What follows belongs to an exercise in optimizing a design on an open flow for a short achievable clock period and few clock cycles; a production flow would make more cautious choices.
RTL that was checked went through simulation tests only; none was proved equivalent to the original.
Not every run is shown, and edits may drop behaviour that the tests do not exercise.
Only the layout flow was run in runs 2 to 6; the RTL was not checked for function there.

### flow/run.sh
#!/bin/bash
# synth_recipe.tcl (not shown) runs the flow's synth.tcl, then flattens the netlist and writes it again
# the make line also repeats each setting of config.mk as NAME=value (left out here)
make -C /OpenROAD-flow-scripts/flow DESIGN_CONFIG=/design/flow/config.mk WORK_HOME=/design/flow/orfs CLKGATE_MAP_FILE= SYNTH_SCRIPT=/design/flow/synth_recipe.tcl finish
### flow/config.mk
export PLATFORM = sky130hd
export DESIGN_NAME = cpu
export DESIGN_NICKNAME = cpu
export VERILOG_FILES = /design/flow/design.v
export SDC_FILE = /design/flow/constraint.sdc
export NUM_CORES = 4
export LEC_CHECK = 0
export CAP_MARGIN = 20
export CORE_MARGIN = 2
export CORE_UTILIZATION = 40
export PLACE_DENSITY = 0.6
export SLEW_MARGIN = 20
### flow/constraint.sdc
create_clock -name core_clock -period 5.5 [get_ports {clk}]
set_input_delay 1.1000 -clock core_clock [delete_from_list [all_inputs] [get_ports {clk}]]
set_output_delay 1.1000 -clock core_clock [all_outputs]
set_load 0.01 [all_outputs]
### flow/design.v
module DFFe_16(input clk, input en, input [15:0] D, output reg[15:0] Q);
  always @(posedge clk) begin
    if (en) begin
      Q <= D;
    end
  end
endmodule
module DFFe_3(input clk, input en, input [2:0] D, output reg [2:0]Q);
  always @(posedge clk) begin
    if (en) begin
      Q <= D;
    end
  end
endmodule
module DFFe_8(input clk, input en, input [7:0] D, output reg [7:0]Q);
  always @(posedge clk) begin
    if (en) begin
      Q <= D;
    end
  end
endmodule
module mux_16(input [15:0] option_1, input [15:0] option_2, input selection, output reg[15:0] out);
   always @(*) begin  
   case(selection) 
        1'b0: out <= option_2;
        1'b1: out <= option_1;
        default: out <= 16'bx;
   endcase
  end
endmodule
module mux_8(input [7:0] option_1, input [7:0] option_2, input selection, output reg[7:0] out);
   always @(*) begin  
   case(selection) 
        1'b0: out <= option_2;
        1'b1: out <= option_1;
        default: out <= 8'bx;
   endcase
  end
endmodule
module mux_writeback(input [15:0] option_1, input [15:0] option_2, input [15:0] option_3, input [15:0] option_4, input [1:0] selection, output reg [15:0] out);
 always @(*) begin  
   case(selection) 
        2'b00: out <= option_1;
        2'b01: out <= option_2;
        2'b10: out <= option_3;
        2'b11: out <= option_4;
        default: out <= 16'bx;
   endcase
  end
endmodule
module regfile(input logic clk, input logic [15:0] w_data, input logic [2:0] w_addr, input logic w_en, input logic [2:0] r_addr, output logic [15:0] r_data);
    logic [15:0] m[0:7];
    assign r_data = m[r_addr];
    always_ff @(posedge clk) if (w_en) m[w_addr] <= w_data;
endmodule
module shifter( input [15:0] shift_in, input [1:0] shift_op, output [15:0] shift_out);
  reg signed [15:0] shift_out_reg;
  reg signed [15:0] shift_in_reg;
  assign shift_out = shift_out_reg;
always_comb begin
  if (shift_op == 2'b00) begin
    shift_in_reg = shift_in;
    shift_out_reg = shift_in;
  end 
  else if (shift_op == 2'b01) begin
    shift_in_reg = shift_in;
    shift_out_reg = shift_in << 1;
  end
  else if (shift_op == 2'b10) begin
    shift_in_reg = shift_in;
    shift_out_reg = shift_in >> 1;
  end
  else if (shift_op == 2'b11) begin
    shift_in_reg = shift_in;
    shift_out_reg = shift_in_reg >>> 1;
  end
  else begin
    shift_out_reg = 16'bx;
    shift_in_reg = 16'bx;
  end
end
endmodule
module ALU(input [15:0] val_A, input [15:0] val_B, input [1:0] ALU_op, output [15:0] ALU_out, output [2:0] Z);
  reg signed [15:0] ALU_out_reg;
  reg signed [15:0] val_B_reg;
  reg signed [15:0] val_A_reg;
  reg [2:0] Z_reg;
  assign ALU_out = ALU_out_reg;
  assign Z = Z_reg;
 always_comb begin
    ALU_out_reg = 16'bx;
     val_B_reg = ~val_B + 1'b1;
  if (ALU_op == 2'b00) begin
    ALU_out_reg = val_A + val_B;
  end 
  else if (ALU_op == 2'b01) begin
    ALU_out_reg = val_A + val_B_reg;
  end
  else if (ALU_op == 2'b10) begin
   ALU_out_reg = val_A & val_B;
  end
  else if (ALU_op == 2'b11) begin
    ALU_out_reg = ~val_B;
  end
  else begin
    ALU_out_reg = 16'bx;
  end
end
always_comb begin
  Z_reg[2] = (ALU_out_reg == 16'b0);
  Z_reg[1] = ALU_out_reg[15];
  Z_reg[0] = (val_A[15] != val_B[15]) && (ALU_out_reg[15] != val_A[15]);
end
endmodule
module idecoder(input [15:0] ir, input [1:0] reg_sel,
                output [2:0] opcode, output [1:0] ALU_op, output [1:0] shift_op,
		output [15:0] sximm5, output [15:0] sximm8,
                output [2:0] r_addr, output [2:0] w_addr);
        reg [2:0] out;
        assign opcode = ir[15:13];
        assign ALU_op = ir[12:11];
        assign shift_op = (ir[15:13] == 3'b011 || ir[15:13] == 3'b100) ? 2'b00 : ir[4:3];  
        mux_3 regselmux(ir[10:8], ir[7:5], ir[2:0], reg_sel, out);
        assign r_addr = out;
        assign w_addr = out;
        assign sximm5 = {{11{ir[4]}},ir[4:0]};
        assign sximm8 = {{8{ir[7]}},ir[7:0]};
endmodule
module mux_3(input wire [2:0] Rn_in, input wire [2:0] Rd_in, input wire [2:0] Rm_in, input wire [1:0] selection_FSM, output reg [2:0] out);
  always @(*) begin  
   case(selection_FSM) 
        2'b00: out <= Rm_in;
        2'b01: out <= Rd_in;
        2'b10: out <= Rn_in;
        default: out <= 3'bx;
   endcase
  end
endmodule
module datapath(input clk, input [15:0] mdata, input [7:0] pc, input [1:0] wb_sel,
                input [2:0] w_addr, input w_en, input [2:0] r_addr, input en_A,
                input en_B, input [1:0] shift_op, input sel_A, input sel_B,
                input [1:0] ALU_op, input en_C, input en_status,
		            input [15:0] sximm8, input [15:0] sximm5,
                output [15:0] datapath_out, output [15:0] out,output Z_out, output N_out, output V_out);
  reg [15:0] w_data;
  reg [15:0] shift_in;
  reg [15:0] val_A;
  reg [15:0] val_B;
  assign out = datapath_out;
  reg [15:0] r_data;
  reg [15:0] shift_out;
  reg [15:0] ALU_out;
  reg [2:0] Z;
  wire [15:0] A_out; 
  DFFe_16 A(clk, en_A, r_data, A_out);
  DFFe_16 B(clk, en_B, r_data, shift_in);
  DFFe_16 C(clk, en_C, ALU_out, datapath_out);
  DFFe_3 status(clk, en_status, Z, {Z_out,N_out,V_out});
  mux_16 a_select(16'b0, A_out, sel_A, val_A);
  mux_16 b_select(sximm5, shift_out, sel_B, val_B);
  mux_writeback writeback(datapath_out, {8'b0,pc}, sximm8, mdata, wb_sel, w_data); 
  regfile U0(clk, w_data, w_addr, w_en, r_addr, r_data); 
  shifter U1(shift_in, shift_op, shift_out);
  ALU U2(val_A, val_B, ALU_op, ALU_out, Z);
endmodule
module controller7(input clk, input rst_n,
                  input [2:0] opcode, input [1:0] ALU_op, input [1:0] shift_op,
                  output waiting,
                  output [1:0] reg_sel, output [1:0] wb_sel, output w_en,
                  output en_A, output en_B, output en_C, output en_status,
                  output sel_A, output sel_B,
                  output load_ir, output load_addr, output sel_addr, output load_pc, output clear_pc,
                  output ram_w_en);
  localparam [4:0] S_RST     = 5'd0,
                   S_IF1     = 5'd1,    
                   S_IF2     = 5'd2,    
                   S_DEC     = 5'd3,
                   S_MOVI    = 5'd4,
                   S_LA      = 5'd5,
                   S_LB      = 5'd6,
                   S_ALU     = 5'd7,
                   S_CMP     = 5'd8,
                   S_WB      = 5'd9,
                   S_ADDR    = 5'd10,   
                   S_DAR     = 5'd11,   
                   S_LDR1    = 5'd12,   
                   S_LDR2    = 5'd13,   
                   S_STR1    = 5'd14,   
                   S_STR2    = 5'd15,   
                   S_STR3    = 5'd16,   
                   S_HALT    = 5'd17;
  reg [4:0] State;
  reg [4:0] NextState;
  wire is_movi = (opcode == 3'b110) && (ALU_op == 2'b10);
  wire is_movr = (opcode == 3'b110) && (ALU_op == 2'b00);
  wire is_alu  = (opcode == 3'b101);
  wire is_ldr  = (opcode == 3'b011);
  wire is_str  = (opcode == 3'b100);
  always @(*) begin
    case (State)
      S_RST:  NextState = S_IF1;
      S_IF1:  NextState = S_IF2;
      S_IF2:  NextState = S_DEC;
      S_DEC: begin
        if (is_movi)                              NextState = S_MOVI;
        else if (is_movr || (is_alu && ALU_op == 2'b11)) NextState = S_LB;
        else if (is_alu || is_ldr || is_str)      NextState = S_LA;
        else                                      NextState = S_HALT;
      end
      S_MOVI: NextState = S_IF1;
      S_LA:   NextState = (is_ldr || is_str) ? S_ADDR : S_LB;
      S_LB:   NextState = (is_alu && ALU_op == 2'b01) ? S_CMP : S_ALU;
      S_ALU:  NextState = S_WB;
      S_CMP:  NextState = S_IF1;
      S_WB:   NextState = S_IF1;
      S_ADDR: NextState = S_DAR;
      S_DAR:  NextState = is_ldr ? S_LDR1 : S_STR1;
      S_LDR1: NextState = S_LDR2;
      S_LDR2: NextState = S_IF1;
      S_STR1: NextState = S_STR2;
      S_STR2: NextState = S_STR3;
      S_STR3: NextState = S_IF1;
      default: NextState = S_HALT;
    endcase
  end
  always_ff @(posedge clk) begin
    if (~rst_n) State <= S_RST;
    else        State <= NextState;
  end
  assign waiting   = (State == S_HALT);
  assign reg_sel   = (State == S_MOVI || State == S_LA) ? 2'b10 :
                     (State == S_WB || State == S_LDR2 || State == S_STR1) ? 2'b01 : 2'b00;
  assign wb_sel    = (State == S_MOVI) ? 2'b10 : (State == S_LDR2) ? 2'b11 : 2'b00;
  assign w_en      = (State == S_MOVI) || (State == S_WB) || (State == S_LDR2);
  assign en_A      = (State == S_LA);
  assign en_B      = (State == S_LB) || (State == S_STR1);
  assign en_C      = (State == S_ALU) || (State == S_ADDR) || (State == S_STR2);
  assign en_status = (State == S_CMP);
  assign sel_A     = (State == S_STR2) || (State == S_ALU && (is_movr || ALU_op == 2'b11));
  assign sel_B     = (State == S_ADDR);
  assign load_ir   = (State == S_IF2);
  assign load_addr = (State == S_DAR);
  assign sel_addr  = !(State == S_LDR1 || State == S_STR3);
  assign load_pc   = (State == S_RST) || (State == S_IF1);
  assign clear_pc  = (State == S_RST);
  assign ram_w_en  = (State == S_STR3);
endmodule
module cpu(input clk, input rst_n, input [7:0] start_pc, input [15:0] ram_r_data,
           output waiting, output [15:0] out, output [15:0] ram_w_data, output N, output V, output Z, output [7:0] ram_addr, output ram_w_en);
reg [15:0] ir;
reg [1:0] reg_sel;
reg [2:0] opcode;
reg [1:0] ALU_op;
reg [15:0] sximm5;
reg [15:0] sximm8;
reg [2:0] r_addr;
reg [2:0] w_addr;
reg [1:0] shift_op;
reg [1:0] wb_sel;
reg w_en;
reg en_A;
reg en_B;
reg en_C;
reg en_status;
reg sel_A;
reg sel_B;
reg [15:0] mdata;
reg [7:0] pc;
reg load_ir;
reg sel_addr;
reg load_pc;
reg clear_pc;
reg [15:0] datapath_out;
reg load_addr;
reg [7:0] data_addr;
reg [7:0] next_pc;
reg [7:0] pc_addr;
assign ram_w_data = datapath_out;
idecoder U0(ir, reg_sel, 
            opcode, ALU_op, shift_op, sximm5, sximm8, r_addr, w_addr);
controller7 U1(clk, rst_n, opcode, ALU_op, shift_op,
              waiting, reg_sel, wb_sel, w_en, en_A, en_B, en_C, en_status, sel_A, sel_B,
              load_ir, load_addr, sel_addr, load_pc, clear_pc, ram_w_en);
datapath U2( clk, ram_r_data, pc, wb_sel, w_addr,  w_en, r_addr,  en_A, en_B, shift_op, sel_A, sel_B, ALU_op, en_C, en_status, sximm8, sximm5,
            datapath_out, out, Z, N, V);
DFFe_16 inst_reg(clk, load_ir, ram_r_data, ir);
DFFe_8 DAR(clk, load_addr, datapath_out[7:0], data_addr);
DFFe_8 PC(clk, load_pc, next_pc, pc);
mux_8 PC_control(start_pc, {pc + 1'b1}, clear_pc, next_pc);
mux_8 ram_AddrControl(pc, data_addr, sel_addr, ram_addr);
endmodule
==> flow_results.org, run 1 <==
** Worst setup path
- Critical-path cell list :: or3b_1 > a41oi_1 > nor2_1 > o21ai_0 > inv_1 > ha_1 > o21ba_2 > o211ai_1 > a31oi_1 > o31ai_2 > a211o_1 > and4_4 > a311o_1 > nor4_2 > o2111ai_1 > nor4b_2
- For this run, the slowest stage of the critical path takes 0.62 ns.
- Critical Setup Path Class :: register to register
- The cell family contributing the most delay on the critical path is compound AO/OA/AOI/OAI gates.
- Setup crit end kind :: register
- Cell with the largest stage delay on the worst path :: sky130_fd_sc_hd__or3b_1
- Data on the critical path is required at its endpoint by 5.84 ns.
- Of all nets on the critical path, the largest fanout is 14.
- Together, buffers and inverters on the worst path number 1.
- STA puts the critical path data arrival time at 5.44 ns.
- For flop-to-flop paths, the worst setup slack is 0.40 ns.
- STA classifies the critical path startpoint as a register.

** Synthesis
- Number of unique standard cell types used by synthesis :: 87
- After synthesis, the share of flip-flops with an asynchronous set or reset is 0%.
- Share of synthesized area spent on multiplexers :: 1.65%
- The number of nets in the synthesized netlist is 1,205.
- After synthesis, the largest family of logic cells by area is simple AND/OR/NAND/NOR gates.
- Post-Synth Simple-Gate Area :: 20.5%
- Post-synthesis share of cell area spent on full adders, half adders and majority gates :: 3.52%
- Synthesis handed over a netlist of 1,147 instances.
- In the post-synthesis netlist, the biggest area contributors are sky130_fd_sc_hd__edfxtp_1 54%, sky130_fd_sc_hd__nand2_1 7.1%, sky130_fd_sc_hd__nand3_1 3.7%.
- Share of the synthesized area in the top cell type :: 53.7%
- The synthesized netlist devotes 1.34% of its cell area to XOR and XNOR gates.
- The average instance in the mapped netlist occupies 10.3 um^2.
- In the synthesized netlist the dominant register cell turns out to be sky130_fd_sc_hd__edfxtp_1.
- Synthesis inferred 216 register bits.
- Part of the Yosys area used for sequential elements :: 54.5%
- For this run, the number of Yosys warnings is 11.
- Summed over all instances, the cell type with the most area after synthesis is sky130_fd_sc_hd__edfxtp_1.
- Synthesized-area fraction occupied by ao, oa, aoi and oai cells :: 13.8%
- Post-synth design cell area :: 0.0118 mm^2
- Counting flops with a built-in enable in the synthesized netlist gives 211.

** Routing
- After the first detailed-routing iteration, the DRC count stood at 841.
- The detailed router placed 8,906 vias in this run.
- Detailed-route vias per instance :: 5.63
- Once detail routing completed, the nets flagged for antenna violations numbered 0.
- Total Wirelength :: 31.3 mm
- The first TritonRoute pass finished after 5 iterations.
- For this run, design rule violations remaining after detail routing come to 0.
- WL/cell :: 19.8 um

** Run
- The tool flagged a number of max-cap violations equal to 0.

** Hold path
- Type of the tightest min-delay check :: register to register

** Clock tree
- Clock latency at the later pin of the worst-skew pair :: 0.52 ns
- CTS tree :: done
- Worst-path clk slew :: 0.06 ns
- Clock tree synthesis inserted a total of 25 buffers.
- CTS built an H-tree with a depth of 1.
- Maximum buffer depth of the clock tree :: 3
- Sinks on the clock net :: 216
- Cell at the root of the clock tree :: sky130_fd_sc_hd__clkbuf_16
- Count of hold-fix buffers inserted at cts :: 0

** Timing
- Layout Skew :: 0.0115 ns
- Total negative slack for setup checks :: 0 ns
- The hold violation total from the final report was 0.
- Setup violations remaining at the end of the flow were counted as 0.
- Unrepaired setup endpoints after global routing :: false
- Final max-slew violation count :: 0
- WHS :: 0.575 ns
- Derived from the worst setup path, the maximum achievable clock frequency is 196 MHz.
- Headroom to the max-slew limit :: 27.1%
- At the pin with the least slew margin, the transition time is 1.09 ns.
- Min cycle time layout :: 5.10 ns
- The worst path uses 92.7% of the clock period.

** Cells and area
- Layout cells sized above 1 :: 8.92%
- The number of antenna diodes in the final layout is 0.
- Layout net count :: 1,244
- Most common library cell in the layout ignoring fill and taps :: sky130_fd_sc_hd__nand2_1
- Once layout is complete, the utilization of the core stands at 47.1%.
- Highest-count cells in the layout ignoring fill and taps :: 223 x sky130_fd_sc_hd__nand2_1, 211 x sky130_fd_sc_hd__edfxtp_1, 88 x sky130_fd_sc_hd__nand3_1, 70 x sky130_fd_sc_hd__clkdlybuf4s50_1, 64 x sky130_fd_sc_hd__o21ai_0
- Signed area change from the synthesized netlist to the final layout :: 15.1%

** Floorplan
- In this run the horizontal extent of the chip is 176 um.
- Area of the placeable core :: 0.0289 mm^2
- The initialized floorplan defines 62 standard-cell rows.
- 71 I/O pins were placed.
- The initial utilization of the core area, before any placement, comes to 40.9%.
- Overall die area :: 0.0309 mm^2
- Vert. Die Dim :: 176 um

** Place
- GP Congestion :: 0.900
- Once detailed placement completed, the half-perimeter wirelength came to 21.6 mm.
- Port Buf Inserts :: 70

** GRT
- Global routing used 34.5% of the available met2 tracks.
- The first global-routing pass estimated 48.5 mm of wire.
- Global routing finished with a remaining overflow of 0.
- Maximum number of pins on one net before global-route repair :: 64
- The number of global-route vias before repair is 8,381.
- In the global route stage, met1 resource usage came out at 27.4%.
- Combined global-route utilization of all metal layers :: 20.2%
- Met3 GRT Util :: 2.51%
- The layer flagged by global routing as most heavily used is met2.
- The number of antenna violations at the first check in global routing came to 0.

** Run status
- Outcome :: complete, no violations
Testbench counts for the RTL of run 1, summed over its fixed seeds: cycles 67,531.
-- run 1: through the flow --
step | setup slack, ns | instance area (um^2) | instances
final | 0.402 | 13600 | 1583
after global routing | 0.0630 | 13600 | 1583
after CTS | 0.381 | 13600 | 1583
after detailed placement | 0.417 | 12900 | 1543
after global placement | 0.558 | 12900 | 1543
after floorplan | 1.21 | 11800 | 1147
-- run 1: layer usage --
metal	wire, um	vias to the layer above
met5	0	-
met4	576	0
met3	1810	44
met2	15300	277
met1	13700	4307
li1	-	4278
-- run 1: Yosys cell counts, drive strengths merged, types with 4 or more instances --
master     n
nand2    224
edfxtp   211
nand3     89
o21ai     67
clkbuf    57
nor2      49
a21oi     40
inv       37
buf       31
ha        30
and2      23
nor3      23
nor2b     21
a31oi     14
a22oi     13
a221o     11
xnor2     11
mux2      10
nand2b    10
or3       10
o21a       9
a211oi     8
a21o       8
nor3b      7
nor4       7
o22ai      7
xor2       7
and3       6
mux2i      6
o31ai      6
a2111oi    5
a22o       5
dfxtp      5
nand3b     5
o211ai     5
o21bai     5
or2        5
nand4b     4
-- run 1: timing repair --
| item | CTS | global route |
|---|---|---|
| setup endpoints to repair | 0 | 1 |
| resized for setup | 0 | 1 |
| setup buffers | 0 | 0 |
-- run 1: final timing paths --
| check | to | cells past startpoint | start |
|---|---|---|---|
| setup / recovery | U2.status.Q[2] | 16 | inst_reg.Q[13] |
| hold / removal | DAR.Q[1] | 0 | U2.C.Q[1] |
| setup reg to reg | U2.status.Q[2] | 16 | inst_reg.Q[13] |
| hold reg to reg | DAR.Q[1] | 0 | U2.C.Q[1] |
-- run 1: cell type report --
type                            instances  area (um^2)
Clock buffer                           28          637
Clock inverter                         12         93.8
Fill cell                            2713        15300
Inverter                               37          139
Multi-Input combinational cell        806         4880
Sequential cell                       216         6440
Tap cell                              384          480
Timing Repair Buffer                  100          926
-- run 1: sequential cells by signal, indices dropped and copies added, names as in the netlist --
signal       flops
U2.C.Q          16
U2.A.Q          16
PC.Q             8
U1.State         5
inst_reg.Q      16
U2.status.Q      3
U2.U0.m        128
U2.B.Q          16
DAR.Q            8
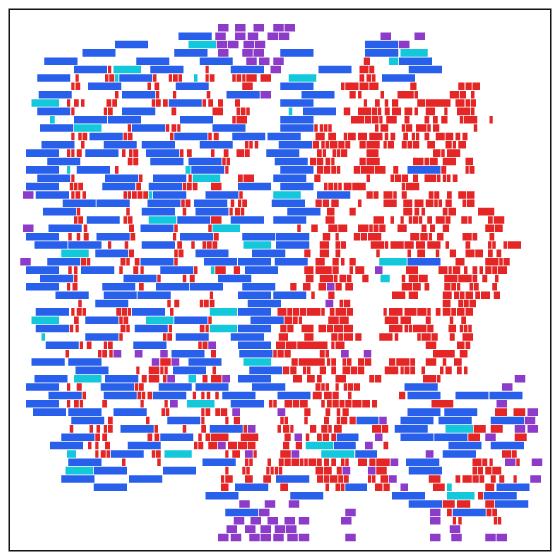
Fig. 1. Cell classes on the final placement (run 1).
colour	class	cells
red	combinational and other logic	843
cyan	clock drivers and dummy loads	40
blue	flops	216
purple	other buffers and delay cells	100

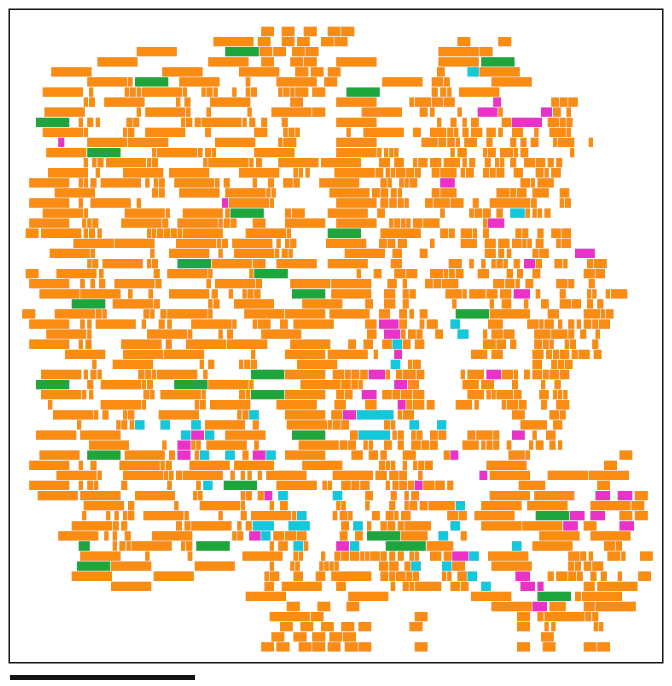
Fig. 2. Sizing map (run 1).
Bar = 50 um.
colour	size	cells
green	_6 and larger	27
orange	_0 and _1 cells	1,092
magenta	_2 cells	42
cyan	_3 and _4 cells	38
worst-case setup margin in the final layout: 0.402 ns
Non-Filler Cell Area, Final: 0.0136 mm^2

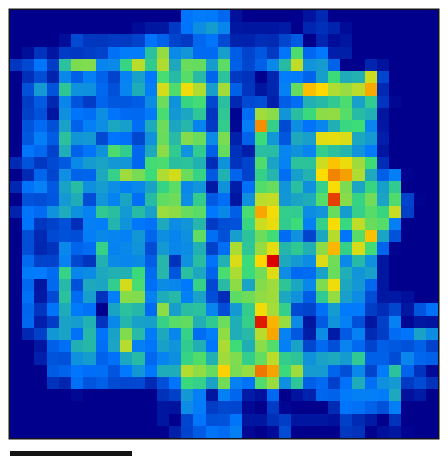
Fig. 3. Wiring heat map (run 1).
Bar = 50 um. The die is cut into 35 by 35 equal tiles; dark blue is low, red is high, scaled to the fullest tile. Values are wire area over tile area, all layers added.
tiles over half the peak	14%
mean over tiles	0.16
emptiest ninth of the die	bottom left
nearly empty tiles	20%
densest ninth of the die	middle
fullest tile	0.64

Fig. 4: run 1, metal 2
Bar = 50 um.
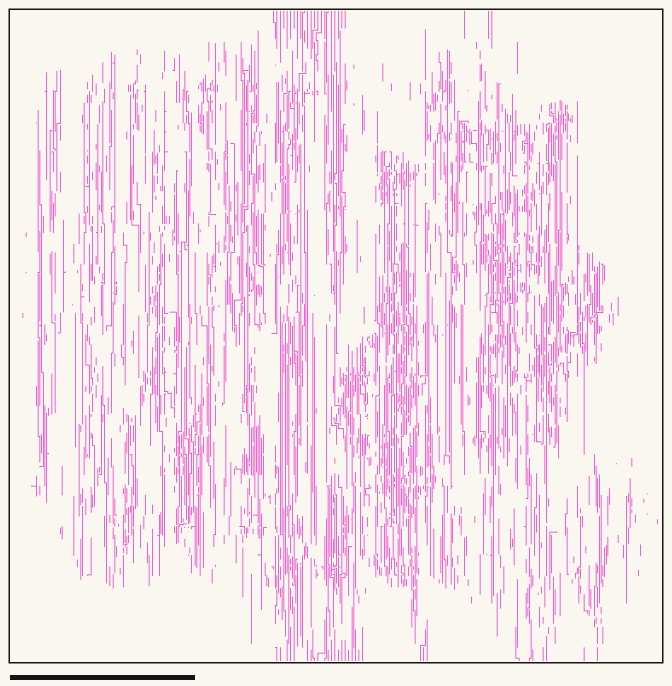

## Run 2: files that changed since run 1, shown whole
==> flow/design.v <==
module cpu(input clk, input rst_n, input [7:0] start_pc, input [15:0] ram_r_data,
           output waiting, output [15:0] out, output [15:0] ram_w_data, output N, output V, output Z, output [7:0] ram_addr, output ram_w_en);
  localparam D = 6;                
  reg [15:0] rf [0:7];
  reg [7:0]  addr_q, pc_q;
  reg        wen_q;
  reg [15:0] wdata_q;
  reg        fetch_q;              
  reg        arr_q;                
  reg        ld1_q;                
  reg [2:0]  ld1_rd;
  reg        ld2_q;                
  reg [2:0]  ld2_rd;
  reg [15:0] q [0:D-1];            
  reg [2:0]  cnt;
  reg        ex_v, ex_wr, ex_out, ex_cmp;
  reg        ex_add, ex_and, ex_notb;    
  reg [2:0]  ex_rd;
  reg [15:0] a_q, b_q;
  reg [15:0] out_q;
  reg        z_q, n_q, v_q;
  reg        wait_q;
  assign waiting    = wait_q;
  assign out        = out_q;
  assign ram_w_data = wdata_q;
  assign ram_addr   = addr_q;
  assign ram_w_en   = wen_q;
  assign Z = z_q;
  assign N = n_q;
  assign V = v_q;
  wire [15:0] sum  = a_q + b_q;
  wire [15:0] diff = a_q - b_q;
  wire [15:0] ex_res = ex_add ? sum : ex_and ? (a_q & b_q) : ex_notb ? ~b_q : b_q;
  wire        ex_fw  = ex_v & ex_wr;
  wire [15:0] ir = q[0];
  wire        ir_v = (cnt != 3'd0);
  wire [2:0]  opc = ir[15:13];
  wire [1:0]  op  = ir[12:11];
  wire [2:0]  rn  = ir[10:8];
  wire [2:0]  rd  = ir[7:5];
  wire [1:0]  sh  = ir[4:3];
  wire [2:0]  rm  = ir[2:0];
  wire is_movi = (opc == 3'b110) & (op == 2'b10);
  wire is_mov  = (opc == 3'b110) & (op == 2'b00);
  wire is_alu  = (opc == 3'b101);
  wire is_ldr  = (opc == 3'b011);
  wire is_str  = (opc == 3'b100);
  wire is_mem  = is_ldr | is_str;
  wire is_halt = ~(is_movi | is_mov | is_alu | is_mem);
  wire reads_a = (is_alu & (op != 2'b11)) | is_mem;
  wire reads_b = is_mov | is_alu | is_str;
  wire [2:0] rb = is_str ? rd : rm;
  wire stall = (ld1_q & ((reads_a & (rn == ld1_rd)) | (reads_b & (rb == ld1_rd)))) |
               (is_mem & ex_fw & (ex_rd == rn)) |
               (is_mem & ld2_q & (ld2_rd == rn));
  wire consume = ir_v & ~is_halt & ~stall;
  wire [15:0] rf_a = rf[rn];
  wire [15:0] rf_b = rf[rb];
  wire [15:0] va = (ex_fw & (ex_rd == rn)) ? ex_res :
                   (ld2_q & (ld2_rd == rn)) ? ram_r_data : rf_a;
  wire [15:0] vb = (ex_fw & (ex_rd == rb)) ? ex_res :
                   (ld2_q & (ld2_rd == rb)) ? ram_r_data : rf_b;
  wire [1:0]  shb = is_str ? 2'b00 : sh;
  wire [15:0] vb_sh = (shb == 2'b00) ? vb :
                      (shb == 2'b01) ? {vb[14:0], 1'b0} :
                      (shb == 2'b10) ? {1'b0, vb[15:1]} : {vb[15], vb[15:1]};
  wire [15:0] sximm5 = {{11{ir[4]}}, ir[4:0]};
  wire [15:0] sximm8 = {{8{ir[7]}}, ir[7:0]};
  wire [15:0] b_d = is_movi ? sximm8 : is_ldr ? sximm5 : vb_sh;
  wire [7:0]  da = rf_a[7:0] + sximm5[7:0];
  wire [2:0] pos   = cnt - {2'b00, consume};
  wire [2:0] cnt_d = pos + {2'b00, arr_q};
  wire fetch_ok = ({1'b0, cnt_d} + {3'b000, fetch_q}) < D;
  integer i;
  always @(posedge clk) begin
    for (i = 0; i < D; i = i + 1) begin
      if (arr_q && pos == i)
        q[i] <= ram_r_data;
      else if (consume)
        q[i] <= (i == D - 1) ? q[i] : q[(i == D - 1) ? i : i + 1];
    end
  end
  always @(posedge clk) begin
    if (!rst_n) cnt <= 3'd0;
    else        cnt <= cnt_d;
  end
  always @(posedge clk) begin
    if (!rst_n) begin
      addr_q  <= start_pc;
      pc_q    <= start_pc + 8'd1;
      fetch_q <= 1'b1;
      wen_q   <= 1'b0;
      ld1_q   <= 1'b0;
      arr_q   <= 1'b0;
      ld2_q   <= 1'b0;
    end else begin
      arr_q  <= fetch_q;
      ld2_q  <= ld1_q;
      ld2_rd <= ld1_rd;
      if (consume & is_mem) begin
        addr_q  <= da;
        fetch_q <= 1'b0;
        wen_q   <= is_str;
        ld1_q   <= is_ldr;
        ld1_rd  <= rd;
      end else begin
        wen_q   <= 1'b0;
        ld1_q   <= 1'b0;
        fetch_q <= fetch_ok;
        if (fetch_ok) begin
          addr_q <= pc_q;
          pc_q   <= pc_q + 8'd1;
        end
      end
    end
    wdata_q <= vb;
  end
  always @(posedge clk) begin
    if (!rst_n) ex_v <= 1'b0;
    else        ex_v <= consume;
    a_q     <= va;
    b_q     <= b_d;
    ex_wr   <= is_movi | is_mov | (is_alu & (op != 2'b01));
    ex_out  <= is_mov | (is_alu & (op != 2'b01)) | is_mem;
    ex_cmp  <= is_alu & (op == 2'b01);
    ex_add  <= (is_alu & (op == 2'b00)) | is_ldr;
    ex_and  <= is_alu & (op == 2'b10);
    ex_notb <= is_alu & (op == 2'b11);
    ex_rd   <= is_movi ? rn : rd;
  end
  integer k;
  always @(posedge clk) begin
    for (k = 0; k < 8; k = k + 1) begin
      if (ex_fw && ex_rd == k)
        rf[k] <= ex_res;
      else if (ld2_q && ld2_rd == k)
        rf[k] <= ram_r_data;
    end
    if (ex_v & ex_out) out_q <= ex_res;
    if (ex_v & ex_cmp) begin
      z_q <= (a_q == b_q);
      n_q <= diff[15];
      v_q <= (a_q[15] != b_q[15]) & (diff[15] != a_q[15]);
    end
  end
  always @(posedge clk) begin
    if (!rst_n) wait_q <= 1'b0;
    else if (ir_v & is_halt) wait_q <= 1'b1;
  end
endmodule
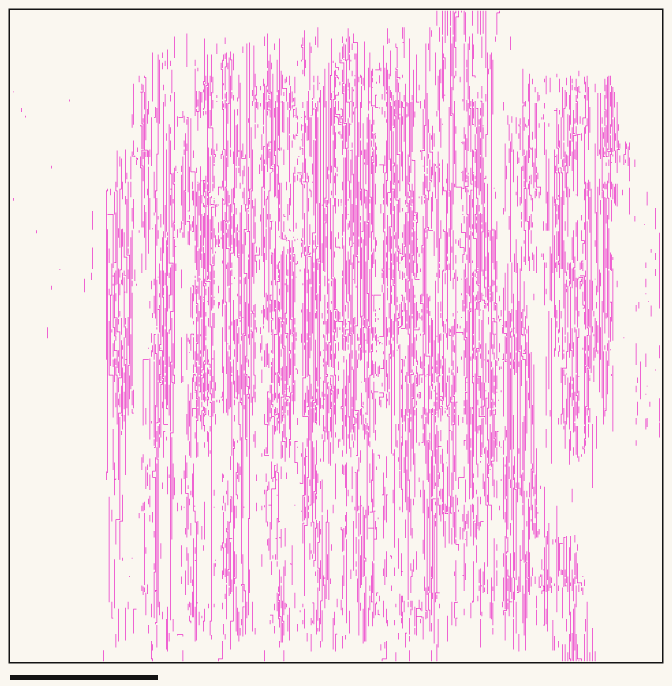
Fig. 5. Metal 2 (run 2).
Bar = 50 um.
main direction	vertical
longest straight run	99.6 um

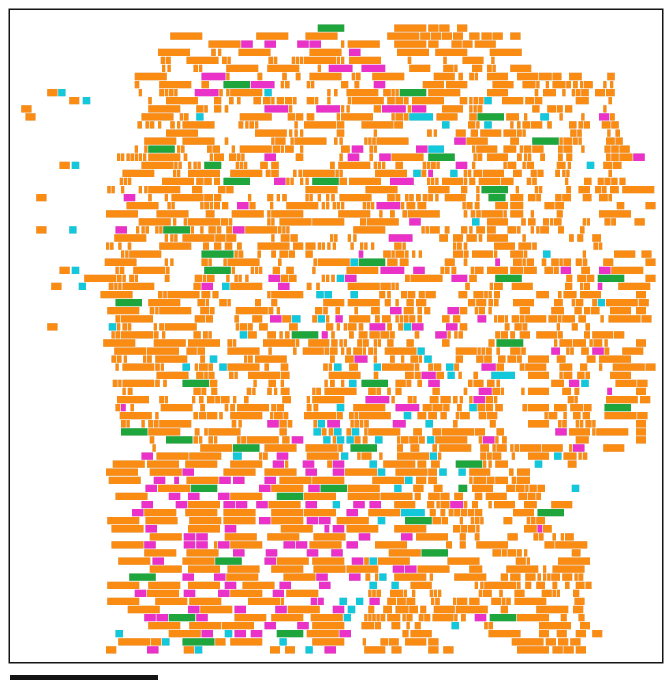
Fig. 6. Sizing map (run 2).
Bar = 50 um.
colour	size	cells
cyan	_3 and _4 cells	86
magenta	_2 cells	164
green	_6 and larger	42
orange	_0 and _1 cells	1,587
Non-Filler Cell Area, Final: 0.0213 mm^2
signed area change from the synthesized netlist to the final layout: 14.7%

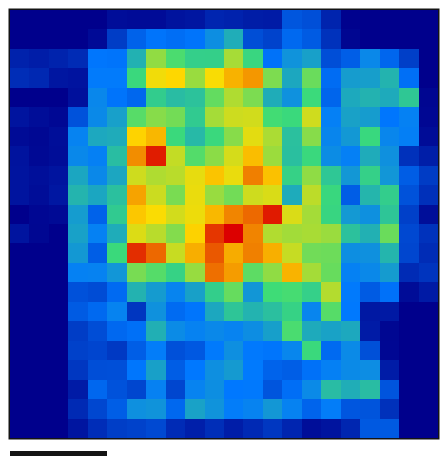
Fig. 7. Wiring heat map (run 2).
Bar = 50 um. The die is cut into 22 by 22 equal tiles; dark blue is low, red is high, scaled to the fullest tile. Values are wire area over tile area, all layers added.
nearly empty tiles	16%
fullest tile	0.70
densest ninth of the die	middle
emptiest ninth of the die	bottom left
tiles over half the peak	21%
mean over tiles	0.21

==> flow_results.org, run 2 <==
** Cells and area
- The register with the most flip-flops in the layout has 128 of them.
- Antenna cells :: 0
- Reg area :: 0.00930 mm^2
- Counting the fill cells in the layout gives 4,215.
- Layout cells sized above 1 :: 15.5%
- Highest-count cells in the layout ignoring fill and taps :: 318 x sky130_fd_sc_hd__nand2_1, 265 x sky130_fd_sc_hd__edfxtp_1, 121 x sky130_fd_sc_hd__mux2_2, 116 x sky130_fd_sc_hd__o21ai_0, 97 x sky130_fd_sc_hd__nor2_1
- Register containing the most flip-flops in the final layout :: rf
- Most common library cell in the layout ignoring fill and taps :: sky130_fd_sc_hd__nand2_1

** Floorplan
- Overall die area :: 0.0482 mm^2
- Width of the die :: 220 um
- After floorplanning, the core was sized to cover 0.0457 mm^2.
- Cell row count :: 78

** Synthesis
- Asr flop ratio synth :: 0%
- In this run the biggest area consumer among cell types represents 42.8% of the synthesized area.
- Commonest cells in the netlist :: 319 x sky130_fd_sc_hd__nand2_1, 265 x sky130_fd_sc_hd__edfxtp_1, 126 x sky130_fd_sc_hd__o21ai_0, 121 x sky130_fd_sc_hd__mux2_2, 108 x sky130_fd_sc_hd__clkbuf_1
- Summing every instance area after synthesis gives 0.0186 mm^2.
- Number of unique standard cell types used by synthesis :: 78
- Among all flip-flop cells after synthesis, the most frequent one is sky130_fd_sc_hd__edfxtp_1.
- Yosys printed 3 warnings.
- Summed over all instances, the cell type with the most area after synthesis is sky130_fd_sc_hd__edfxtp_1.
- Synthesized netlist cell count :: 1,797

** Timing
- Headroom to the max-slew limit :: 15.1%
- Min cycle time layout :: 4.99 ns
- Layout Skew :: 0.0209 ns
- Transition time at the pin with the least slew margin :: 1.27 ns
- For this run, the top clock speed supported by timing is 201 MHz.
- The hold violation total from the final report came to 0.
- Setup repair after global routing left no endpoint under its margin.
- The max-slew violation total from the final report was 0.
- Setup violations remaining at the end of the flow were counted as 0.

** Routing
- Total via count in the routed design :: 14,719
- Dividing the detail-routed wire length by the instance count gives 24.3 um.
- Drt first pass iters :: 6
- Detailed-route vias per instance :: 5.94
- Total Wirelength :: 60.2 mm
- After the first detailed-routing iteration, the DRC count stood at 1,691.

** Hold path
- Hold-critical path endpoint :: wait_q

** Clock tree
- The longest clock path from root to sink contains 3 buffers.
- Worst-path clk slew :: 0.06 ns
- Resize count post-CTS :: 0
- Count of hold-fix buffers inserted at cts :: 0
- # Post-CTS Setup Buffers :: 0
- Clock latency on the worst-skew pair, taken at its later pin, is 0.57 ns.

** Worst setup path
- The worst register-to-register path ends at pc_q[6].
- Among cell families on the critical path, the largest total delay comes from simple AND/OR/NAND/NOR gates.
- Data required time at the worst endpoint :: 5.69 ns
- Setup crit end kind :: register
- CP Buf/Inv Count :: 2
- Critical path fanouts, max :: 13

** Run status
- Outcome :: complete, no violations

** Place
- Timing analysis after detailed placement gives a worst setup slack of 0.526 ns.
- At the end of routability-driven placement, the weighted congestion stood at 0.934.
- Instance area after placement :: 0.0202 mm^2
- Port buffering added 70 buffers.

** Run
- The tool flagged a number of max-cap violations equal to 0.

** GRT
- Global routing consumed, over all layers together, 25.0% of the routing resources.
- The first global-routing pass estimated 89.3 mm of wire.
- Vias in the first global route :: 14,222
- Entering global routing, the biggest net connects 43 pins.
- After global routing the overflow that remains totals 0.
run 2: changes by cell type in the layout (fill, tap and decap cells not counted), sizes merged, moves of 18 or more:
cell | before | now
nand2 | 224 | 319
buf | 30 | 78
edfxtp | 211 | 265
nand3 | 89 | 34
mux2i | 6 | 45
o21ai | 67 | 129
xnor2 | 11 | 43
a22oi | 13 | 60
inv | 38 | 56
nor2 | 49 | 97
a21oi | 40 | 64
mux2 | 10 | 122
dfxtp | 5 | 67
run 2: metrics by stage:
| step | instances | util (%) |
|---|---|---|
| 3_5_place_dp | 2411 | 44.1 |
| 2_1_floorplan | 1797 | - |
| 6_report | 2479 | 46.7 |
| 4_1_cts | 2479 | 46.7 |
| 5_1_grt | 2479 | 46.7 |
| 3_3_place_gp | 2410 | 44.1 |
run 2: cell type report:
type / count / area share (%)
repair buffers: 148 / 6.03
clock buffers: 41 / 4.41
clock inverters: 27 / 1.00
well taps: 600 / 3.52
multi-input cells: 1275 / 40.4
flip-flops and latches: 332 / 43.6
inverters: 56 / 0.986
run 2: cells by family after synthesis:
| family | count (synthesis) | share of synthesized area, % |
|---|---|---|
| AOI/OAI and AO/OA | 404 | 14.3 |
| xor gates and xnor gates | 59 | 2.78 |
| adders and majority gates | 45 | 3.11 |
| buffers and inverters | 190 | 3.94 |
| DFF | 332 | 50.0 |
| muxes | 181 | 11.7 |
| and+or+nand+nor | 586 | 14.1 |
run 2: worst max-delay path by stage:
stage,start,to,depth (start not counted)
detailed placement,q[0][14],pc_q[6],15
floorplan,q[0][9],q[2][0],13
CTS,q[0][14],pc_q[6],15
global placement,q[0][14],pc_q[5],15
global route,q[0][14],pc_q[6],15
finish,q[0][13],pc_q[6],15
run 2: metal layers:
layer  vias up  track usage, %  wire, um
li1       6685               -         -
met5         -               0         0
met3       146            5.53      5790
met2       810            39.4     27000
met1      7078            33.5     25100
met4         0            10.1      2260
Fig. 8: run 2, track usage over the die
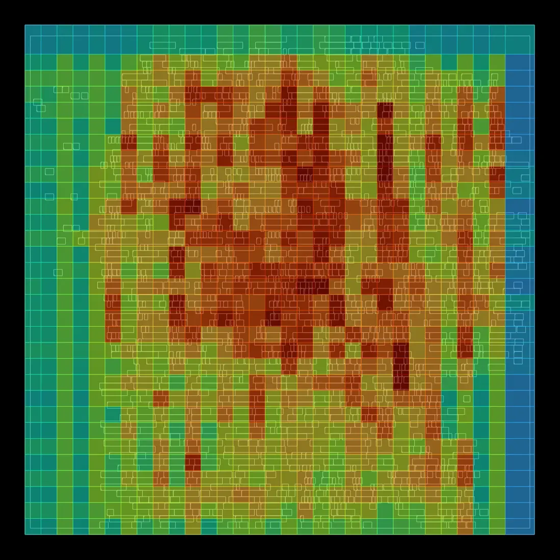

==> run 3: changes to the inputs <==
--- a/flow/config.mk
+++ b/flow/config.mk
@@ -7,2 +7,3 @@
 export LEC_CHECK = 0
+export ABC_CLOCK_PERIOD_IN_PS = 2000
 export CAP_MARGIN = 20
@@ -11,2 +12,3 @@
 export PLACE_DENSITY = 0.6
+export SETUP_SLACK_MARGIN = 3.4
 export SLEW_MARGIN = 20
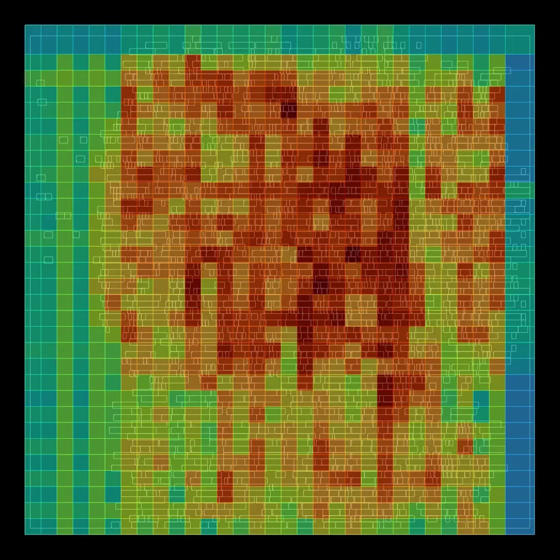
Fig. 9. Track usage over the die (run 3).
met3 GRT Util: 6.43%
combined global-route utilization of all metal layers: 27.4%
WL/cell: 24.8 um
utilization after layout: 56.7%
highest-utilization routing layer at the global route stage: met2

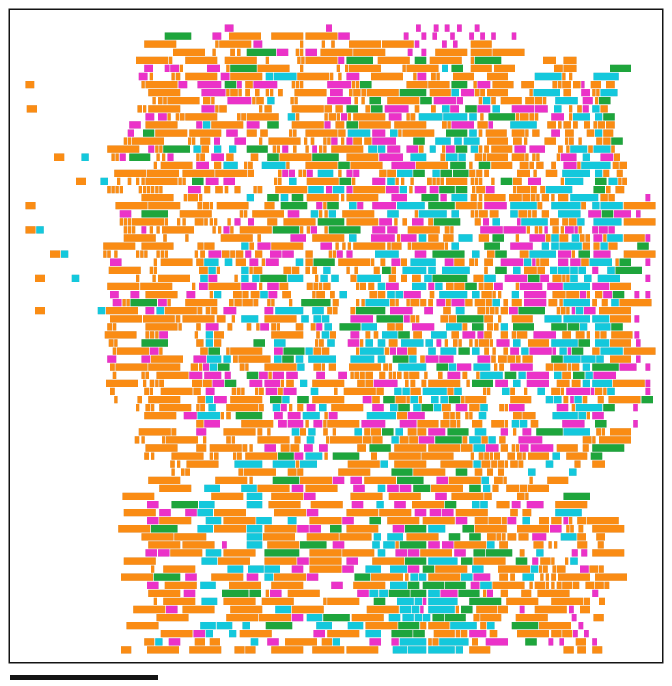
Fig. 10. Sizing map (run 3).
Bar = 50 um.
colour	size	cells
cyan	_3 and _4 cells	349
magenta	_2 cells	386
green	_6 and larger	170
orange	_0 and _1 cells	1,205

==> flow_results.org, run 3 <==
** Clock tree
- Sinks on the clock net :: 332
- Maximum buffer depth of the clock tree :: 3
- Cell at the root of the clock tree :: sky130_fd_sc_hd__clkbuf_16
- The H-tree generated during clock tree synthesis spans 2 levels.
- CTS tree :: done
- After clock tree synthesis, the clock-pin slew on the worst setup and hold paths is 0.06 ns.

** Timing
- Final max-slew violation count :: 0
- Peak clock frequency supported by timing :: 257 MHz
- WHS :: 0.468 ns
- Total negative slack for setup checks :: 0 ns
- Clock skew on the completed layout was measured at 0.0276 ns.
- Setup repair after global routing could not meet its margin everywhere.
- Final setup violation count :: 0
- In this run the tightest slew margin relative to its limit is 22.0%.
- At the pin with the least slew margin, the transition time is 1.17 ns.
- Part of the cycle the worst path needs :: 70.9%
- The smallest clock period supported by the final layout is computed as 3.90 ns.

** Cells and area
- Final clock-cell share :: 4.80%
- The design has 332 sequential cells.
- Fill count :: 3,713
- The area growth from synthesis to layout is 39.4%.
- Antenna cells :: 0
- The sequential cells in the finished layout cover a total of 0.00933 mm^2.
- In the final layout, the share of cells above drive strength 1 is 42.9%.
- Layout multi-input combinational cell count :: 1,281
- Counting flops per register, the top entry is rf.
- Leaving out the clock tree, the finished layout contains an inverter count of 56.
- Leaving out fill and tap cells, the most frequent cell in the layout is sky130_fd_sc_hd__nand2_1.
- Multi-input gate area :: 0.0108 mm^2
- Clkbuf count :: 43

** Place
- Post-detail-place hpwl :: 41.2 mm
- Input and output buffers added on the ports amount to 70.

** Routing
- Residual DRC :: 0
- In this run the top signal layer used is met4.
- The first detailed-routing pass ran for 6 iterations.
- The final layout contains routed wiring with a total length of 67.1 mm.
- Total via count in the routed design :: 16,185
- Routed wl met2 :: 30.8 mm
- Summed over all nets, wire length on met3 after detailed routing comes to 6.73 mm.
- Met1 wire length :: 26.3 mm
- Final ANT Viol Nets :: 0

** Worst setup path
- Kind of launch point of the worst setup path :: register
- R2r worst-path depth :: 16
- For the worst setup path, the data required time is 5.72 ns.
- FF-to-FF End :: pc_q[1]
- The critical path goes through or3b_4 > mux2i_1 > buf_4 > xnor2_2 > o41ai_2 > a2111o_1 > inv_2 > ha_4 > ha_4 > inv_2 > ha_4 > ha_4 > xor2_2 > a32oi_2 > nor2_2 > nor2_4.
- Worst path max stage delay :: 0.47 ns
- Arrival time of data at the critical path endpoint :: 4.12 ns
- The worst setup path is of the register to register kind.
- Setup crit end kind :: register
- Critical path fanouts, max :: 8
- Cell with the largest stage delay on the worst path :: sky130_fd_sc_hd__or3b_4

** Run status
- The run finished with no timing, DRC or antenna violations.

** Hold path
- Type of the tightest min-delay check :: register to register
- Hold Crit Depth :: 1
- Hold-critical path endpoint :: wait_q
- HP Start :: wait_q

** Synthesis
- Asr flop ratio synth :: 0%
- Part of the Yosys area used for sequential elements :: 50.0%
- By count the netlist is led by 319 x sky130_fd_sc_hd__nand2_1, 265 x sky130_fd_sc_hd__edfxtp_1, 126 x sky130_fd_sc_hd__o21ai_0, 121 x sky130_fd_sc_hd__mux2_2, 108 x sky130_fd_sc_hd__clkbuf_1.
- Share of the synthesized area in the top cell type :: 42.8%
- Main synth FF type :: sky130_fd_sc_hd__edfxtp_1
- Summed over all instances, the cell type with the most area after synthesis is sky130_fd_sc_hd__edfxtp_1.
- In the post-synthesis netlist, the cell with the most instances is sky130_fd_sc_hd__nand2_1.
- In the synthesized netlist, the number of instances is 1,797.
- Yosys warns :: 3
- Counting every net in the synthesized netlist gives 1,868.
- Top post-synthesis cells by area :: sky130_fd_sc_hd__edfxtp_1 43%, sky130_fd_sc_hd__mux2_2 7.3%, sky130_fd_sc_hd__dfxtp_1 7.2%
- In this run the mean area of a mapped cell was 10.3 um^2.

** GRT
- Wire length of the first global-routing pass :: 98.5 mm
- Vias in the first global route :: 15,628
- Maximum number of pins on one net before global-route repair :: 31
- The number of antenna violations at the first check in global routing came to 0.

** Floorplan
- Vert. Die Dim :: 220 um
- The die covers 0.0482 mm^2.
- Width of the die :: 220 um
- 71 I/O pins were placed.
- The initial utilization of the core area, before any placement, comes to 40.7%.
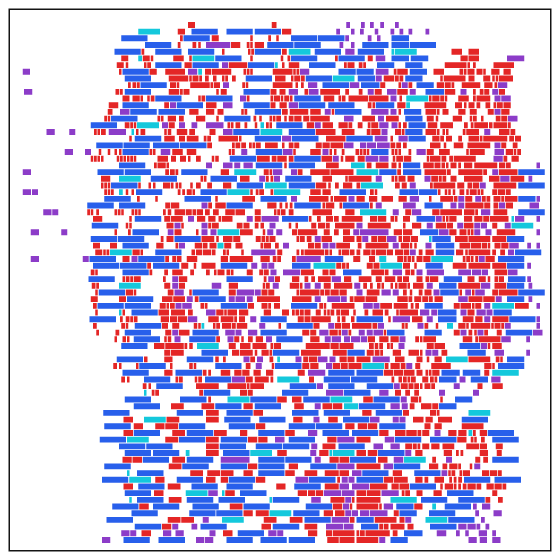
Fig. 11. Cell classes on the final placement (run 3).
colour	class	cells
cyan	clock drivers and dummy loads	70
blue	flops	332
red	combinational and other logic	1,337
purple	other buffers and delay cells	371
cell row count: 78
Non-Filler Cell Area, Final: 0.0259 mm^2
flip-flop and latch share of the layout cell area: 36.0%
area of the placeable core: 0.0457 mm^2

## run 3: cell types whose count changed in the layout (fill, tap and decap cells not counted), moves of 37 or more
cell	change
sky130_fd_sc_hd__mux2_4	+43
sky130_fd_sc_hd__buf_2	+42
sky130_fd_sc_hd__nand2_2	+37
sky130_fd_sc_hd__nand2_1	-42
sky130_fd_sc_hd__o21ai_0	-61
sky130_fd_sc_hd__clkdlybuf4s50_1	-48
sky130_fd_sc_hd__mux2_2	-42
sky130_fd_sc_hd__buf_6	+86
sky130_fd_sc_hd__buf_4	+106
sky130_fd_sc_hd__o21ai_2	+39
## run 3: what timing repair did
action,in CTS,in global routing
hold buffers,0,0
gates resized for setup,507,207
pin swaps,104,104
buffers inserted,149,75
setup endpoints to repair,473,485
cloned,15,1
## run 3: cells by family (layout without fill, tap and decap cells)
family	after synthesis	count (layout)	synth area share, %
flops	332	332	50.0
fa+ha+maj	45	45	3.11
mux	181	183	11.7
compound gates	404	404	14.3
simple gates	586	590	14.1
buf+inv	190	497	3.94
xor+xnor	59	59	2.78
## run 3: worst max-delay path, delay by kind of cell, from the launching register on
family,cells,cell delay (ns)
compound gates,3,0.83
fa+ha+maj,4,0.82
simple gates,3,0.80
flops,1,0.40
xor+xnor,2,0.30
buf+inv,3,0.28
mux,1,0.14
## run 3: worst max-delay path by stage
stage	from	end	slack [ns]
after CTS	q[0][14]	pc_q[7]	1.55
after global routing	q[0][13]	pc_q[7]	1.49
after global placement	q[0][13]	pc_q[3]	0.98
after floorplan	q[0][13]	q[0][0]	1.69
after detailed placement	q[0][13]	pc_q[2]	0.89
final	q[0][13]	pc_q[1]	1.60
## run 3: routing by layer
metal	up-vias	GRT usage, %
li1	7171	-
met1	7928	35.1
met2	889	44.5
met3	197	6.43
met4	0	11.5
met5	-	0
## run 3: per-stage QoR
step | cell area, um^2 | worst slack [ns] | instances
3_5_place_dp | 20700 | 0.893 | 2400
4_1_cts | 24500 | 1.55 | 2634
6_report | 25900 | 1.60 | 2710
3_3_place_gp | 20700 | 0.976 | 2400
2_1_floorplan | 19400 | 1.69 | 1797
5_1_grt | 25900 | 1.49 | 2710
Fig. 12: run 3, metal 2
Bar = 50 um.
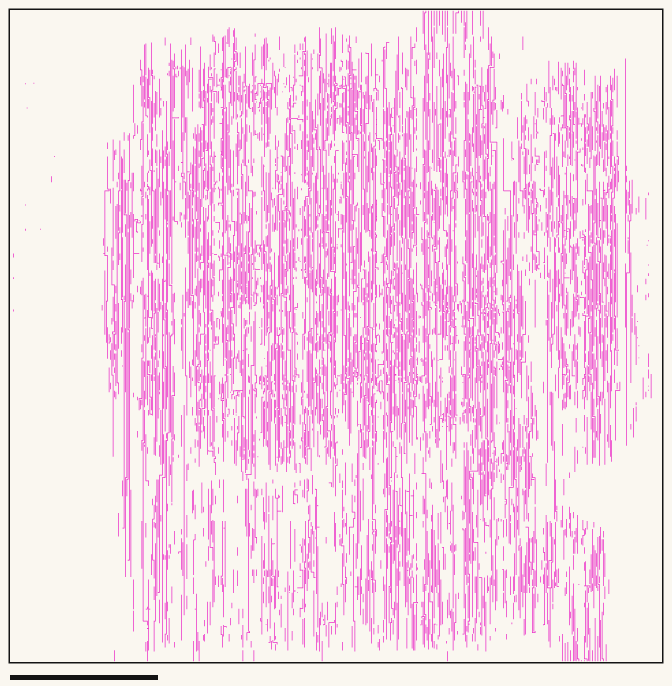

--- run 4 (changed files replaced; the others as in run 3) ---
==> flow/design.v <==
module cpu(input clk, input rst_n, input [7:0] start_pc, input [15:0] ram_r_data,
           output waiting, output [15:0] out, output [15:0] ram_w_data, output N, output V, output Z, output [7:0] ram_addr, output ram_w_en);
  localparam K = 4;                
  localparam KB = 2;               
  localparam FWDADD = 0;           
  reg [15:0] rf [0:7];
  reg [7:0]  addr_q, pc_q;
  reg        wen_q;
  reg [15:0] wdata_q;
  reg        fetch_q;              
  reg        arr_q;                
  reg        ld1_q;                
  reg [2:0]  ld1_rd;
  reg [7:0]  ld2_oh;               
  reg [15:0] bq [0:K-1];
  reg [KB-1:0] rp, wp;
  reg [KB:0] nb;
  reg [15:0] ir;
  reg        ir_v;
  reg        d_movi, d_ldr, d_str, d_halt, d_wr, d_add, d_out, d_cmp, d_and, d_notb;
  reg [2:0]  d_dest;
  reg [7:0]  d_rn_oh, d_rb_oh;
  reg [1:0]  d_sh;
  reg        fa_ex, fb_ex, fa_ld, fb_ld, stall_q;
  reg        ex_wr, ex_out, ex_cmp;
  reg [7:0]  ex_wr_oh;
  reg        ex_add, ex_and, ex_notb;    
  reg [15:0] a_q, b_q;
  reg [15:0] out_q;
  reg        z_q, n_q, v_q;
  reg        wait_q;
  assign waiting    = wait_q;
  assign out        = out_q;
  assign ram_w_data = wdata_q;
  assign ram_addr   = addr_q;
  assign ram_w_en   = wen_q;
  assign Z = z_q;
  assign N = n_q;
  assign V = v_q;
  wire [15:0] sum    = a_q + b_q;
  wire [15:0] diff   = a_q - b_q;
  wire [15:0] ex_lres = ex_and ? (a_q & b_q) : ex_notb ? ~b_q : b_q;
  wire [15:0] ex_res  = ex_add ? sum : ex_lres;
  wire [15:0] ex_fwd  = FWDADD ? ex_res : ex_lres;
  wire consume = ir_v & ~d_halt & ~stall_q;
  wire d_mem   = d_ldr | d_str;
  reg [15:0] rf_a, rf_b;
  integer j;
  always @(*) begin
    rf_a = 16'h0;
    rf_b = 16'h0;
    for (j = 0; j < 8; j = j + 1) begin
      rf_a = rf_a | ({16{d_rn_oh[j]}} & rf[j]);
      rf_b = rf_b | ({16{d_rb_oh[j]}} & rf[j]);
    end
  end
  wire [15:0] va = fa_ex ? ex_fwd : fa_ld ? ram_r_data : rf_a;
  wire [15:0] vb = fb_ex ? ex_fwd : fb_ld ? ram_r_data : rf_b;
  wire [15:0] vb_sh = (d_sh == 2'b00) ? vb :
                      (d_sh == 2'b01) ? {vb[14:0], 1'b0} :
                      (d_sh == 2'b10) ? {1'b0, vb[15:1]} : {vb[15], vb[15:1]};
  wire [15:0] sximm5 = {{11{ir[4]}}, ir[4:0]};
  wire [15:0] sximm8 = {{8{ir[7]}}, ir[7:0]};
  wire [15:0] b_d = d_movi ? sximm8 : d_ldr ? sximm5 : vb_sh;
  wire [7:0]  da  = rf_a[7:0] + sximm5[7:0];
  wire take = ~ir_v | consume;
  wire [15:0] bhead = bq[rp];
  wire [15:0] w  = ~take ? ir : (nb != 0) ? bhead : ram_r_data;
  wire        wv = ~take | (nb != 0) | arr_q;
  wire [2:0] opc = w[15:13];
  wire [1:0] op  = w[12:11];
  wire [2:0] rn  = w[10:8];
  wire [2:0] rd  = w[7:5];
  wire [2:0] rm  = w[2:0];
  wire w_movi = (opc == 3'b110) & (op == 2'b10);
  wire w_mov  = (opc == 3'b110) & (op == 2'b00);
  wire w_alu  = (opc == 3'b101);
  wire w_ldr  = (opc == 3'b011);
  wire w_str  = (opc == 3'b100);
  wire w_mem  = w_ldr | w_str;
  wire w_halt = ~(w_movi | w_mov | w_alu | w_mem);
  wire w_ra   = (w_alu & (op != 2'b11)) | w_mem;
  wire w_rb   = w_mov | w_alu | w_str;
  wire [2:0] rb = w_str ? rd : rm;
  wire       nx_ex_wr = consume & d_wr;
  wire       nx_ld1   = consume & d_ldr;
  wire       a_ex  = nx_ex_wr & (d_dest == rn);
  wire       b_ex  = nx_ex_wr & (d_dest == rb);
  wire       a_ld1 = nx_ld1 & (ir[7:5] == rn);
  wire       b_ld1 = nx_ld1 & (ir[7:5] == rb);
  wire       a_ld2 = ld1_q & (ld1_rd == rn);
  wire       b_ld2 = ld1_q & (ld1_rd == rb);
  wire       ex_noadd = FWDADD ? 1'b1 : ~d_add;
  wire       stall_d = (w_ra & a_ld1) | (w_rb & b_ld1) |
                       (w_mem & (a_ex | a_ld2)) |
                       (~ex_noadd & ((w_ra & a_ex) | (w_rb & b_ex)));
  always @(posedge clk) begin
    if (take) ir <= w;
    d_movi <= w_movi;
    d_ldr  <= w_ldr;
    d_str  <= w_str;
    d_halt <= w_halt;
    d_wr   <= w_movi | w_mov | (w_alu & (op != 2'b01));
    d_out  <= w_mov | (w_alu & (op != 2'b01)) | w_mem;
    d_cmp  <= w_alu & (op == 2'b01);
    d_add  <= (w_alu & (op == 2'b00)) | w_ldr;
    d_and  <= w_alu & (op == 2'b10);
    d_notb <= w_alu & (op == 2'b11);
    d_dest <= w_movi ? rn : rd;
    d_rn_oh <= 8'b1 << rn;
    d_rb_oh <= 8'b1 << rb;
    d_sh   <= w_mem ? 2'b00 : w[4:3];
    fa_ex  <= a_ex;
    fb_ex  <= b_ex;
    fa_ld  <= a_ld2 & ~a_ex;
    fb_ld  <= b_ld2 & ~b_ex;
    if (!rst_n) begin
      ir_v    <= 1'b0;
      stall_q <= 1'b0;
    end else begin
      ir_v    <= wv;
      stall_q <= stall_d;
    end
  end
  wire from_b = take & (nb != 0);
  wire to_b   = arr_q & ~(take & (nb == 0));
  always @(posedge clk) begin
    if (to_b) bq[wp] <= ram_r_data;
    if (!rst_n) begin
      rp <= 0;
      wp <= 0;
      nb <= 0;
    end else begin
      if (from_b) rp <= rp + 1'b1;
      if (to_b)   wp <= wp + 1'b1;
      nb <= nb + {{KB{1'b0}}, to_b} - {{KB{1'b0}}, from_b};
    end
  end
  wire fetch_ok = ({2'b00, nb} + {{KB+1{1'b0}}, ir_v} + {{KB+1{1'b0}}, arr_q} +
                   {{KB+1{1'b0}}, fetch_q}) <= K;
  always @(posedge clk) begin
    if (!rst_n) begin
      addr_q  <= start_pc;
      pc_q    <= start_pc + 8'd1;
      fetch_q <= 1'b1;
      wen_q   <= 1'b0;
      ld1_q   <= 1'b0;
      arr_q   <= 1'b0;
      ld2_oh  <= 8'h00;
    end else begin
      arr_q  <= fetch_q;
      ld2_oh <= ld1_q ? (8'b1 << ld1_rd) : 8'h00;
      if (consume & d_mem) begin
        addr_q  <= da;
        fetch_q <= 1'b0;
        wen_q   <= d_str;
        ld1_q   <= d_ldr;
        ld1_rd  <= ir[7:5];
      end else begin
        wen_q   <= 1'b0;
        ld1_q   <= 1'b0;
        fetch_q <= fetch_ok;
        if (fetch_ok) begin
          addr_q <= pc_q;
          pc_q   <= pc_q + 8'd1;
        end
      end
    end
    wdata_q <= vb;
  end
  always @(posedge clk) begin
    if (!rst_n) begin
      ex_wr_oh <= 8'h00;
      ex_out   <= 1'b0;
      ex_cmp   <= 1'b0;
    end else begin
      ex_wr_oh <= (consume & d_wr) ? (8'b1 << d_dest) : 8'h00;
      ex_out   <= consume & d_out;
      ex_cmp   <= consume & d_cmp;
    end
    a_q     <= va;
    b_q     <= b_d;
    ex_add  <= d_add;
    ex_and  <= d_and;
    ex_notb <= d_notb;
  end
  integer k;
  always @(posedge clk) begin
    for (k = 0; k < 8; k = k + 1) begin
      if (ex_wr_oh[k])
        rf[k] <= ex_res;
      else if (ld2_oh[k])
        rf[k] <= ram_r_data;
    end
    if (ex_out) out_q <= ex_res;
    if (ex_cmp) begin
      z_q <= (a_q == b_q);
      n_q <= diff[15];
      v_q <= (a_q[15] != b_q[15]) & (diff[15] != a_q[15]);
    end
  end
  always @(posedge clk) begin
    if (!rst_n) wait_q <= 1'b0;
    else if (ir_v & d_halt) wait_q <= 1'b1;
  end
endmodule
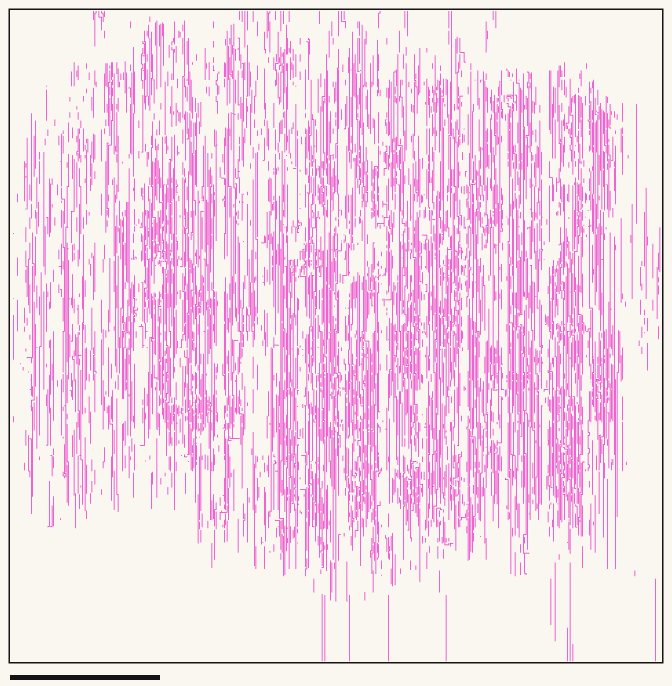
Fig. 13. Metal 2 (run 4).
Bar = 50 um.
nets with wire on the layer	1,694
longest straight run	81.8 um
total via count in the routed design: 15,098
fraction of met2 tracks used by global routing: 42.5%
Total Wirelength: 63.5 mm

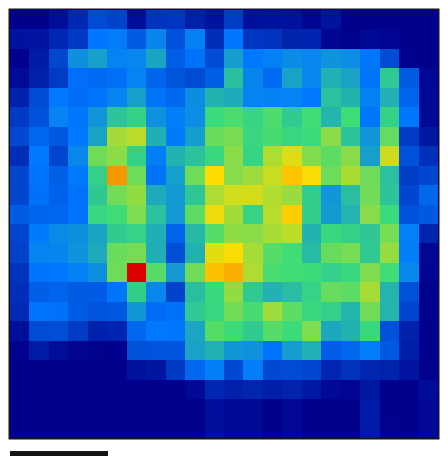
Fig. 14. Wiring heat map (run 4).
Bar = 50 um. The die is cut into 22 by 22 equal tiles; dark blue is low, red is high, scaled to the fullest tile. Values are wire area over tile area, all layers added.
mean over tiles	0.23
densest ninth of the die	middle
fullest tile	0.83
emptiest ninth of the die	bottom left
nearly empty tiles	19%
tiles over half the peak	18%
combined global-route utilization of all metal layers: 26.3%
WL/cell: 25.2 um

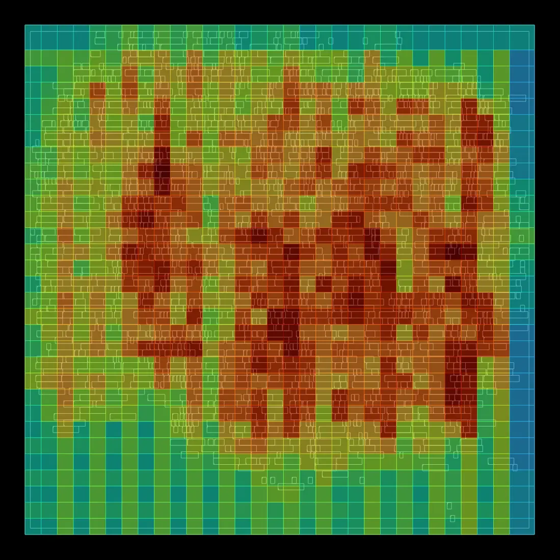
Fig. 15. Track usage over the die (run 4).
utilization after layout: 54.2%
met1 track utilization from global routing: 33.7%
met3 GRT Util: 4.63%

==> flow_results.org, run 4 <==
** Run status
- The run finished with no timing, DRC or antenna violations.

** Timing
- Transition time at the pin with the least slew margin :: 1.19 ns
- Layout Skew :: 0.0322 ns
- Setup total negative slack on the finished layout was measured at 0 ns.
- Setup violations remaining at the end of the flow were counted as 0.
- Setup slack on the critical path of the routed design comes to 2.67 ns.
- Unrepaired setup endpoints after global routing :: true
- Headroom to the max-slew limit :: 20.6%
- Final hold analysis gives a worst-case slack of 0.323 ns.
- Min cycle time layout :: 2.83 ns
- Final hold viol count :: 0
- Part of the cycle the worst path needs :: 51.5%
- The max-slew violation total from the final report was 0.
- Peak clock frequency supported by timing :: 353 MHz

** Worst setup path
- Arrival time of data at the critical path endpoint :: 3.31 ns
- Worst flop-to-flop path startpoint :: b_q[0]
- FF-to-FF End :: out_q[14]
- The number of cells on the worst reg-to-reg path is 14.
- For the worst setup path, the data required time is 5.98 ns.
- Critical path fanouts, max :: 8
- Reg-to-reg slack, setup :: 2.69 ns
- Kind of launch point of the worst setup path :: input port
- Setup crit end kind :: register
- Critical Setup Path Class :: input port to register

** Place
- GP Congestion :: 0.915
- The count of buffers added on input and output ports is 70.
- Summing all placed instances gives a cell area of 0.0199 mm^2.
- Worst setup timing slack at the placement stage :: 1.91 ns
- Inst Count DP :: 2,255
- Post-detail-place hpwl :: 38.1 mm

** Synthesis
- Cell type with the largest total area after synthesis :: sky130_fd_sc_hd__edfxtp_1
- Most frequently used cell type in the post-synthesis netlist :: sky130_fd_sc_hd__edfxtp_1
- In this run the cell area of the synthesized design comes to 0.0183 mm^2.
- Share of the synthesized area in the top cell type :: 40.5%
- Yosys warns :: 2
- In the synthesized netlist, the number of instances is 1,675.
- The most used flip-flop cell after synthesis is sky130_fd_sc_hd__edfxtp_1.
- Commonest cells in the netlist :: 246 x sky130_fd_sc_hd__edfxtp_1, 157 x sky130_fd_sc_hd__nor2_1, 132 x sky130_fd_sc_hd__a21oi_1, 130 x sky130_fd_sc_hd__a22oi_1, 125 x sky130_fd_sc_hd__nand2_1
- Counting distinct cell types in the post-synthesis netlist gives 68.
- Asr flop ratio synth :: 0%
- Top post-synthesis cells by area :: sky130_fd_sc_hd__edfxtp_1 40%, sky130_fd_sc_hd__dfxtp_1 13%, sky130_fd_sc_hd__a22oi_1 5.3%
- Flip-flop and latch count after synthesis :: 366
- The number of nets handed over by synthesis was 1,754.
- Average instance area after synthesis :: 10.9 um^2
- Number of enable-type register cells in the synthesized netlist :: 246
- The share of the Yosys chip area taken by registers is 53.6%.

** Cells and area
- Layout cells sized above 1 :: 38.5%
- Largest regs :: rf x128, bq x64
- Highest-count cells in the layout ignoring fill and taps :: 246 x sky130_fd_sc_hd__edfxtp_1, 138 x sky130_fd_sc_hd__nor2_1, 131 x sky130_fd_sc_hd__buf_4, 107 x sky130_fd_sc_hd__nand2_1, 93 x sky130_fd_sc_hd__a22oi_1
- Most common library cell in the layout ignoring fill and taps :: sky130_fd_sc_hd__edfxtp_1
- Antenna cells :: 0
- Layout net count :: 1,971
- The register with the most flip-flops in the layout has 128 of them.
- Fill count :: 3,760
- Final non-filler cell total :: 2,526
- The register with the most flip-flops in the final layout is rf.
- After routing the design area is 0.0245 mm^2.
- Signed area change from the synthesized netlist to the final layout :: 34.3%

** GRT
- Maximum number of pins on one net before global-route repair :: 46
- The number of antenna violations at the first check in global routing was 0.
- Total gr overflow :: 0
- The first global-routing pass estimated 92.4 mm of wire.
- The number of global-route vias before repair was 14,743.

** Clock tree
- The number of clock buffers added by TritonCTS is 42.
- CTS H-tree lvls :: 2
- CTS tree :: done
- Maximum buffer depth of the clock tree :: 3
- At the later pin of the worst-skew pair, clock insertion delay measures 0.58 ns.
- For this design, the sink count on the clock tree is 366.
- Clock-pin slew was measured on the worst setup and hold paths at 0.06 ns.
- Clock tree synthesis selected as its root buffer the cell sky130_fd_sc_hd__clkbuf_16.

** Hold path
- The min-delay analysis places its worst path in the category register to register.
- In this run the most critical hold path is launched from d_and.
- The worst hold path terminates at ex_and.
- Along the worst hold path, the cell count comes to 0.

** Floorplan
- The floorplan step set the die height to 218 um.
- Area of the placeable core :: 0.0452 mm^2
- Total I/O pin count :: 71
- Width of the die :: 218 um
- Effective utilization at floorplan :: 40.4%
- In this run the core area contains 78 standard-cell rows.
- The floorplan step defined a die boundary enclosing 0.0474 mm^2.

** Routing
- After detailed routing, the number of remaining DRC violations is 0.
- Detailed-route vias per instance :: 5.98
- Drt first pass iters :: 7
- Final ANT Viol Nets :: 0
- The first routing iteration left 1,795 violations.

** Run
- Number of violations of the max-capacitance limit :: 0
-- run 4: repair_timing --
item / 4_1_cts / 5_1_grt
setup endpoints to repair: 365 / 317
buffers inserted: 128 / 60
hold endpoints to repair: 0 / 0
gates resized for setup: 471 / 205
gates cloned: 3 / 2
pin swaps: 70 / 102
hold buffers: 0 / 0
-- run 4: how the worst max path moves through the flow --
stage	from	end	slack, ns	depth (start not counted)
floorplan	ram_r_data[15]	stall_q	2.86	8
global placement	ram_r_data[14]	stall_q	1.93	10
detailed placement	ram_r_data[14]	stall_q	1.91	10
CTS	b_q[0]	rf[1][14]	2.79	14
global route	b_q[0]	out_q[14]	2.55	14
finish	ram_r_data[15]	stall_q	2.67	10
-- run 4: layer usage --
metal  vias to the layer above  part of all wire, %  global-route usage (%)
met5                         -                    0                       0
met4                         0                  5.3                    14.2
met3                       194                  9.3                    4.63
met2                       872                   47                    42.5
met1                      7405                   39                    33.7
li1                       6627                    -                       -
-- run 4: logic make-up after synthesis --
group,share of synthesized area [%]
simple gates,10.9
mux,9.61
buf+inv,3.98
xor+xnor,2.88
flops,53.6
compound gates,15.1
fa+ha+maj,3.84
-- run 4: final cells by class --
class / instances / area, um^2 / share of cell area (%)
Clock buffer: 58 / 1190 / 4.87
Multi-Input combinational cell: 1122 / 9320 / 38.0
Clock inverter: 20 / 153 / 0.623
Inverter: 62 / 282 / 1.15
Tap cell: 600 / 751 / 3.06
Sequential cell: 366 / 9870 / 40.3
Timing Repair Buffer: 298 / 2940 / 12.0
-- run 4: worst max-delay path: stages --
cell                              delay [ns]
sky130_fd_sc_hd__clkdlybuf4s50_1        0.43
sky130_fd_sc_hd__buf_8                  0.15
sky130_fd_sc_hd__a221oi_4               0.29
sky130_fd_sc_hd__inv_2                  0.14
sky130_fd_sc_hd__nand3_4                0.18
sky130_fd_sc_hd__mux2_4                 0.34
sky130_fd_sc_hd__mux2i_1                0.14
sky130_fd_sc_hd__and3_4                 0.22
sky130_fd_sc_hd__o2111ai_1              0.12
sky130_fd_sc_hd__a31oi_1                0.18
Fig. 16: run 4, cell classes on the final placement
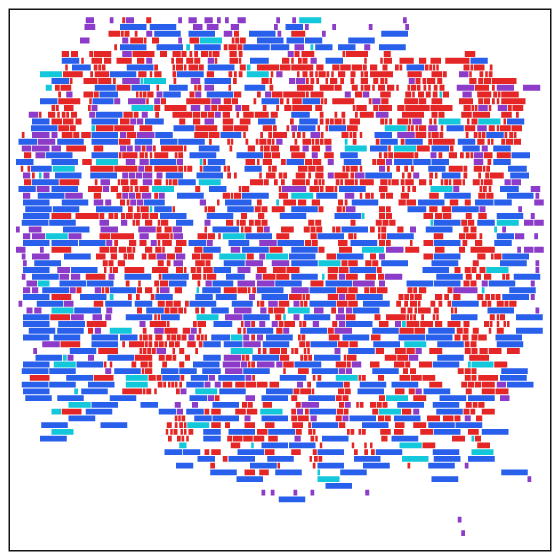

==> run 5: a larger rewrite; changed files in full <==
==> flow/design.v <==
module idecoder(input [15:0] w, input [2:0] xd, input [2:0] wd,
                output movi, output ldr, output str, output halt,
                output ra, output rbu, output wr, output add, output lop_and,
                output lop_notb, output cmp, output outv,
                output [2:0] dest, output [7:0] rn_oh, output [7:0] rb_oh, output [1:0] sh,
                output rn_x, output rb_x, output rn_w, output rb_w);
  wire [2:0] opc = w[15:13];
  wire [1:0] op  = w[12:11];
  wire [2:0] rn  = w[10:8];
  wire [2:0] rd  = w[7:5];
  wire [2:0] rm  = w[2:0];
  wire mv  = (opc == 3'b110) & (op == 2'b00);
  wire alu = (opc == 3'b101);
  wire mem;
  assign movi = (opc == 3'b110) & (op == 2'b10);
  assign ldr  = (opc == 3'b011);
  assign str  = (opc == 3'b100);
  assign mem  = ldr | str;
  assign halt = ~(movi | mv | alu | mem);
  assign ra   = (alu & (op != 2'b11)) | mem;
  assign rbu  = mv | alu | str;
  assign wr   = movi | mv | (alu & (op != 2'b01)) | ldr;
  assign add  = (alu & (op == 2'b00)) | ldr;
  assign lop_and  = alu & (op == 2'b10);
  assign lop_notb = alu & (op == 2'b11);
  assign cmp  = alu & (op == 2'b01);
  assign outv = mv | (alu & (op != 2'b01)) | mem;
  wire [2:0] rb = str ? rd : rm;
  assign dest  = movi ? rn : rd;
  assign rn_oh = 8'b1 << rn;
  assign rb_oh = 8'b1 << rb;
  assign sh    = mem ? 2'b00 : w[4:3];
  assign rn_x  = (rn == xd);
  assign rb_x  = (rb == xd);
  assign rn_w  = (rn == wd);
  assign rb_w  = (rb == wd);
endmodule
module cpu(input clk, input rst_n, input [7:0] start_pc, input [15:0] ram_r_data,
           output waiting, output [15:0] out, output [15:0] ram_w_data, output N, output V, output Z, output [7:0] ram_addr, output ram_w_en);
  localparam K = 4;                
  localparam KB = 2;               
  reg [15:0] rf [0:7];
  reg [7:0]  addr_q, pc_q;
  reg        wen_q;
  reg [15:0] wdata_q;
  reg        fetch_q;              
  reg        arr_q;                
  reg [15:0] bq [0:K-1];
  reg [KB-1:0] rp, wp;
  reg [KB:0] nb;
  reg [15:0] ir;
  reg        ir_v;
  reg        d_movi, d_ldr, d_str, d_halt, d_wr, d_add, d_out, d_cmp, d_and, d_notb;
  reg [2:0]  d_dest;
  reg [7:0]  d_rn_oh, d_rb_oh;
  reg [1:0]  d_sh;
  reg        fa_ex, fb_ex, fa_wb, fb_wb, stall_q;
  reg [15:0] a_q, b_q;
  reg        ex_add, ex_and, ex_notb;    
  reg        ex_wr, ex_out, ex_cmp, ex_ldr;
  reg [2:0]  ex_dest;
  reg [15:0] wb_res;
  reg [7:0]  wb_wr_oh;
  reg        wb_ldr;
  reg [15:0] out_q;
  reg        z_q, n_q, v_q;
  reg        wait_q;
  assign waiting    = wait_q;
  assign out        = out_q;
  assign ram_w_data = wdata_q;
  assign ram_addr   = addr_q;
  assign ram_w_en   = wen_q;
  assign Z = z_q;
  assign N = n_q;
  assign V = v_q;
  wire [8:0]  lo  = {1'b0, a_q[7:0]} + {1'b0, b_q[7:0]};
  wire [7:0]  h0  = a_q[15:8] + b_q[15:8];
  wire [7:0]  h1  = a_q[15:8] - ~b_q[15:8];         
  wire [15:0] sum = {lo[8] ? h1 : h0, lo[7:0]};
  wire [8:0]  dlo = {1'b0, a_q[7:0]} - {1'b0, b_q[7:0]};
  wire [7:0]  dh0 = a_q[15:8] - b_q[15:8];
  wire [7:0]  dh1 = a_q[15:8] + ~b_q[15:8];         
  wire        dn  = dlo[8] ? dh1[7] : dh0[7];
  wire [15:0] ex_lres = ex_and ? (a_q & b_q) : ex_notb ? ~b_q : b_q;
  wire [15:0] ex_res  = ex_add ? sum : ex_lres;
  wire [15:0] wb_val  = wb_ldr ? ram_r_data : wb_res;
  wire consume = ir_v & ~d_halt & ~stall_q;
  wire d_mem   = d_ldr | d_str;
  reg [15:0] rf_a, rf_b;
  integer j;
  always @(*) begin
    rf_a = 16'h0;
    rf_b = 16'h0;
    for (j = 0; j < 8; j = j + 1) begin
      rf_a = rf_a | ({16{d_rn_oh[j]}} & rf[j]);
      rf_b = rf_b | ({16{d_rb_oh[j]}} & rf[j]);
    end
  end
  wire [15:0] va = fa_ex ? ex_lres : fa_wb ? wb_val : rf_a;
  wire [15:0] vb = fb_ex ? ex_lres : fb_wb ? wb_val : rf_b;
  wire [15:0] vb_sh = (d_sh == 2'b00) ? vb :
                      (d_sh == 2'b01) ? {vb[14:0], 1'b0} :
                      (d_sh == 2'b10) ? {1'b0, vb[15:1]} : {vb[15], vb[15:1]};
  wire [15:0] sximm5 = {{11{ir[4]}}, ir[4:0]};
  wire [15:0] sximm8 = {{8{ir[7]}}, ir[7:0]};
  wire [15:0] b_d = d_movi ? sximm8 : d_ldr ? sximm5 : vb_sh;
  wire [7:0]  base = fa_wb ? wb_res[7:0] : rf_a[7:0];
  wire [7:0]  da   = base + sximm5[7:0];
  wire take   = ~ir_v | consume;
  wire from_b = take & (nb != 3'd0);
  wire [15:0] bhead = bq[rp];
  wire cx = consume & d_wr;
  wire cw = ex_wr;
  wire i_movi, i_ldr, i_str, i_halt, i_ra, i_rbu, i_wr, i_add, i_and, i_notb, i_cmp, i_out;
  wire [2:0] i_dest; wire [7:0] i_rn, i_rb; wire [1:0] i_sh;
  wire i_rnx, i_rbx, i_rnw, i_rbw;
  idecoder DI(ir, d_dest, ex_dest, i_movi, i_ldr, i_str, i_halt, i_ra, i_rbu, i_wr, i_add,
              i_and, i_notb, i_cmp, i_out, i_dest, i_rn, i_rb, i_sh, i_rnx, i_rbx, i_rnw, i_rbw);
  wire h_movi, h_ldr, h_str, h_halt, h_ra, h_rbu, h_wr, h_add, h_and, h_notb, h_cmp, h_out;
  wire [2:0] h_dest; wire [7:0] h_rn, h_rb; wire [1:0] h_sh;
  wire h_rnx, h_rbx, h_rnw, h_rbw;
  idecoder DH(bhead, d_dest, ex_dest, h_movi, h_ldr, h_str, h_halt, h_ra, h_rbu, h_wr, h_add,
              h_and, h_notb, h_cmp, h_out, h_dest, h_rn, h_rb, h_sh, h_rnx, h_rbx, h_rnw, h_rbw);
  wire r_movi, r_ldr, r_str, r_halt, r_ra, r_rbu, r_wr, r_add, r_and, r_notb, r_cmp, r_out;
  wire [2:0] r_dest; wire [7:0] r_rn, r_rb; wire [1:0] r_sh;
  wire r_rnx, r_rbx, r_rnw, r_rbw;
  idecoder DR(ram_r_data, d_dest, ex_dest, r_movi, r_ldr, r_str, r_halt, r_ra, r_rbu, r_wr, r_add,
              r_and, r_notb, r_cmp, r_out, r_dest, r_rn, r_rb, r_sh, r_rnx, r_rbx, r_rnw, r_rbw);
  wire i_aw = cw & i_rnw;
  wire i_st = (i_ldr | i_str) & i_aw & ex_ldr;
  wire i_fa_wb = i_aw;
  wire i_fb_wb = cw & i_rbw;
  wire h_ax = cx & h_rnx, h_bx = cx & h_rbx, h_aw = cw & h_rnw, h_bw = cw & h_rbw;
  wire h_st = (d_add & ((h_ra & h_ax) | (h_rbu & h_bx))) |
              ((h_ldr | h_str) & (h_ax | (h_aw & ex_ldr)));
  wire r_ax = cx & r_rnx, r_bx = cx & r_rbx, r_aw = cw & r_rnw, r_bw = cw & r_rbw;
  wire r_st = (d_add & ((r_ra & r_ax) | (r_rbu & r_bx))) |
              ((r_ldr | r_str) & (r_ax | (r_aw & ex_ldr)));
  always @(posedge clk) begin
    if (take) ir <= from_b ? bhead : ram_r_data;
    if (!take) begin
      d_movi <= i_movi; d_ldr <= i_ldr; d_str <= i_str; d_halt <= i_halt;
      d_wr <= i_wr; d_add <= i_add; d_and <= i_and; d_notb <= i_notb;
      d_cmp <= i_cmp; d_out <= i_out; d_dest <= i_dest;
      d_rn_oh <= i_rn; d_rb_oh <= i_rb; d_sh <= i_sh;
      fa_ex <= 1'b0; fb_ex <= 1'b0; fa_wb <= i_fa_wb; fb_wb <= i_fb_wb;
    end else if (from_b) begin
      d_movi <= h_movi; d_ldr <= h_ldr; d_str <= h_str; d_halt <= h_halt;
      d_wr <= h_wr; d_add <= h_add; d_and <= h_and; d_notb <= h_notb;
      d_cmp <= h_cmp; d_out <= h_out; d_dest <= h_dest;
      d_rn_oh <= h_rn; d_rb_oh <= h_rb; d_sh <= h_sh;
      fa_ex <= h_ax; fb_ex <= h_bx; fa_wb <= h_aw & ~h_ax; fb_wb <= h_bw & ~h_bx;
    end else begin
      d_movi <= r_movi; d_ldr <= r_ldr; d_str <= r_str; d_halt <= r_halt;
      d_wr <= r_wr; d_add <= r_add; d_and <= r_and; d_notb <= r_notb;
      d_cmp <= r_cmp; d_out <= r_out; d_dest <= r_dest;
      d_rn_oh <= r_rn; d_rb_oh <= r_rb; d_sh <= r_sh;
      fa_ex <= r_ax; fb_ex <= r_bx; fa_wb <= r_aw & ~r_ax; fb_wb <= r_bw & ~r_bx;
    end
    if (!rst_n) begin
      ir_v    <= 1'b0;
      stall_q <= 1'b0;
    end else begin
      ir_v    <= ~take | (nb != 3'd0) | arr_q;
      stall_q <= ~take ? i_st : from_b ? h_st : r_st;
    end
  end
  wire to_b = arr_q & ~(take & (nb == 3'd0));
  always @(posedge clk) begin
    if (to_b) bq[wp] <= ram_r_data;
    if (!rst_n) begin
      rp <= 0;
      wp <= 0;
      nb <= 0;
    end else begin
      if (from_b) rp <= rp + 1'b1;
      if (to_b)   wp <= wp + 1'b1;
      nb <= nb + {{KB{1'b0}}, to_b} - {{KB{1'b0}}, from_b};
    end
  end
  wire fetch_ok = ({2'b00, nb} + {{KB+1{1'b0}}, ir_v} + {{KB+1{1'b0}}, arr_q} +
                   {{KB+1{1'b0}}, fetch_q}) <= K;
  always @(posedge clk) begin
    if (!rst_n) begin
      addr_q  <= start_pc;
      pc_q    <= start_pc + 8'd1;
      fetch_q <= 1'b1;
      wen_q   <= 1'b0;
      arr_q   <= 1'b0;
    end else begin
      arr_q <= fetch_q;
      if (consume & d_mem) begin
        addr_q  <= da;
        fetch_q <= 1'b0;
        wen_q   <= d_str;
      end else begin
        wen_q   <= 1'b0;
        fetch_q <= fetch_ok;
        if (fetch_ok) begin
          addr_q <= pc_q;
          pc_q   <= pc_q + 8'd1;
        end
      end
    end
    wdata_q <= vb;
  end
  always @(posedge clk) begin
    if (!rst_n) begin
      ex_wr  <= 1'b0;
      ex_out <= 1'b0;
      ex_cmp <= 1'b0;
      ex_ldr <= 1'b0;
    end else begin
      ex_wr  <= consume & d_wr;
      ex_out <= consume & d_out;
      ex_cmp <= consume & d_cmp;
      ex_ldr <= consume & d_ldr;
    end
    a_q     <= va;
    b_q     <= b_d;
    ex_add  <= d_add;
    ex_and  <= d_and;
    ex_notb <= d_notb;
    ex_dest <= d_dest;
  end
  always @(posedge clk) begin
    if (!rst_n) begin
      wb_wr_oh <= 8'h00;
      wb_ldr   <= 1'b0;
    end else begin
      wb_wr_oh <= ex_wr ? (8'b1 << ex_dest) : 8'h00;
      wb_ldr   <= ex_ldr;
    end
    wb_res <= ex_res;
    if (ex_out) out_q <= ex_res;
    if (ex_cmp) begin
      z_q <= (a_q == b_q);
      n_q <= dn;
      v_q <= (a_q[15] != b_q[15]) & (dn != a_q[15]);
    end
  end
  integer k;
  always @(posedge clk) begin
    for (k = 0; k < 8; k = k + 1)
      if (wb_wr_oh[k]) rf[k] <= wb_val;
  end
  always @(posedge clk) begin
    if (!rst_n) wait_q <= 1'b0;
    else if (ir_v & d_halt) wait_q <= 1'b1;
  end
endmodule
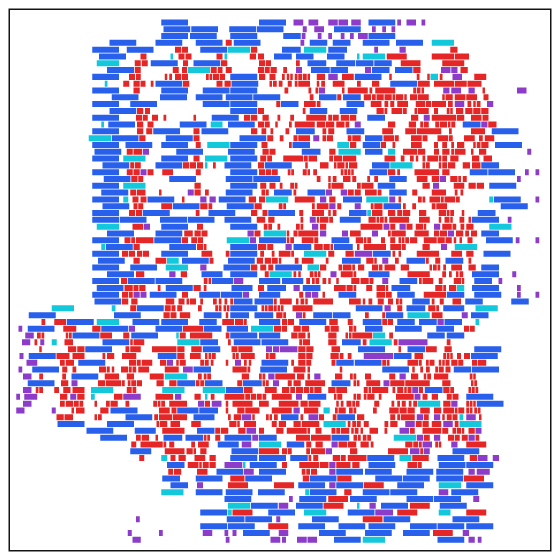
Fig. 17. Cell classes on the final placement (run 5).
colour	class	cells
purple	other buffers and delay cells	189
red	combinational and other logic	1,121
cyan	clock drivers and dummy loads	77
blue	flops	376

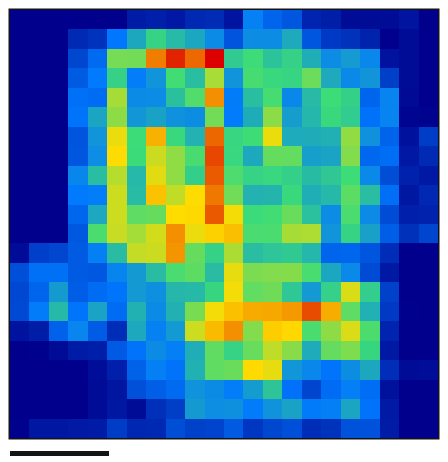
Fig. 18. Wiring heat map (run 5).
Bar = 50 um. The die is cut into 22 by 22 equal tiles; dark blue is low, red is high, scaled to the fullest tile. Values are wire area over tile area, all layers added.
fullest tile	0.64
mean over tiles	0.20
emptiest ninth of the die	bottom left
nearly empty tiles	17%
tiles over half the peak	23%
densest ninth of the die	middle
WL/cell: 23.1 um
combined global-route utilization of all metal layers: 23.0%
Total Wirelength: 54.3 mm
total via count in the routed design: 13,600

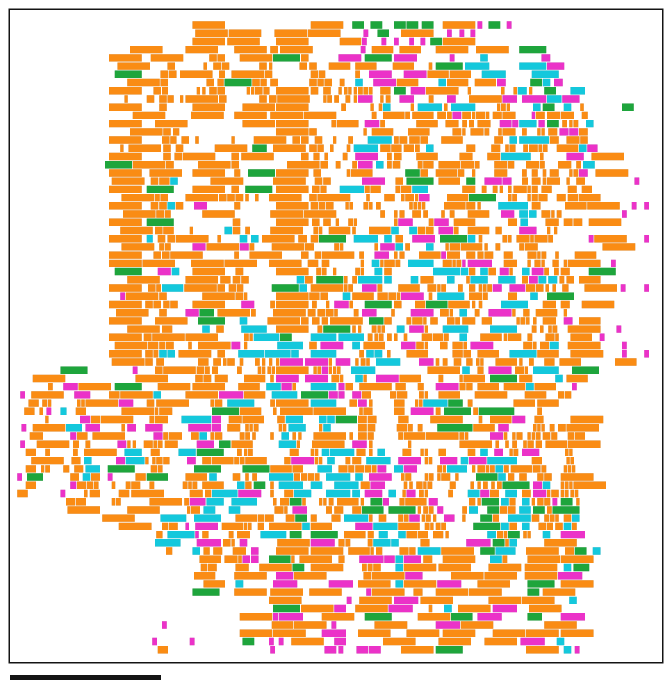
Fig. 19. Sizing map (run 5).
Bar = 50 um.
colour	size	cells
orange	_0 and _1 cells	1,260
cyan	_3 and _4 cells	194
magenta	_2 cells	214
green	_6 and larger	95

==> flow_results.org, run 5 <==
** Cells and area
- Most common library cell in the layout ignoring fill and taps :: sky130_fd_sc_hd__edfxtp_1
- Antenna cells :: 0
- The register with the most flip-flops in the layout has 128 of them.
- Non-Filler Cell Area, Final :: 0.0226 mm^2
- The register with the most flip-flops in the final layout is rf.
- Highest-count cells in the layout ignoring fill and taps :: 243 x sky130_fd_sc_hd__edfxtp_1, 112 x sky130_fd_sc_hd__nor2_1, 111 x sky130_fd_sc_hd__nand2_1, 111 x sky130_fd_sc_hd__a22oi_1, 91 x sky130_fd_sc_hd__buf_4
- Utilization after layout :: 51.0%
- Relative to the synthesized area, the layout overhead comes to 25.8%.
- Fill count :: 3,815
- Cells with a size suffix above 1 make up 28.5% of the layout.
- Largest regs :: rf x128, bq x64
- For this run, the post-layout net count is 1,817.

** Floorplan
- Vert. Die Dim :: 216 um
- Cell row count :: 77
- In this run the standard cell core region covers 0.0442 mm^2.
- The die is 216 um wide.
- The die covers 0.0466 mm^2.
- For this configuration, the core starts out at a cell density of 40.6%.
- 71 I/O pins were placed.

** Routing
- The count of nets left with antenna violations once routing finished came out at 0.
- The first routing iteration left 1,433 violations.
- Drt first pass iters :: 8
- After detailed routing, the number of remaining DRC violations is 0.
- Using the TritonRoute via totals, the vias-per-cell ratio works out to 5.77.

** Timing
- The max-slew violation total from the final report is 0.
- Unrepaired setup endpoints after global routing :: true
- Across the routed clock network, the largest skew measured is 0.0184 ns.
- For the pin with the worst max-slew slack, the measured transition is 1.13 ns.
- The final critical path takes up 64.2% of the cycle.
- Final hold viol count :: 0
- Measured against its own limit, the worst slew margin works out to 24.4%.
- Subtracting the final worst setup slack from the clock period gives 3.53 ns.
- Setup violations remaining at the end of the flow were counted as 0.
- Total negative slack for setup checks :: 0 ns
- Once routing completed, OpenROAD measured the worst setup slack at 1.97 ns.
- Peak clock frequency supported by timing :: 283 MHz

** Run
- Max-cap violations in this run came to 0.

** GRT
- Maximum number of pins on one net before global-route repair :: 53
- Number of antenna violations at the first check in global routing :: 1
- Wire length of the first global-routing pass :: 81.0 mm
- Summed over all layers, the global routing overflow is 0.
- Vias in the first global route :: 13,428

** Synthesis
- After synthesis, the largest family of logic cells by area is compound AO/OA/AOI/OAI gates.
- Xor and xnor fraction of the mapped netlist area :: 4.15%
- Cell type with the largest total area after synthesis :: sky130_fd_sc_hd__edfxtp_1
- Sorting the synthesized cells by how often they occur yields 243 x sky130_fd_sc_hd__edfxtp_1, 133 x sky130_fd_sc_hd__dfxtp_1, 120 x sky130_fd_sc_hd__nand2_1, 118 x sky130_fd_sc_hd__nor2_1, 114 x sky130_fd_sc_hd__a22oi_1.
- Share of synthesized area spent on multiplexers :: 6.94%
- Number of enable-type register cells in the synthesized netlist :: 243
- Of the total synthesized cell area, the portion taken by AND, OR, NAND and NOR gates is 11.1%.
- Most frequently used cell type in the post-synthesis netlist :: sky130_fd_sc_hd__edfxtp_1
- The number of different library cells used by synthesis comes to 71.
- Sequential cells were found to cover 55.5% of the synthesized design area.
- After synthesis the cells add up to 0.0179 mm^2.
- For this run, asynchronously set or reset flops after synthesis account for 0%.
- Main synth FF type :: sky130_fd_sc_hd__edfxtp_1
- When the netlist entered floorplanning its net count stood at 1,685.
- The synthesized design devotes to its leading area cell type 40.7% of total area.
- Top post-synthesis cells by area :: sky130_fd_sc_hd__edfxtp_1 41%, sky130_fd_sc_hd__dfxtp_1 15%, sky130_fd_sc_hd__a22oi_1 4.8%
- The cell count after synthesis came out at 1,598.
- Counting flops and latches in the post-synthesis netlist gives 376.
- Summing the areas of all compound-gate instances in the mapped netlist gives 14.1% of the synthesized area.
- Average instance area after synthesis :: 11.2 um^2
- Yosys warns :: 2
- Post-synthesis share of cell area spent on full adders, half adders and majority gates :: 4.51%

** Clock tree
- CTS tree :: done
- The clock reaches the later pin of the worst-skew pair after 0.57 ns.
- The number of clock buffers added by TritonCTS is 42.
- The clock net in this run drives a total of 376 sinks.
- The H-tree generated during clock tree synthesis spans 2 levels.
- Count of hold-fix buffers inserted at cts :: 0
- Clock-pin slew was measured on the worst setup and hold paths at 0.06 ns.
- The longest clock path from root to sink contains 3 buffers.
- Clock tree synthesis selected as its root buffer the cell sky130_fd_sc_hd__clkbuf_16.

** Worst setup path
- The signal on the critical path passes through ha_4 > inv_2 > fa_2 > o21ba_4 > o21ai_4 > a21oi_2 > a221o_2 > nand2_2 > o21ai_4 > buf_6 > buf_6 > fa_2 > nor2b_2 > o21ai_1 > nand2b_1 > a21o_1 > a21oi_2 > xor2_1 > mux2i_1.
- STA classifies the critical path endpoint as a register.
- Among all stages on the critical path, the largest delay is contributed by sky130_fd_sc_hd__a221o_2.
- Data required time at the worst endpoint :: 5.79 ns
- On the worst path, the slowest cell contributes a delay of 0.47 ns.
- The critical path contains buffers and inverters numbering 3 combined.
- Data arrives at the worst endpoint at 3.82 ns.
- Grouping stages by cell kind, the critical path spends the most delay in compound AO/OA/AOI/OAI gates.
- Kind of launch point of the worst setup path :: register
- The critical path is of the register to register type.
- Critical path fanouts, max :: 5

** Place
- In this run the tool buffered the top-level ports with 70 buffer cells.
- GP Congestion :: 0.894
- The wire-length estimate of the detail-placed layout is 35.0 mm.
- Worst setup timing slack at the placement stage :: 1.59 ns
- Instance area after placement :: 0.0194 mm^2

** Run status
- Outcome :: complete, no violations

** Hold path
- Type of the tightest min-delay check :: register to register
run 5: cell families (layout without fill, tap and decap cells):
group                      Yosys count  after routing
adders and majority gates           61             61
and+or+nand+nor                    417            418
xor gates and xnor gates            85             85
buffers and inverters              170            333
DFF                                376            376
muxes                              102            102
AOI/OAI and AO/OA                  387            388
run 5: layout make-up:
| cell class | instances | area [um^2] | area share, % |
|---|---|---|---|
| clock buffers | 60 | 1230 | 5.45 |
| clock inverters | 17 | 103 | 0.455 |
| inverters | 67 | 268 | 1.19 |
| multi-input cells | 1054 | 8560 | 37.9 |
| flip-flops and latches | 376 | 10100 | 44.6 |
| well taps | 592 | 741 | 3.28 |
| repair buffers | 189 | 1600 | 7.08 |
run 5: per-stage QoR:
step                std cells  hold WS, ns
floorplan                1598        0.310
global placement         2166        0.315
detailed placement       2166        0.320
CTS                      2317        0.333
global route             2355        0.340
finish                   2355        0.331
run 5: timing repair:
item / in CTS / in global routing
gates resized for setup: 413 / 132
setup endpoints to repair: 365 / 178
endpoints found under the hold margin: 0 / 0
cloned: 4 / 0
setup buffers: 70 / 38
pin swaps: 55 / 54
run 5: path summary, 6_finish.rpt:
| kind | startpoint | endpoint | slack (ns) | cells past startpoint |
|---|---|---|---|---|
| setup / recovery | b_q[0] | out_q[14] | 1.97 | 19 |
| hold / removal | d_notb | ex_notb | 0.33 | 0 |
| setup reg to reg | b_q[0] | out_q[14] | 1.97 | 19 |
| hold reg to reg | d_notb | ex_notb | 0.33 | 0 |
run 5: routing by layer:
metal	vias to the layer above	global-route usage (%)	part of all wire, %
met5	-	0	0.022
met4	2	11.1	4.6
met3	151	4.78	8.3
met1	6641	30.8	42
met2	614	35.5	46
li1	6192	-	-
Fig. 20: run 5, metal 2
Bar = 50 um.
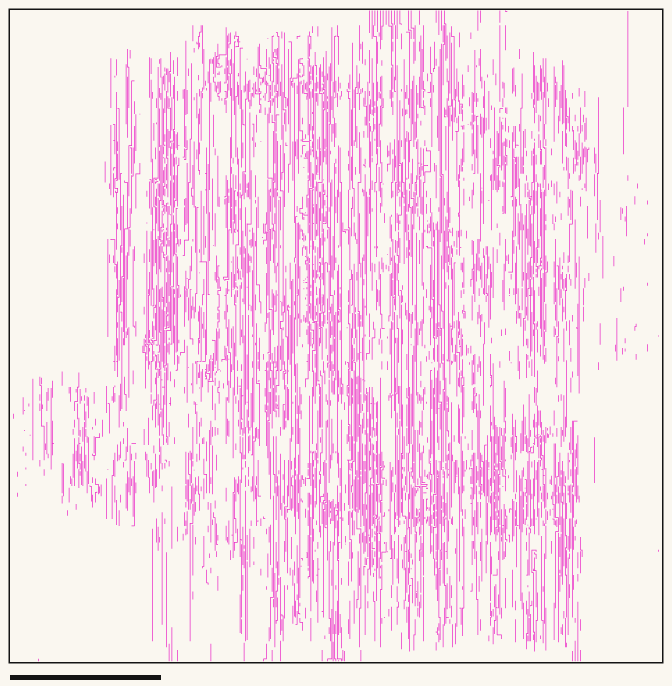

--- run 6 (changed files replaced; the others as in run 5) ---
==> flow/design.v <==
module idecoder(input [15:0] w, input [2:0] xd, input [2:0] wd,
                output movi, output ldr, output str, output halt,
                output ra, output rbu, output wr, output add, output lop_and,
                output lop_notb, output cmp, output outv,
                output [2:0] dest, output [7:0] rn_oh, output [7:0] rb_oh, output [1:0] sh,
                output rn_x, output rb_x, output rn_w, output rb_w);
  wire [2:0] opc = w[15:13];
  wire [1:0] op  = w[12:11];
  wire [2:0] rn  = w[10:8];
  wire [2:0] rd  = w[7:5];
  wire [2:0] rm  = w[2:0];
  wire mv  = (opc == 3'b110) & (op == 2'b00);
  wire alu = (opc == 3'b101);
  wire mem;
  assign movi = (opc == 3'b110) & (op == 2'b10);
  assign ldr  = (opc == 3'b011);
  assign str  = (opc == 3'b100);
  assign mem  = ldr | str;
  assign halt = ~(movi | mv | alu | mem);
  assign ra   = (alu & (op != 2'b11)) | mem;
  assign rbu  = mv | alu | str;
  assign wr   = movi | mv | (alu & (op != 2'b01)) | ldr;
  assign add  = (alu & (op == 2'b00)) | ldr;
  assign lop_and  = alu & (op == 2'b10);
  assign lop_notb = alu & (op == 2'b11);
  assign cmp  = alu & (op == 2'b01);
  assign outv = mv | (alu & (op != 2'b01)) | mem;
  wire [2:0] rb = str ? rd : rm;
  assign dest  = movi ? rn : rd;
  assign rn_oh = 8'b1 << rn;
  assign rb_oh = 8'b1 << rb;
  assign sh    = mem ? 2'b00 : w[4:3];
  assign rn_x  = (rn == xd);
  assign rb_x  = (rb == xd);
  assign rn_w  = (rn == wd);
  assign rb_w  = (rb == wd);
endmodule
module cpu(input clk, input rst_n, input [7:0] start_pc, input [15:0] ram_r_data,
           output waiting, output [15:0] out, output [15:0] ram_w_data, output N, output V, output Z, output [7:0] ram_addr, output ram_w_en);
  localparam K = 4;                
  reg [15:0] rf [0:7];
  reg [7:0]  addr_q, pc_q;
  reg        wen_q;
  reg [15:0] wdata_q;
  reg        fetch_q;              
  reg        arr_q;                
  reg [15:0] bq [0:K-1];           
  reg [K-1:0] bv;                  
  reg [15:0] ir;
  reg        ir_v;
  reg        d_movi, d_ldr, d_str, d_halt, d_wr, d_add, d_out, d_cmp, d_and, d_notb;
  reg [2:0]  d_dest;
  reg [7:0]  d_rn_oh, d_rb_oh;
  reg [1:0]  d_sh;
  reg        fa_ex, fb_ex, fa_wb, fb_wb, stall_q;
  reg        cons_q;               
  reg [15:0] a_q, b_q;
  reg        ex_add, ex_and, ex_notb;    
  reg        ex_wr, ex_out, ex_cmp, ex_ldr;
  reg [2:0]  ex_dest;
  reg [7:0]  wb_lo, wb_h0, wb_h1;
  reg        wb_c;
  reg [15:0] wb_l;
  reg        wb_add, wb_ldr, wb_outadd, wb_cmp;
  reg [7:0]  wb_wr_oh;
  reg        wb_z, wb_db, wb_dh0, wb_dh1, wb_a15, wb_b15;
  reg [15:0] out_q;
  reg        z_q, n_q, v_q;
  reg        wait_q;
  assign waiting    = wait_q;
  assign out        = out_q;
  assign ram_w_data = wdata_q;
  assign ram_addr   = addr_q;
  assign ram_w_en   = wen_q;
  assign Z = z_q;
  assign N = n_q;
  assign V = v_q;
  wire [8:0]  lo  = {1'b0, a_q[7:0]} + {1'b0, b_q[7:0]};
  wire [7:0]  h0  = a_q[15:8] + b_q[15:8];
  wire [7:0]  h1  = a_q[15:8] - ~b_q[15:8];         
  wire [8:0]  dlo = {1'b0, a_q[7:0]} - {1'b0, b_q[7:0]};
  wire [7:0]  dh0 = a_q[15:8] - b_q[15:8];
  wire [7:0]  dh1 = a_q[15:8] + ~b_q[15:8];         
  wire [15:0] ex_l = ex_and ? (a_q & b_q) : ex_notb ? ~b_q : b_q;
  wire [15:0] wb_sum = {(wb_h0 & {8{~wb_c}}) | (wb_h1 & {8{wb_c}}), wb_lo};
  wire [15:0] wb_res = wb_add ? wb_sum : wb_l;
  wire [15:0] wb_val = wb_ldr ? ram_r_data : wb_res;
  wire        wb_n   = (wb_dh0 & ~wb_db) | (wb_dh1 & wb_db);
  wire consume = cons_q;
  wire d_mem   = d_ldr | d_str;
  reg [15:0] rf_a, rf_b;
  integer j;
  always @(*) begin
    rf_a = 16'h0;
    rf_b = 16'h0;
    for (j = 0; j < 8; j = j + 1) begin
      rf_a = rf_a | ({16{d_rn_oh[j]}} & rf[j]);
      rf_b = rf_b | ({16{d_rb_oh[j]}} & rf[j]);
    end
  end
  wire [15:0] va = fa_ex ? ex_l : fa_wb ? wb_val : rf_a;
  wire [15:0] vb = fb_ex ? ex_l : fb_wb ? wb_val : rf_b;
  wire [15:0] vb_sh = (d_sh == 2'b00) ? vb :
                      (d_sh == 2'b01) ? {vb[14:0], 1'b0} :
                      (d_sh == 2'b10) ? {1'b0, vb[15:1]} : {vb[15], vb[15:1]};
  wire [15:0] sximm5 = {{11{ir[4]}}, ir[4:0]};
  wire [15:0] sximm8 = {{8{ir[7]}}, ir[7:0]};
  wire [15:0] b_d = d_movi ? sximm8 : d_ldr ? sximm5 : vb_sh;
  reg [7:0] da_rf;
  integer m;
  always @(*) begin
    da_rf = 8'h00;
    for (m = 0; m < 8; m = m + 1)
      da_rf = da_rf | ({8{d_rn_oh[m]}} & (rf[m][7:0] + sximm5[7:0]));
  end
  wire [7:0] da_wl = wb_lo + sximm5[7:0];
  wire [7:0] da_wo = wb_l[7:0] + sximm5[7:0];
  wire [7:0] da = ~fa_wb ? da_rf : wb_add ? da_wl : da_wo;
  wire take   = ~ir_v | consume;
  wire from_b = take & bv[0];
  wire cx = consume & d_wr;
  wire cw = ex_wr;
  wire i_movi, i_ldr, i_str, i_halt, i_ra, i_rbu, i_wr, i_add, i_and, i_notb, i_cmp, i_out;
  wire [2:0] i_dest; wire [7:0] i_rn, i_rb; wire [1:0] i_sh;
  wire i_rnx, i_rbx, i_rnw, i_rbw;
  idecoder DI(ir, d_dest, ex_dest, i_movi, i_ldr, i_str, i_halt, i_ra, i_rbu, i_wr, i_add,
              i_and, i_notb, i_cmp, i_out, i_dest, i_rn, i_rb, i_sh, i_rnx, i_rbx, i_rnw, i_rbw);
  wire h_movi, h_ldr, h_str, h_halt, h_ra, h_rbu, h_wr, h_add, h_and, h_notb, h_cmp, h_out;
  wire [2:0] h_dest; wire [7:0] h_rn, h_rb; wire [1:0] h_sh;
  wire h_rnx, h_rbx, h_rnw, h_rbw;
  idecoder DH(bq[0], d_dest, ex_dest, h_movi, h_ldr, h_str, h_halt, h_ra, h_rbu, h_wr, h_add,
              h_and, h_notb, h_cmp, h_out, h_dest, h_rn, h_rb, h_sh, h_rnx, h_rbx, h_rnw, h_rbw);
  wire r_movi, r_ldr, r_str, r_halt, r_ra, r_rbu, r_wr, r_add, r_and, r_notb, r_cmp, r_out;
  wire [2:0] r_dest; wire [7:0] r_rn, r_rb; wire [1:0] r_sh;
  wire r_rnx, r_rbx, r_rnw, r_rbw;
  idecoder DR(ram_r_data, d_dest, ex_dest, r_movi, r_ldr, r_str, r_halt, r_ra, r_rbu, r_wr, r_add,
              r_and, r_notb, r_cmp, r_out, r_dest, r_rn, r_rb, r_sh, r_rnx, r_rbx, r_rnw, r_rbw);
  wire i_aw = cw & i_rnw;
  wire i_st = (i_ldr | i_str) & i_aw & ex_ldr;
  wire h_ax = cx & h_rnx, h_bx = cx & h_rbx, h_aw = cw & h_rnw, h_bw = cw & h_rbw;
  wire h_st = (d_add & ((h_ra & h_ax) | (h_rbu & h_bx))) |
              ((h_ldr | h_str) & (h_ax | (h_aw & ex_ldr)));
  wire r_ax = cx & r_rnx, r_bx = cx & r_rbx, r_aw = cw & r_rnw, r_bw = cw & r_rbw;
  wire r_st = (d_add & ((r_ra & r_ax) | (r_rbu & r_bx))) |
              ((r_ldr | r_str) & (r_ax | (r_aw & ex_ldr)));
  wire nx_v = ~take | bv[0] | arr_q;
  always @(posedge clk) begin
    if (take) ir <= from_b ? bq[0] : ram_r_data;
    if (!take) begin
      d_movi <= i_movi; d_ldr <= i_ldr; d_str <= i_str; d_halt <= i_halt;
      d_wr <= i_wr; d_add <= i_add; d_and <= i_and; d_notb <= i_notb;
      d_cmp <= i_cmp; d_out <= i_out; d_dest <= i_dest;
      d_rn_oh <= i_rn; d_rb_oh <= i_rb; d_sh <= i_sh;
      fa_ex <= 1'b0; fb_ex <= 1'b0; fa_wb <= i_aw; fb_wb <= cw & i_rbw;
    end else if (from_b) begin
      d_movi <= h_movi; d_ldr <= h_ldr; d_str <= h_str; d_halt <= h_halt;
      d_wr <= h_wr; d_add <= h_add; d_and <= h_and; d_notb <= h_notb;
      d_cmp <= h_cmp; d_out <= h_out; d_dest <= h_dest;
      d_rn_oh <= h_rn; d_rb_oh <= h_rb; d_sh <= h_sh;
      fa_ex <= h_ax; fb_ex <= h_bx; fa_wb <= h_aw & ~h_ax; fb_wb <= h_bw & ~h_bx;
    end else begin
      d_movi <= r_movi; d_ldr <= r_ldr; d_str <= r_str; d_halt <= r_halt;
      d_wr <= r_wr; d_add <= r_add; d_and <= r_and; d_notb <= r_notb;
      d_cmp <= r_cmp; d_out <= r_out; d_dest <= r_dest;
      d_rn_oh <= r_rn; d_rb_oh <= r_rb; d_sh <= r_sh;
      fa_ex <= r_ax; fb_ex <= r_bx; fa_wb <= r_aw & ~r_ax; fb_wb <= r_bw & ~r_bx;
    end
    if (!rst_n) begin
      ir_v    <= 1'b0;
      stall_q <= 1'b0;
      cons_q  <= 1'b0;
    end else begin
      ir_v    <= nx_v;
      stall_q <= ~take ? i_st : from_b ? h_st : r_st;
      cons_q  <= ~take ? (~i_halt & ~i_st) :
                 from_b ? (~h_halt & ~h_st) : (arr_q & ~r_halt & ~r_st);
    end
  end
  wire pop  = from_b;
  wire push = arr_q & ~(take & ~bv[0]);
  reg [15:0] sh_q [0:K-1];
  reg [K-1:0] sh_v;
  integer f;
  always @(*) begin
    for (f = 0; f < K; f = f + 1) begin
      sh_q[f] = (pop && f < K - 1) ? bq[(f < K - 1) ? f + 1 : f] : bq[f];
      sh_v[f] = pop ? ((f < K - 1) ? bv[(f < K - 1) ? f + 1 : f] : 1'b0) : bv[f];
    end
  end
  always @(posedge clk) begin
    for (f = 0; f < K; f = f + 1) begin
      if (push && !sh_v[f] && (f == 0 || sh_v[(f == 0) ? 0 : f - 1]))
        bq[f] <= ram_r_data;
      else
        bq[f] <= sh_q[f];
    end
    if (!rst_n) bv <= {K{1'b0}};
    else        bv <= sh_v | (push ? (sh_v + 1'b1) & ~sh_v : {K{1'b0}});
  end
  wire [1:0] xin = {1'b0, ir_v} + {1'b0, arr_q} + {1'b0, fetch_q};
  wire fetch_ok = (xin == 2'd0) | ((xin == 2'd1) & ~bv[3]) |
                  ((xin == 2'd2) & ~bv[2]) | ((xin == 2'd3) & ~bv[1]);
  always @(posedge clk) begin
    if (!rst_n) begin
      addr_q  <= start_pc;
      pc_q    <= start_pc + 8'd1;
      fetch_q <= 1'b1;
      wen_q   <= 1'b0;
      arr_q   <= 1'b0;
    end else begin
      arr_q <= fetch_q;
      if (consume & d_mem) begin
        addr_q  <= da;
        fetch_q <= 1'b0;
        wen_q   <= d_str;
      end else begin
        wen_q   <= 1'b0;
        fetch_q <= fetch_ok;
        if (fetch_ok) begin
          addr_q <= pc_q;
          pc_q   <= pc_q + 8'd1;
        end
      end
    end
    wdata_q <= vb;
  end
  always @(posedge clk) begin
    if (!rst_n) begin
      ex_wr  <= 1'b0;
      ex_out <= 1'b0;
      ex_cmp <= 1'b0;
      ex_ldr <= 1'b0;
    end else begin
      ex_wr  <= consume & d_wr;
      ex_out <= consume & d_out;
      ex_cmp <= consume & d_cmp;
      ex_ldr <= consume & d_ldr;
    end
    a_q     <= va;
    b_q     <= b_d;
    ex_add  <= d_add;
    ex_and  <= d_and;
    ex_notb <= d_notb;
    ex_dest <= d_dest;
  end
  always @(posedge clk) begin
    if (!rst_n) begin
      wb_wr_oh  <= 8'h00;
      wb_ldr    <= 1'b0;
      wb_outadd <= 1'b0;
      wb_cmp    <= 1'b0;
    end else begin
      wb_wr_oh  <= ex_wr ? (8'b1 << ex_dest) : 8'h00;
      wb_ldr    <= ex_ldr;
      wb_outadd <= ex_out & ex_add;
      wb_cmp    <= ex_cmp;
    end
    wb_lo  <= lo[7:0];
    wb_c   <= lo[8];
    wb_h0  <= h0;
    wb_h1  <= h1;
    wb_l   <= ex_l;
    wb_add <= ex_add;
    wb_z   <= (a_q == b_q);
    wb_db  <= dlo[8];
    wb_dh0 <= dh0[7];
    wb_dh1 <= dh1[7];
    wb_a15 <= a_q[15];
    wb_b15 <= b_q[15];
  end
  always @(posedge clk) begin
    if (ex_out & ~ex_add) out_q <= ex_l;
    else if (wb_outadd)   out_q <= wb_sum;
    if (wb_cmp) begin
      z_q <= wb_z;
      n_q <= wb_n;
      v_q <= (wb_a15 != wb_b15) & (wb_n != wb_a15);
    end
  end
  integer k;
  always @(posedge clk) begin
    for (k = 0; k < 8; k = k + 1)
      if (wb_wr_oh[k]) rf[k] <= wb_val;
  end
  always @(posedge clk) begin
    if (!rst_n) wait_q <= 1'b0;
    else if (ir_v & d_halt & ~(ex_out & ex_add) & ~ex_cmp) wait_q <= 1'b1;
  end
endmodule
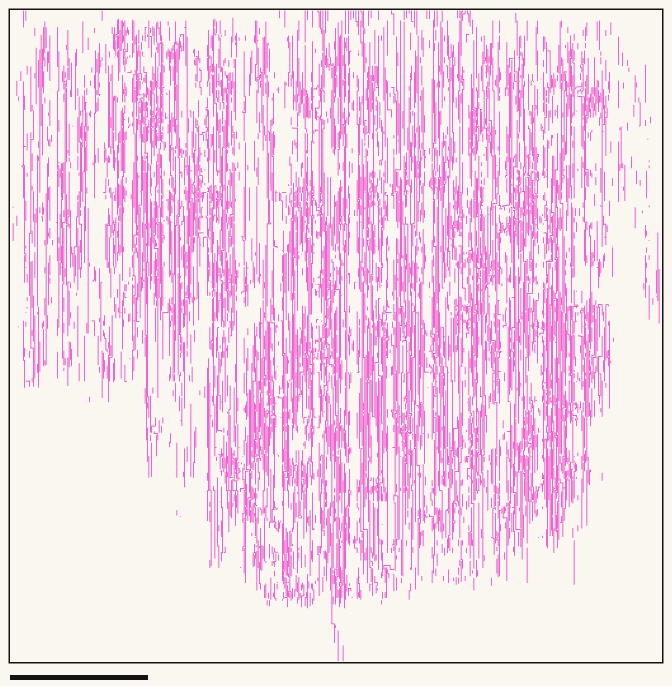
Fig. 21. Metal 2 (run 6).
Bar = 50 um.
main direction	vertical
share of all routed wire	47%
nets with wire on the layer	1,927
longest straight run	72.5 um
wire length on this layer	33.6 mm

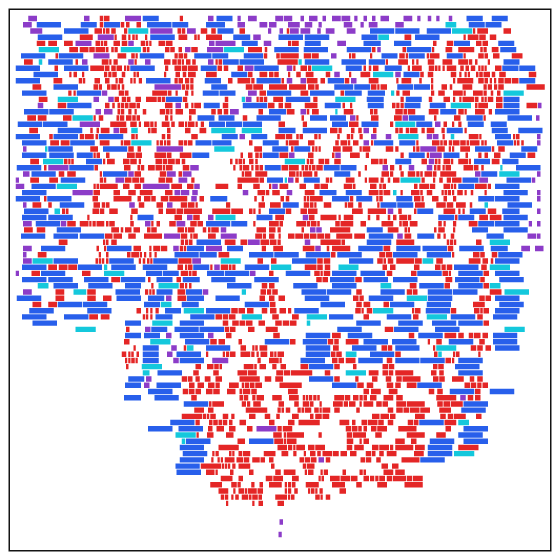
Fig. 22. Cell classes on the final placement (run 6).
colour	class	cells
red	combinational and other logic	1,516
blue	flops	405
cyan	clock drivers and dummy loads	78
purple	other buffers and delay cells	185

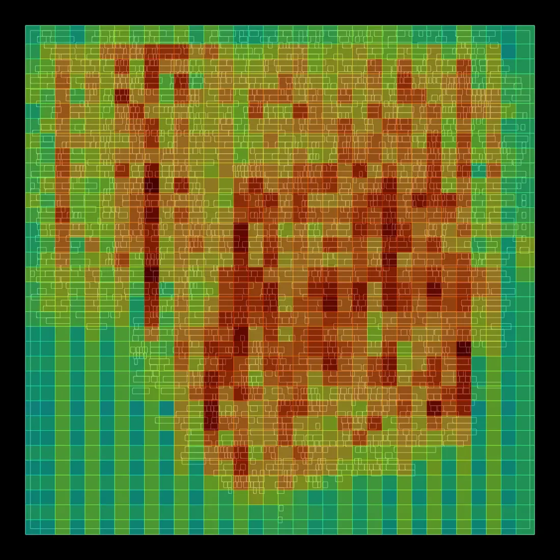
Fig. 23. Track usage over the die (run 6).
WL/cell: 24.9 um
utilization after layout: 48.9%

==> flow_results.org, run 6 <==
** Clock tree
- CTS tree :: done
- After clock tree synthesis, the flow added hold-fix buffers numbering 0.
- CTS placed an instance of sky130_fd_sc_hd__clkbuf_16 at the clock tree root.
- Worst-path clk slew :: 0.06 ns
- The clock passes through at most 3 buffers.
- The clock drives 405 sinks.
- Number of clock buffers inserted by TritonCTS :: 43
- The clock tree synthesis step divided the H-tree into 2 levels.
- The clock reaches the later pin of the worst-skew pair after 0.57 ns.

** Cells and area
- In the final design database the tool counted 2,287 nets.
- The layout has 4,839 filler cells.
- Final non-filler cell total :: 2,880
- Counting flops per register, the top entry is rf.
- The register with the most flip-flops in the layout has 128 of them.
- Highest-count cells in the layout ignoring fill and taps :: 243 x sky130_fd_sc_hd__edfxtp_1, 143 x sky130_fd_sc_hd__nand2_1, 127 x sky130_fd_sc_hd__dfxtp_1, 123 x sky130_fd_sc_hd__a21oi_1, 122 x sky130_fd_sc_hd__nor2_1
- Non-Filler Cell Area, Final :: 0.0262 mm^2
- Signed area change from the synthesized netlist to the final layout :: 21.5%
- Largest regs :: rf x128, bq x64
- Layout cells sized above 1 :: 23.9%
- Most common library cell in the layout ignoring fill and taps :: sky130_fd_sc_hd__edfxtp_1
- The number of antenna diodes in the final layout is 0.

** Synthesis
- Synthesized netlist cell count :: 2,053
- Average instance area after synthesis :: 10.5 um^2
- The Yosys step of the flow raised 7 warnings.
- Among all flip-flop cells after synthesis, the most frequent one is sky130_fd_sc_hd__edfxtp_1.
- Counting every net in the synthesized netlist gives 2,189.
- Yosys instantiated no cell more often than sky130_fd_sc_hd__edfxtp_1.
- The cell area that synthesis handed to floorplanning was 0.0216 mm^2.
- After synthesis the netlist holds a flip-flop and latch count of 405.
- Of all flip-flops after synthesis, the portion carrying an async set or reset was 0%.
- Share of the synthesized area in the top cell type :: 33.8%
- By area the synthesized netlist is led by sky130_fd_sc_hd__edfxtp_1 34%, sky130_fd_sc_hd__dfxtp_1 15%, sky130_fd_sc_hd__ha_1 5.6%.
- Cell type with the largest total area after synthesis :: sky130_fd_sc_hd__edfxtp_1
- In this run, synthesis inferred 243 flip-flops with an integrated enable.
- Part of the Yosys area used for sequential elements :: 48.8%
- Number of unique standard cell types used by synthesis :: 85
- Commonest cells in the netlist :: 243 x sky130_fd_sc_hd__edfxtp_1, 162 x sky130_fd_sc_hd__dfxtp_1, 151 x sky130_fd_sc_hd__nand2_1, 143 x sky130_fd_sc_hd__a21oi_1, 130 x sky130_fd_sc_hd__nor2_1

** Timing
- Total negative slack for setup checks :: 0 ns
- Setup repair after global routing could not meet its margin everywhere.
- Of the available clock period, the critical path in the final layout requires 52.6%.
- Peak clock frequency supported by timing :: 346 MHz
- The max-slew violation total from the final report was 0.
- For the pin with the worst max-slew slack, the measured transition is 1.20 ns.
- The clock arrives with 0.0202 ns of skew.
- Hold is met by 0.330 ns.
- Worst-case setup margin in the final layout :: 2.61 ns
- Min cycle time layout :: 2.89 ns
- The hold violation total from the final report was 0.
- Final setup violation count :: 0
- The worst pin sits at a relative slew slack of 20.1%.

** Hold path
- The worst hold path begins at d_notb.
- For hold timing, the worst endpoint is ex_notb.
- Counting instances, the worst hold path has a depth of 0.
- Type of the tightest min-delay check :: register to register

** Routing
- The first detailed-routing pass took 6 iterations.
- The count of nets left with antenna violations once routing finished came out at 0.
- Total via count in the routed design :: 17,350
- After the first detailed-routing iteration, the DRC count stood at 1,910.
- Residual DRC :: 0
- After detailed routing, the number of vias per cell comes to 6.02.
- The routed design has 71.8 mm of wire.

** Floorplan
- Width of the die :: 236 um
- The die covers 0.0558 mm^2.
- For this configuration, the core starts out at a cell density of 40.3%.
- The floorplan step set the die height to 236 um.
- Pin placement for this block handled 71 I/O pins.
- Cell row count :: 85
- Area of the placeable core :: 0.0536 mm^2

** Worst setup path
- The worst register-to-register path has a depth of 7.
- FF-to-FF End :: addr_q[6]
- The worst setup path is launched from a register.
- Arrival time of data at the critical path endpoint :: 3.19 ns
- The critical path in this run is classified as register to register.
- Along the worst path, the maximum fanout reaches 12.
- Across all register-to-register paths, the minimum setup slack is 2.61 ns.
- STA puts the critical path data required time at 5.80 ns.
- Worst flop-to-flop path startpoint :: ir[4]
- Setup crit end kind :: register

** Place
- Port Buf Inserts :: 70
- GP Congestion :: 0.898
- Worst setup timing slack at the placement stage :: 1.49 ns
- Inst Count DP :: 2,713
- The placed instances occupy a cell area of 0.0230 mm^2.
- Once detailed placement completed, the half-perimeter wirelength came to 48.3 mm.

** GRT
- Combined global-route utilization of all metal layers :: 24.7%
- Number of antenna violations at the first check in global routing :: 1
- The total overflow left after global routing is 0.
- Wire length of the first global-routing pass :: 105 mm
- Vias in the first global route :: 16,594
- Maximum number of pins on one net before global-route repair :: 48

** Run status
- Outcome :: complete, no violations

** Run
- Number of violations of the max-capacitance limit :: 0
[run 6: critical path, cell delays in order, from the launching register on]
cell and delay, ns:
sky130_fd_sc_hd__edfxtp_1 0.49, sky130_fd_sc_hd__buf_12 0.21, sky130_fd_sc_hd__ha_4 0.29, sky130_fd_sc_hd__mux2_2 0.34, sky130_fd_sc_hd__a222oi_1 0.44, sky130_fd_sc_hd__nand4_1 0.24
sky130_fd_sc_hd__a2111oi_4 0.49, sky130_fd_sc_hd__a2bb2oi_2 0.12
[run 6: final cells by class]
type                       instances  area [um^2]  share of cell area (%)
clock buffer                      58         1290                    4.92
clock inverter                    20          171                   0.654
inverter                          97          372                    1.42
multi-input combinational       1419        11100                    42.4
sequential                       405        10600                    40.4
tap                              696          871                    3.32
timing repair buffer             185         1810                    6.89
[run 6: worst max path at each step]
stage | startpoint | endpoint | slack, ns | cells after the start
floorplan | ir[4] | addr_q[6] | 2.79 | 8
global placement | ir[4] | addr_q[6] | 1.24 | 7
detailed placement | ir[4] | addr_q[6] | 1.49 | 7
CTS | ir[0] | addr_q[4] | 2.66 | 10
global route | ir[4] | addr_q[6] | 2.56 | 7
finish | ir[4] | addr_q[6] | 2.61 | 7
[run 6: what timing repair did]
item	CTS	global route
pin swaps	40	34
cloned	4	7
buffers inserted	52	26
gates resized for setup	397	111
setup endpoints to repair	397	191
[run 6: layer usage]
layer	up-vias	global-route usage (%)	share of wire, %	routed length (um)
li1	7841	-	-	-
met1	8546	33.6	42	30500
met2	817	40.0	47	33600
met3	146	2.93	6.8	4890
met4	0	10.1	3.9	2830
met5	-	0	0	0
[run 6: kinds of logic (layout without fill, tap and decap cells)]
group	after synthesis	after routing	share of synthesized area (%)
flip-flops	405	405	48.8
buffers and inverters	231	360	4.52
adder cells (fa/ha/maj)	110	110	6.83
AO/OA/AOI/OAI	606	606	18.8
AND/OR/NAND/NOR	464	466	10.2
multiplexers	126	126	6.28
XOR/XNOR	111	111	4.50

[re-timing with driven ports]
No port has a modelled driver above. Below, the same layouts with a new extraction and two added sets of constraints. Step 1 assumes that a clkbuf_16 drives the clock port and a buf_2 every other input. Step 2, shift: input delay + t, output delay - t, t = (earliest + latest rising clock arrival at the registers) / 2. This alone moves slack from input paths to output paths. Three values: no drivers, after step 1, after step 2; two values: the first two.
run	shift t [ns]	setup slack, ns	worst setup path at the end	cell pins on the clock port's net
run 1	0.563	0.402 / 0.402 / 0.402	register to register	1
run 2	0.615	0.514 / 0.514 / 0.514	register to register	1
run 3	0.603	1.603 / 1.603 / 1.603	register to register	1
run 4	0.622	2.666 / 2.684 / 2.062	input to register	1
run 5	0.613	1.971 / 1.971 / 1.971	register to register	1
run 6	0.621	2.607 / 2.607 / 2.326	input to register	1
After both steps setup and hold are still met in every run listed. The setup slack of run 4, which loses most, moves by +0.018 ns with the drivers and by -0.604 ns with both steps.
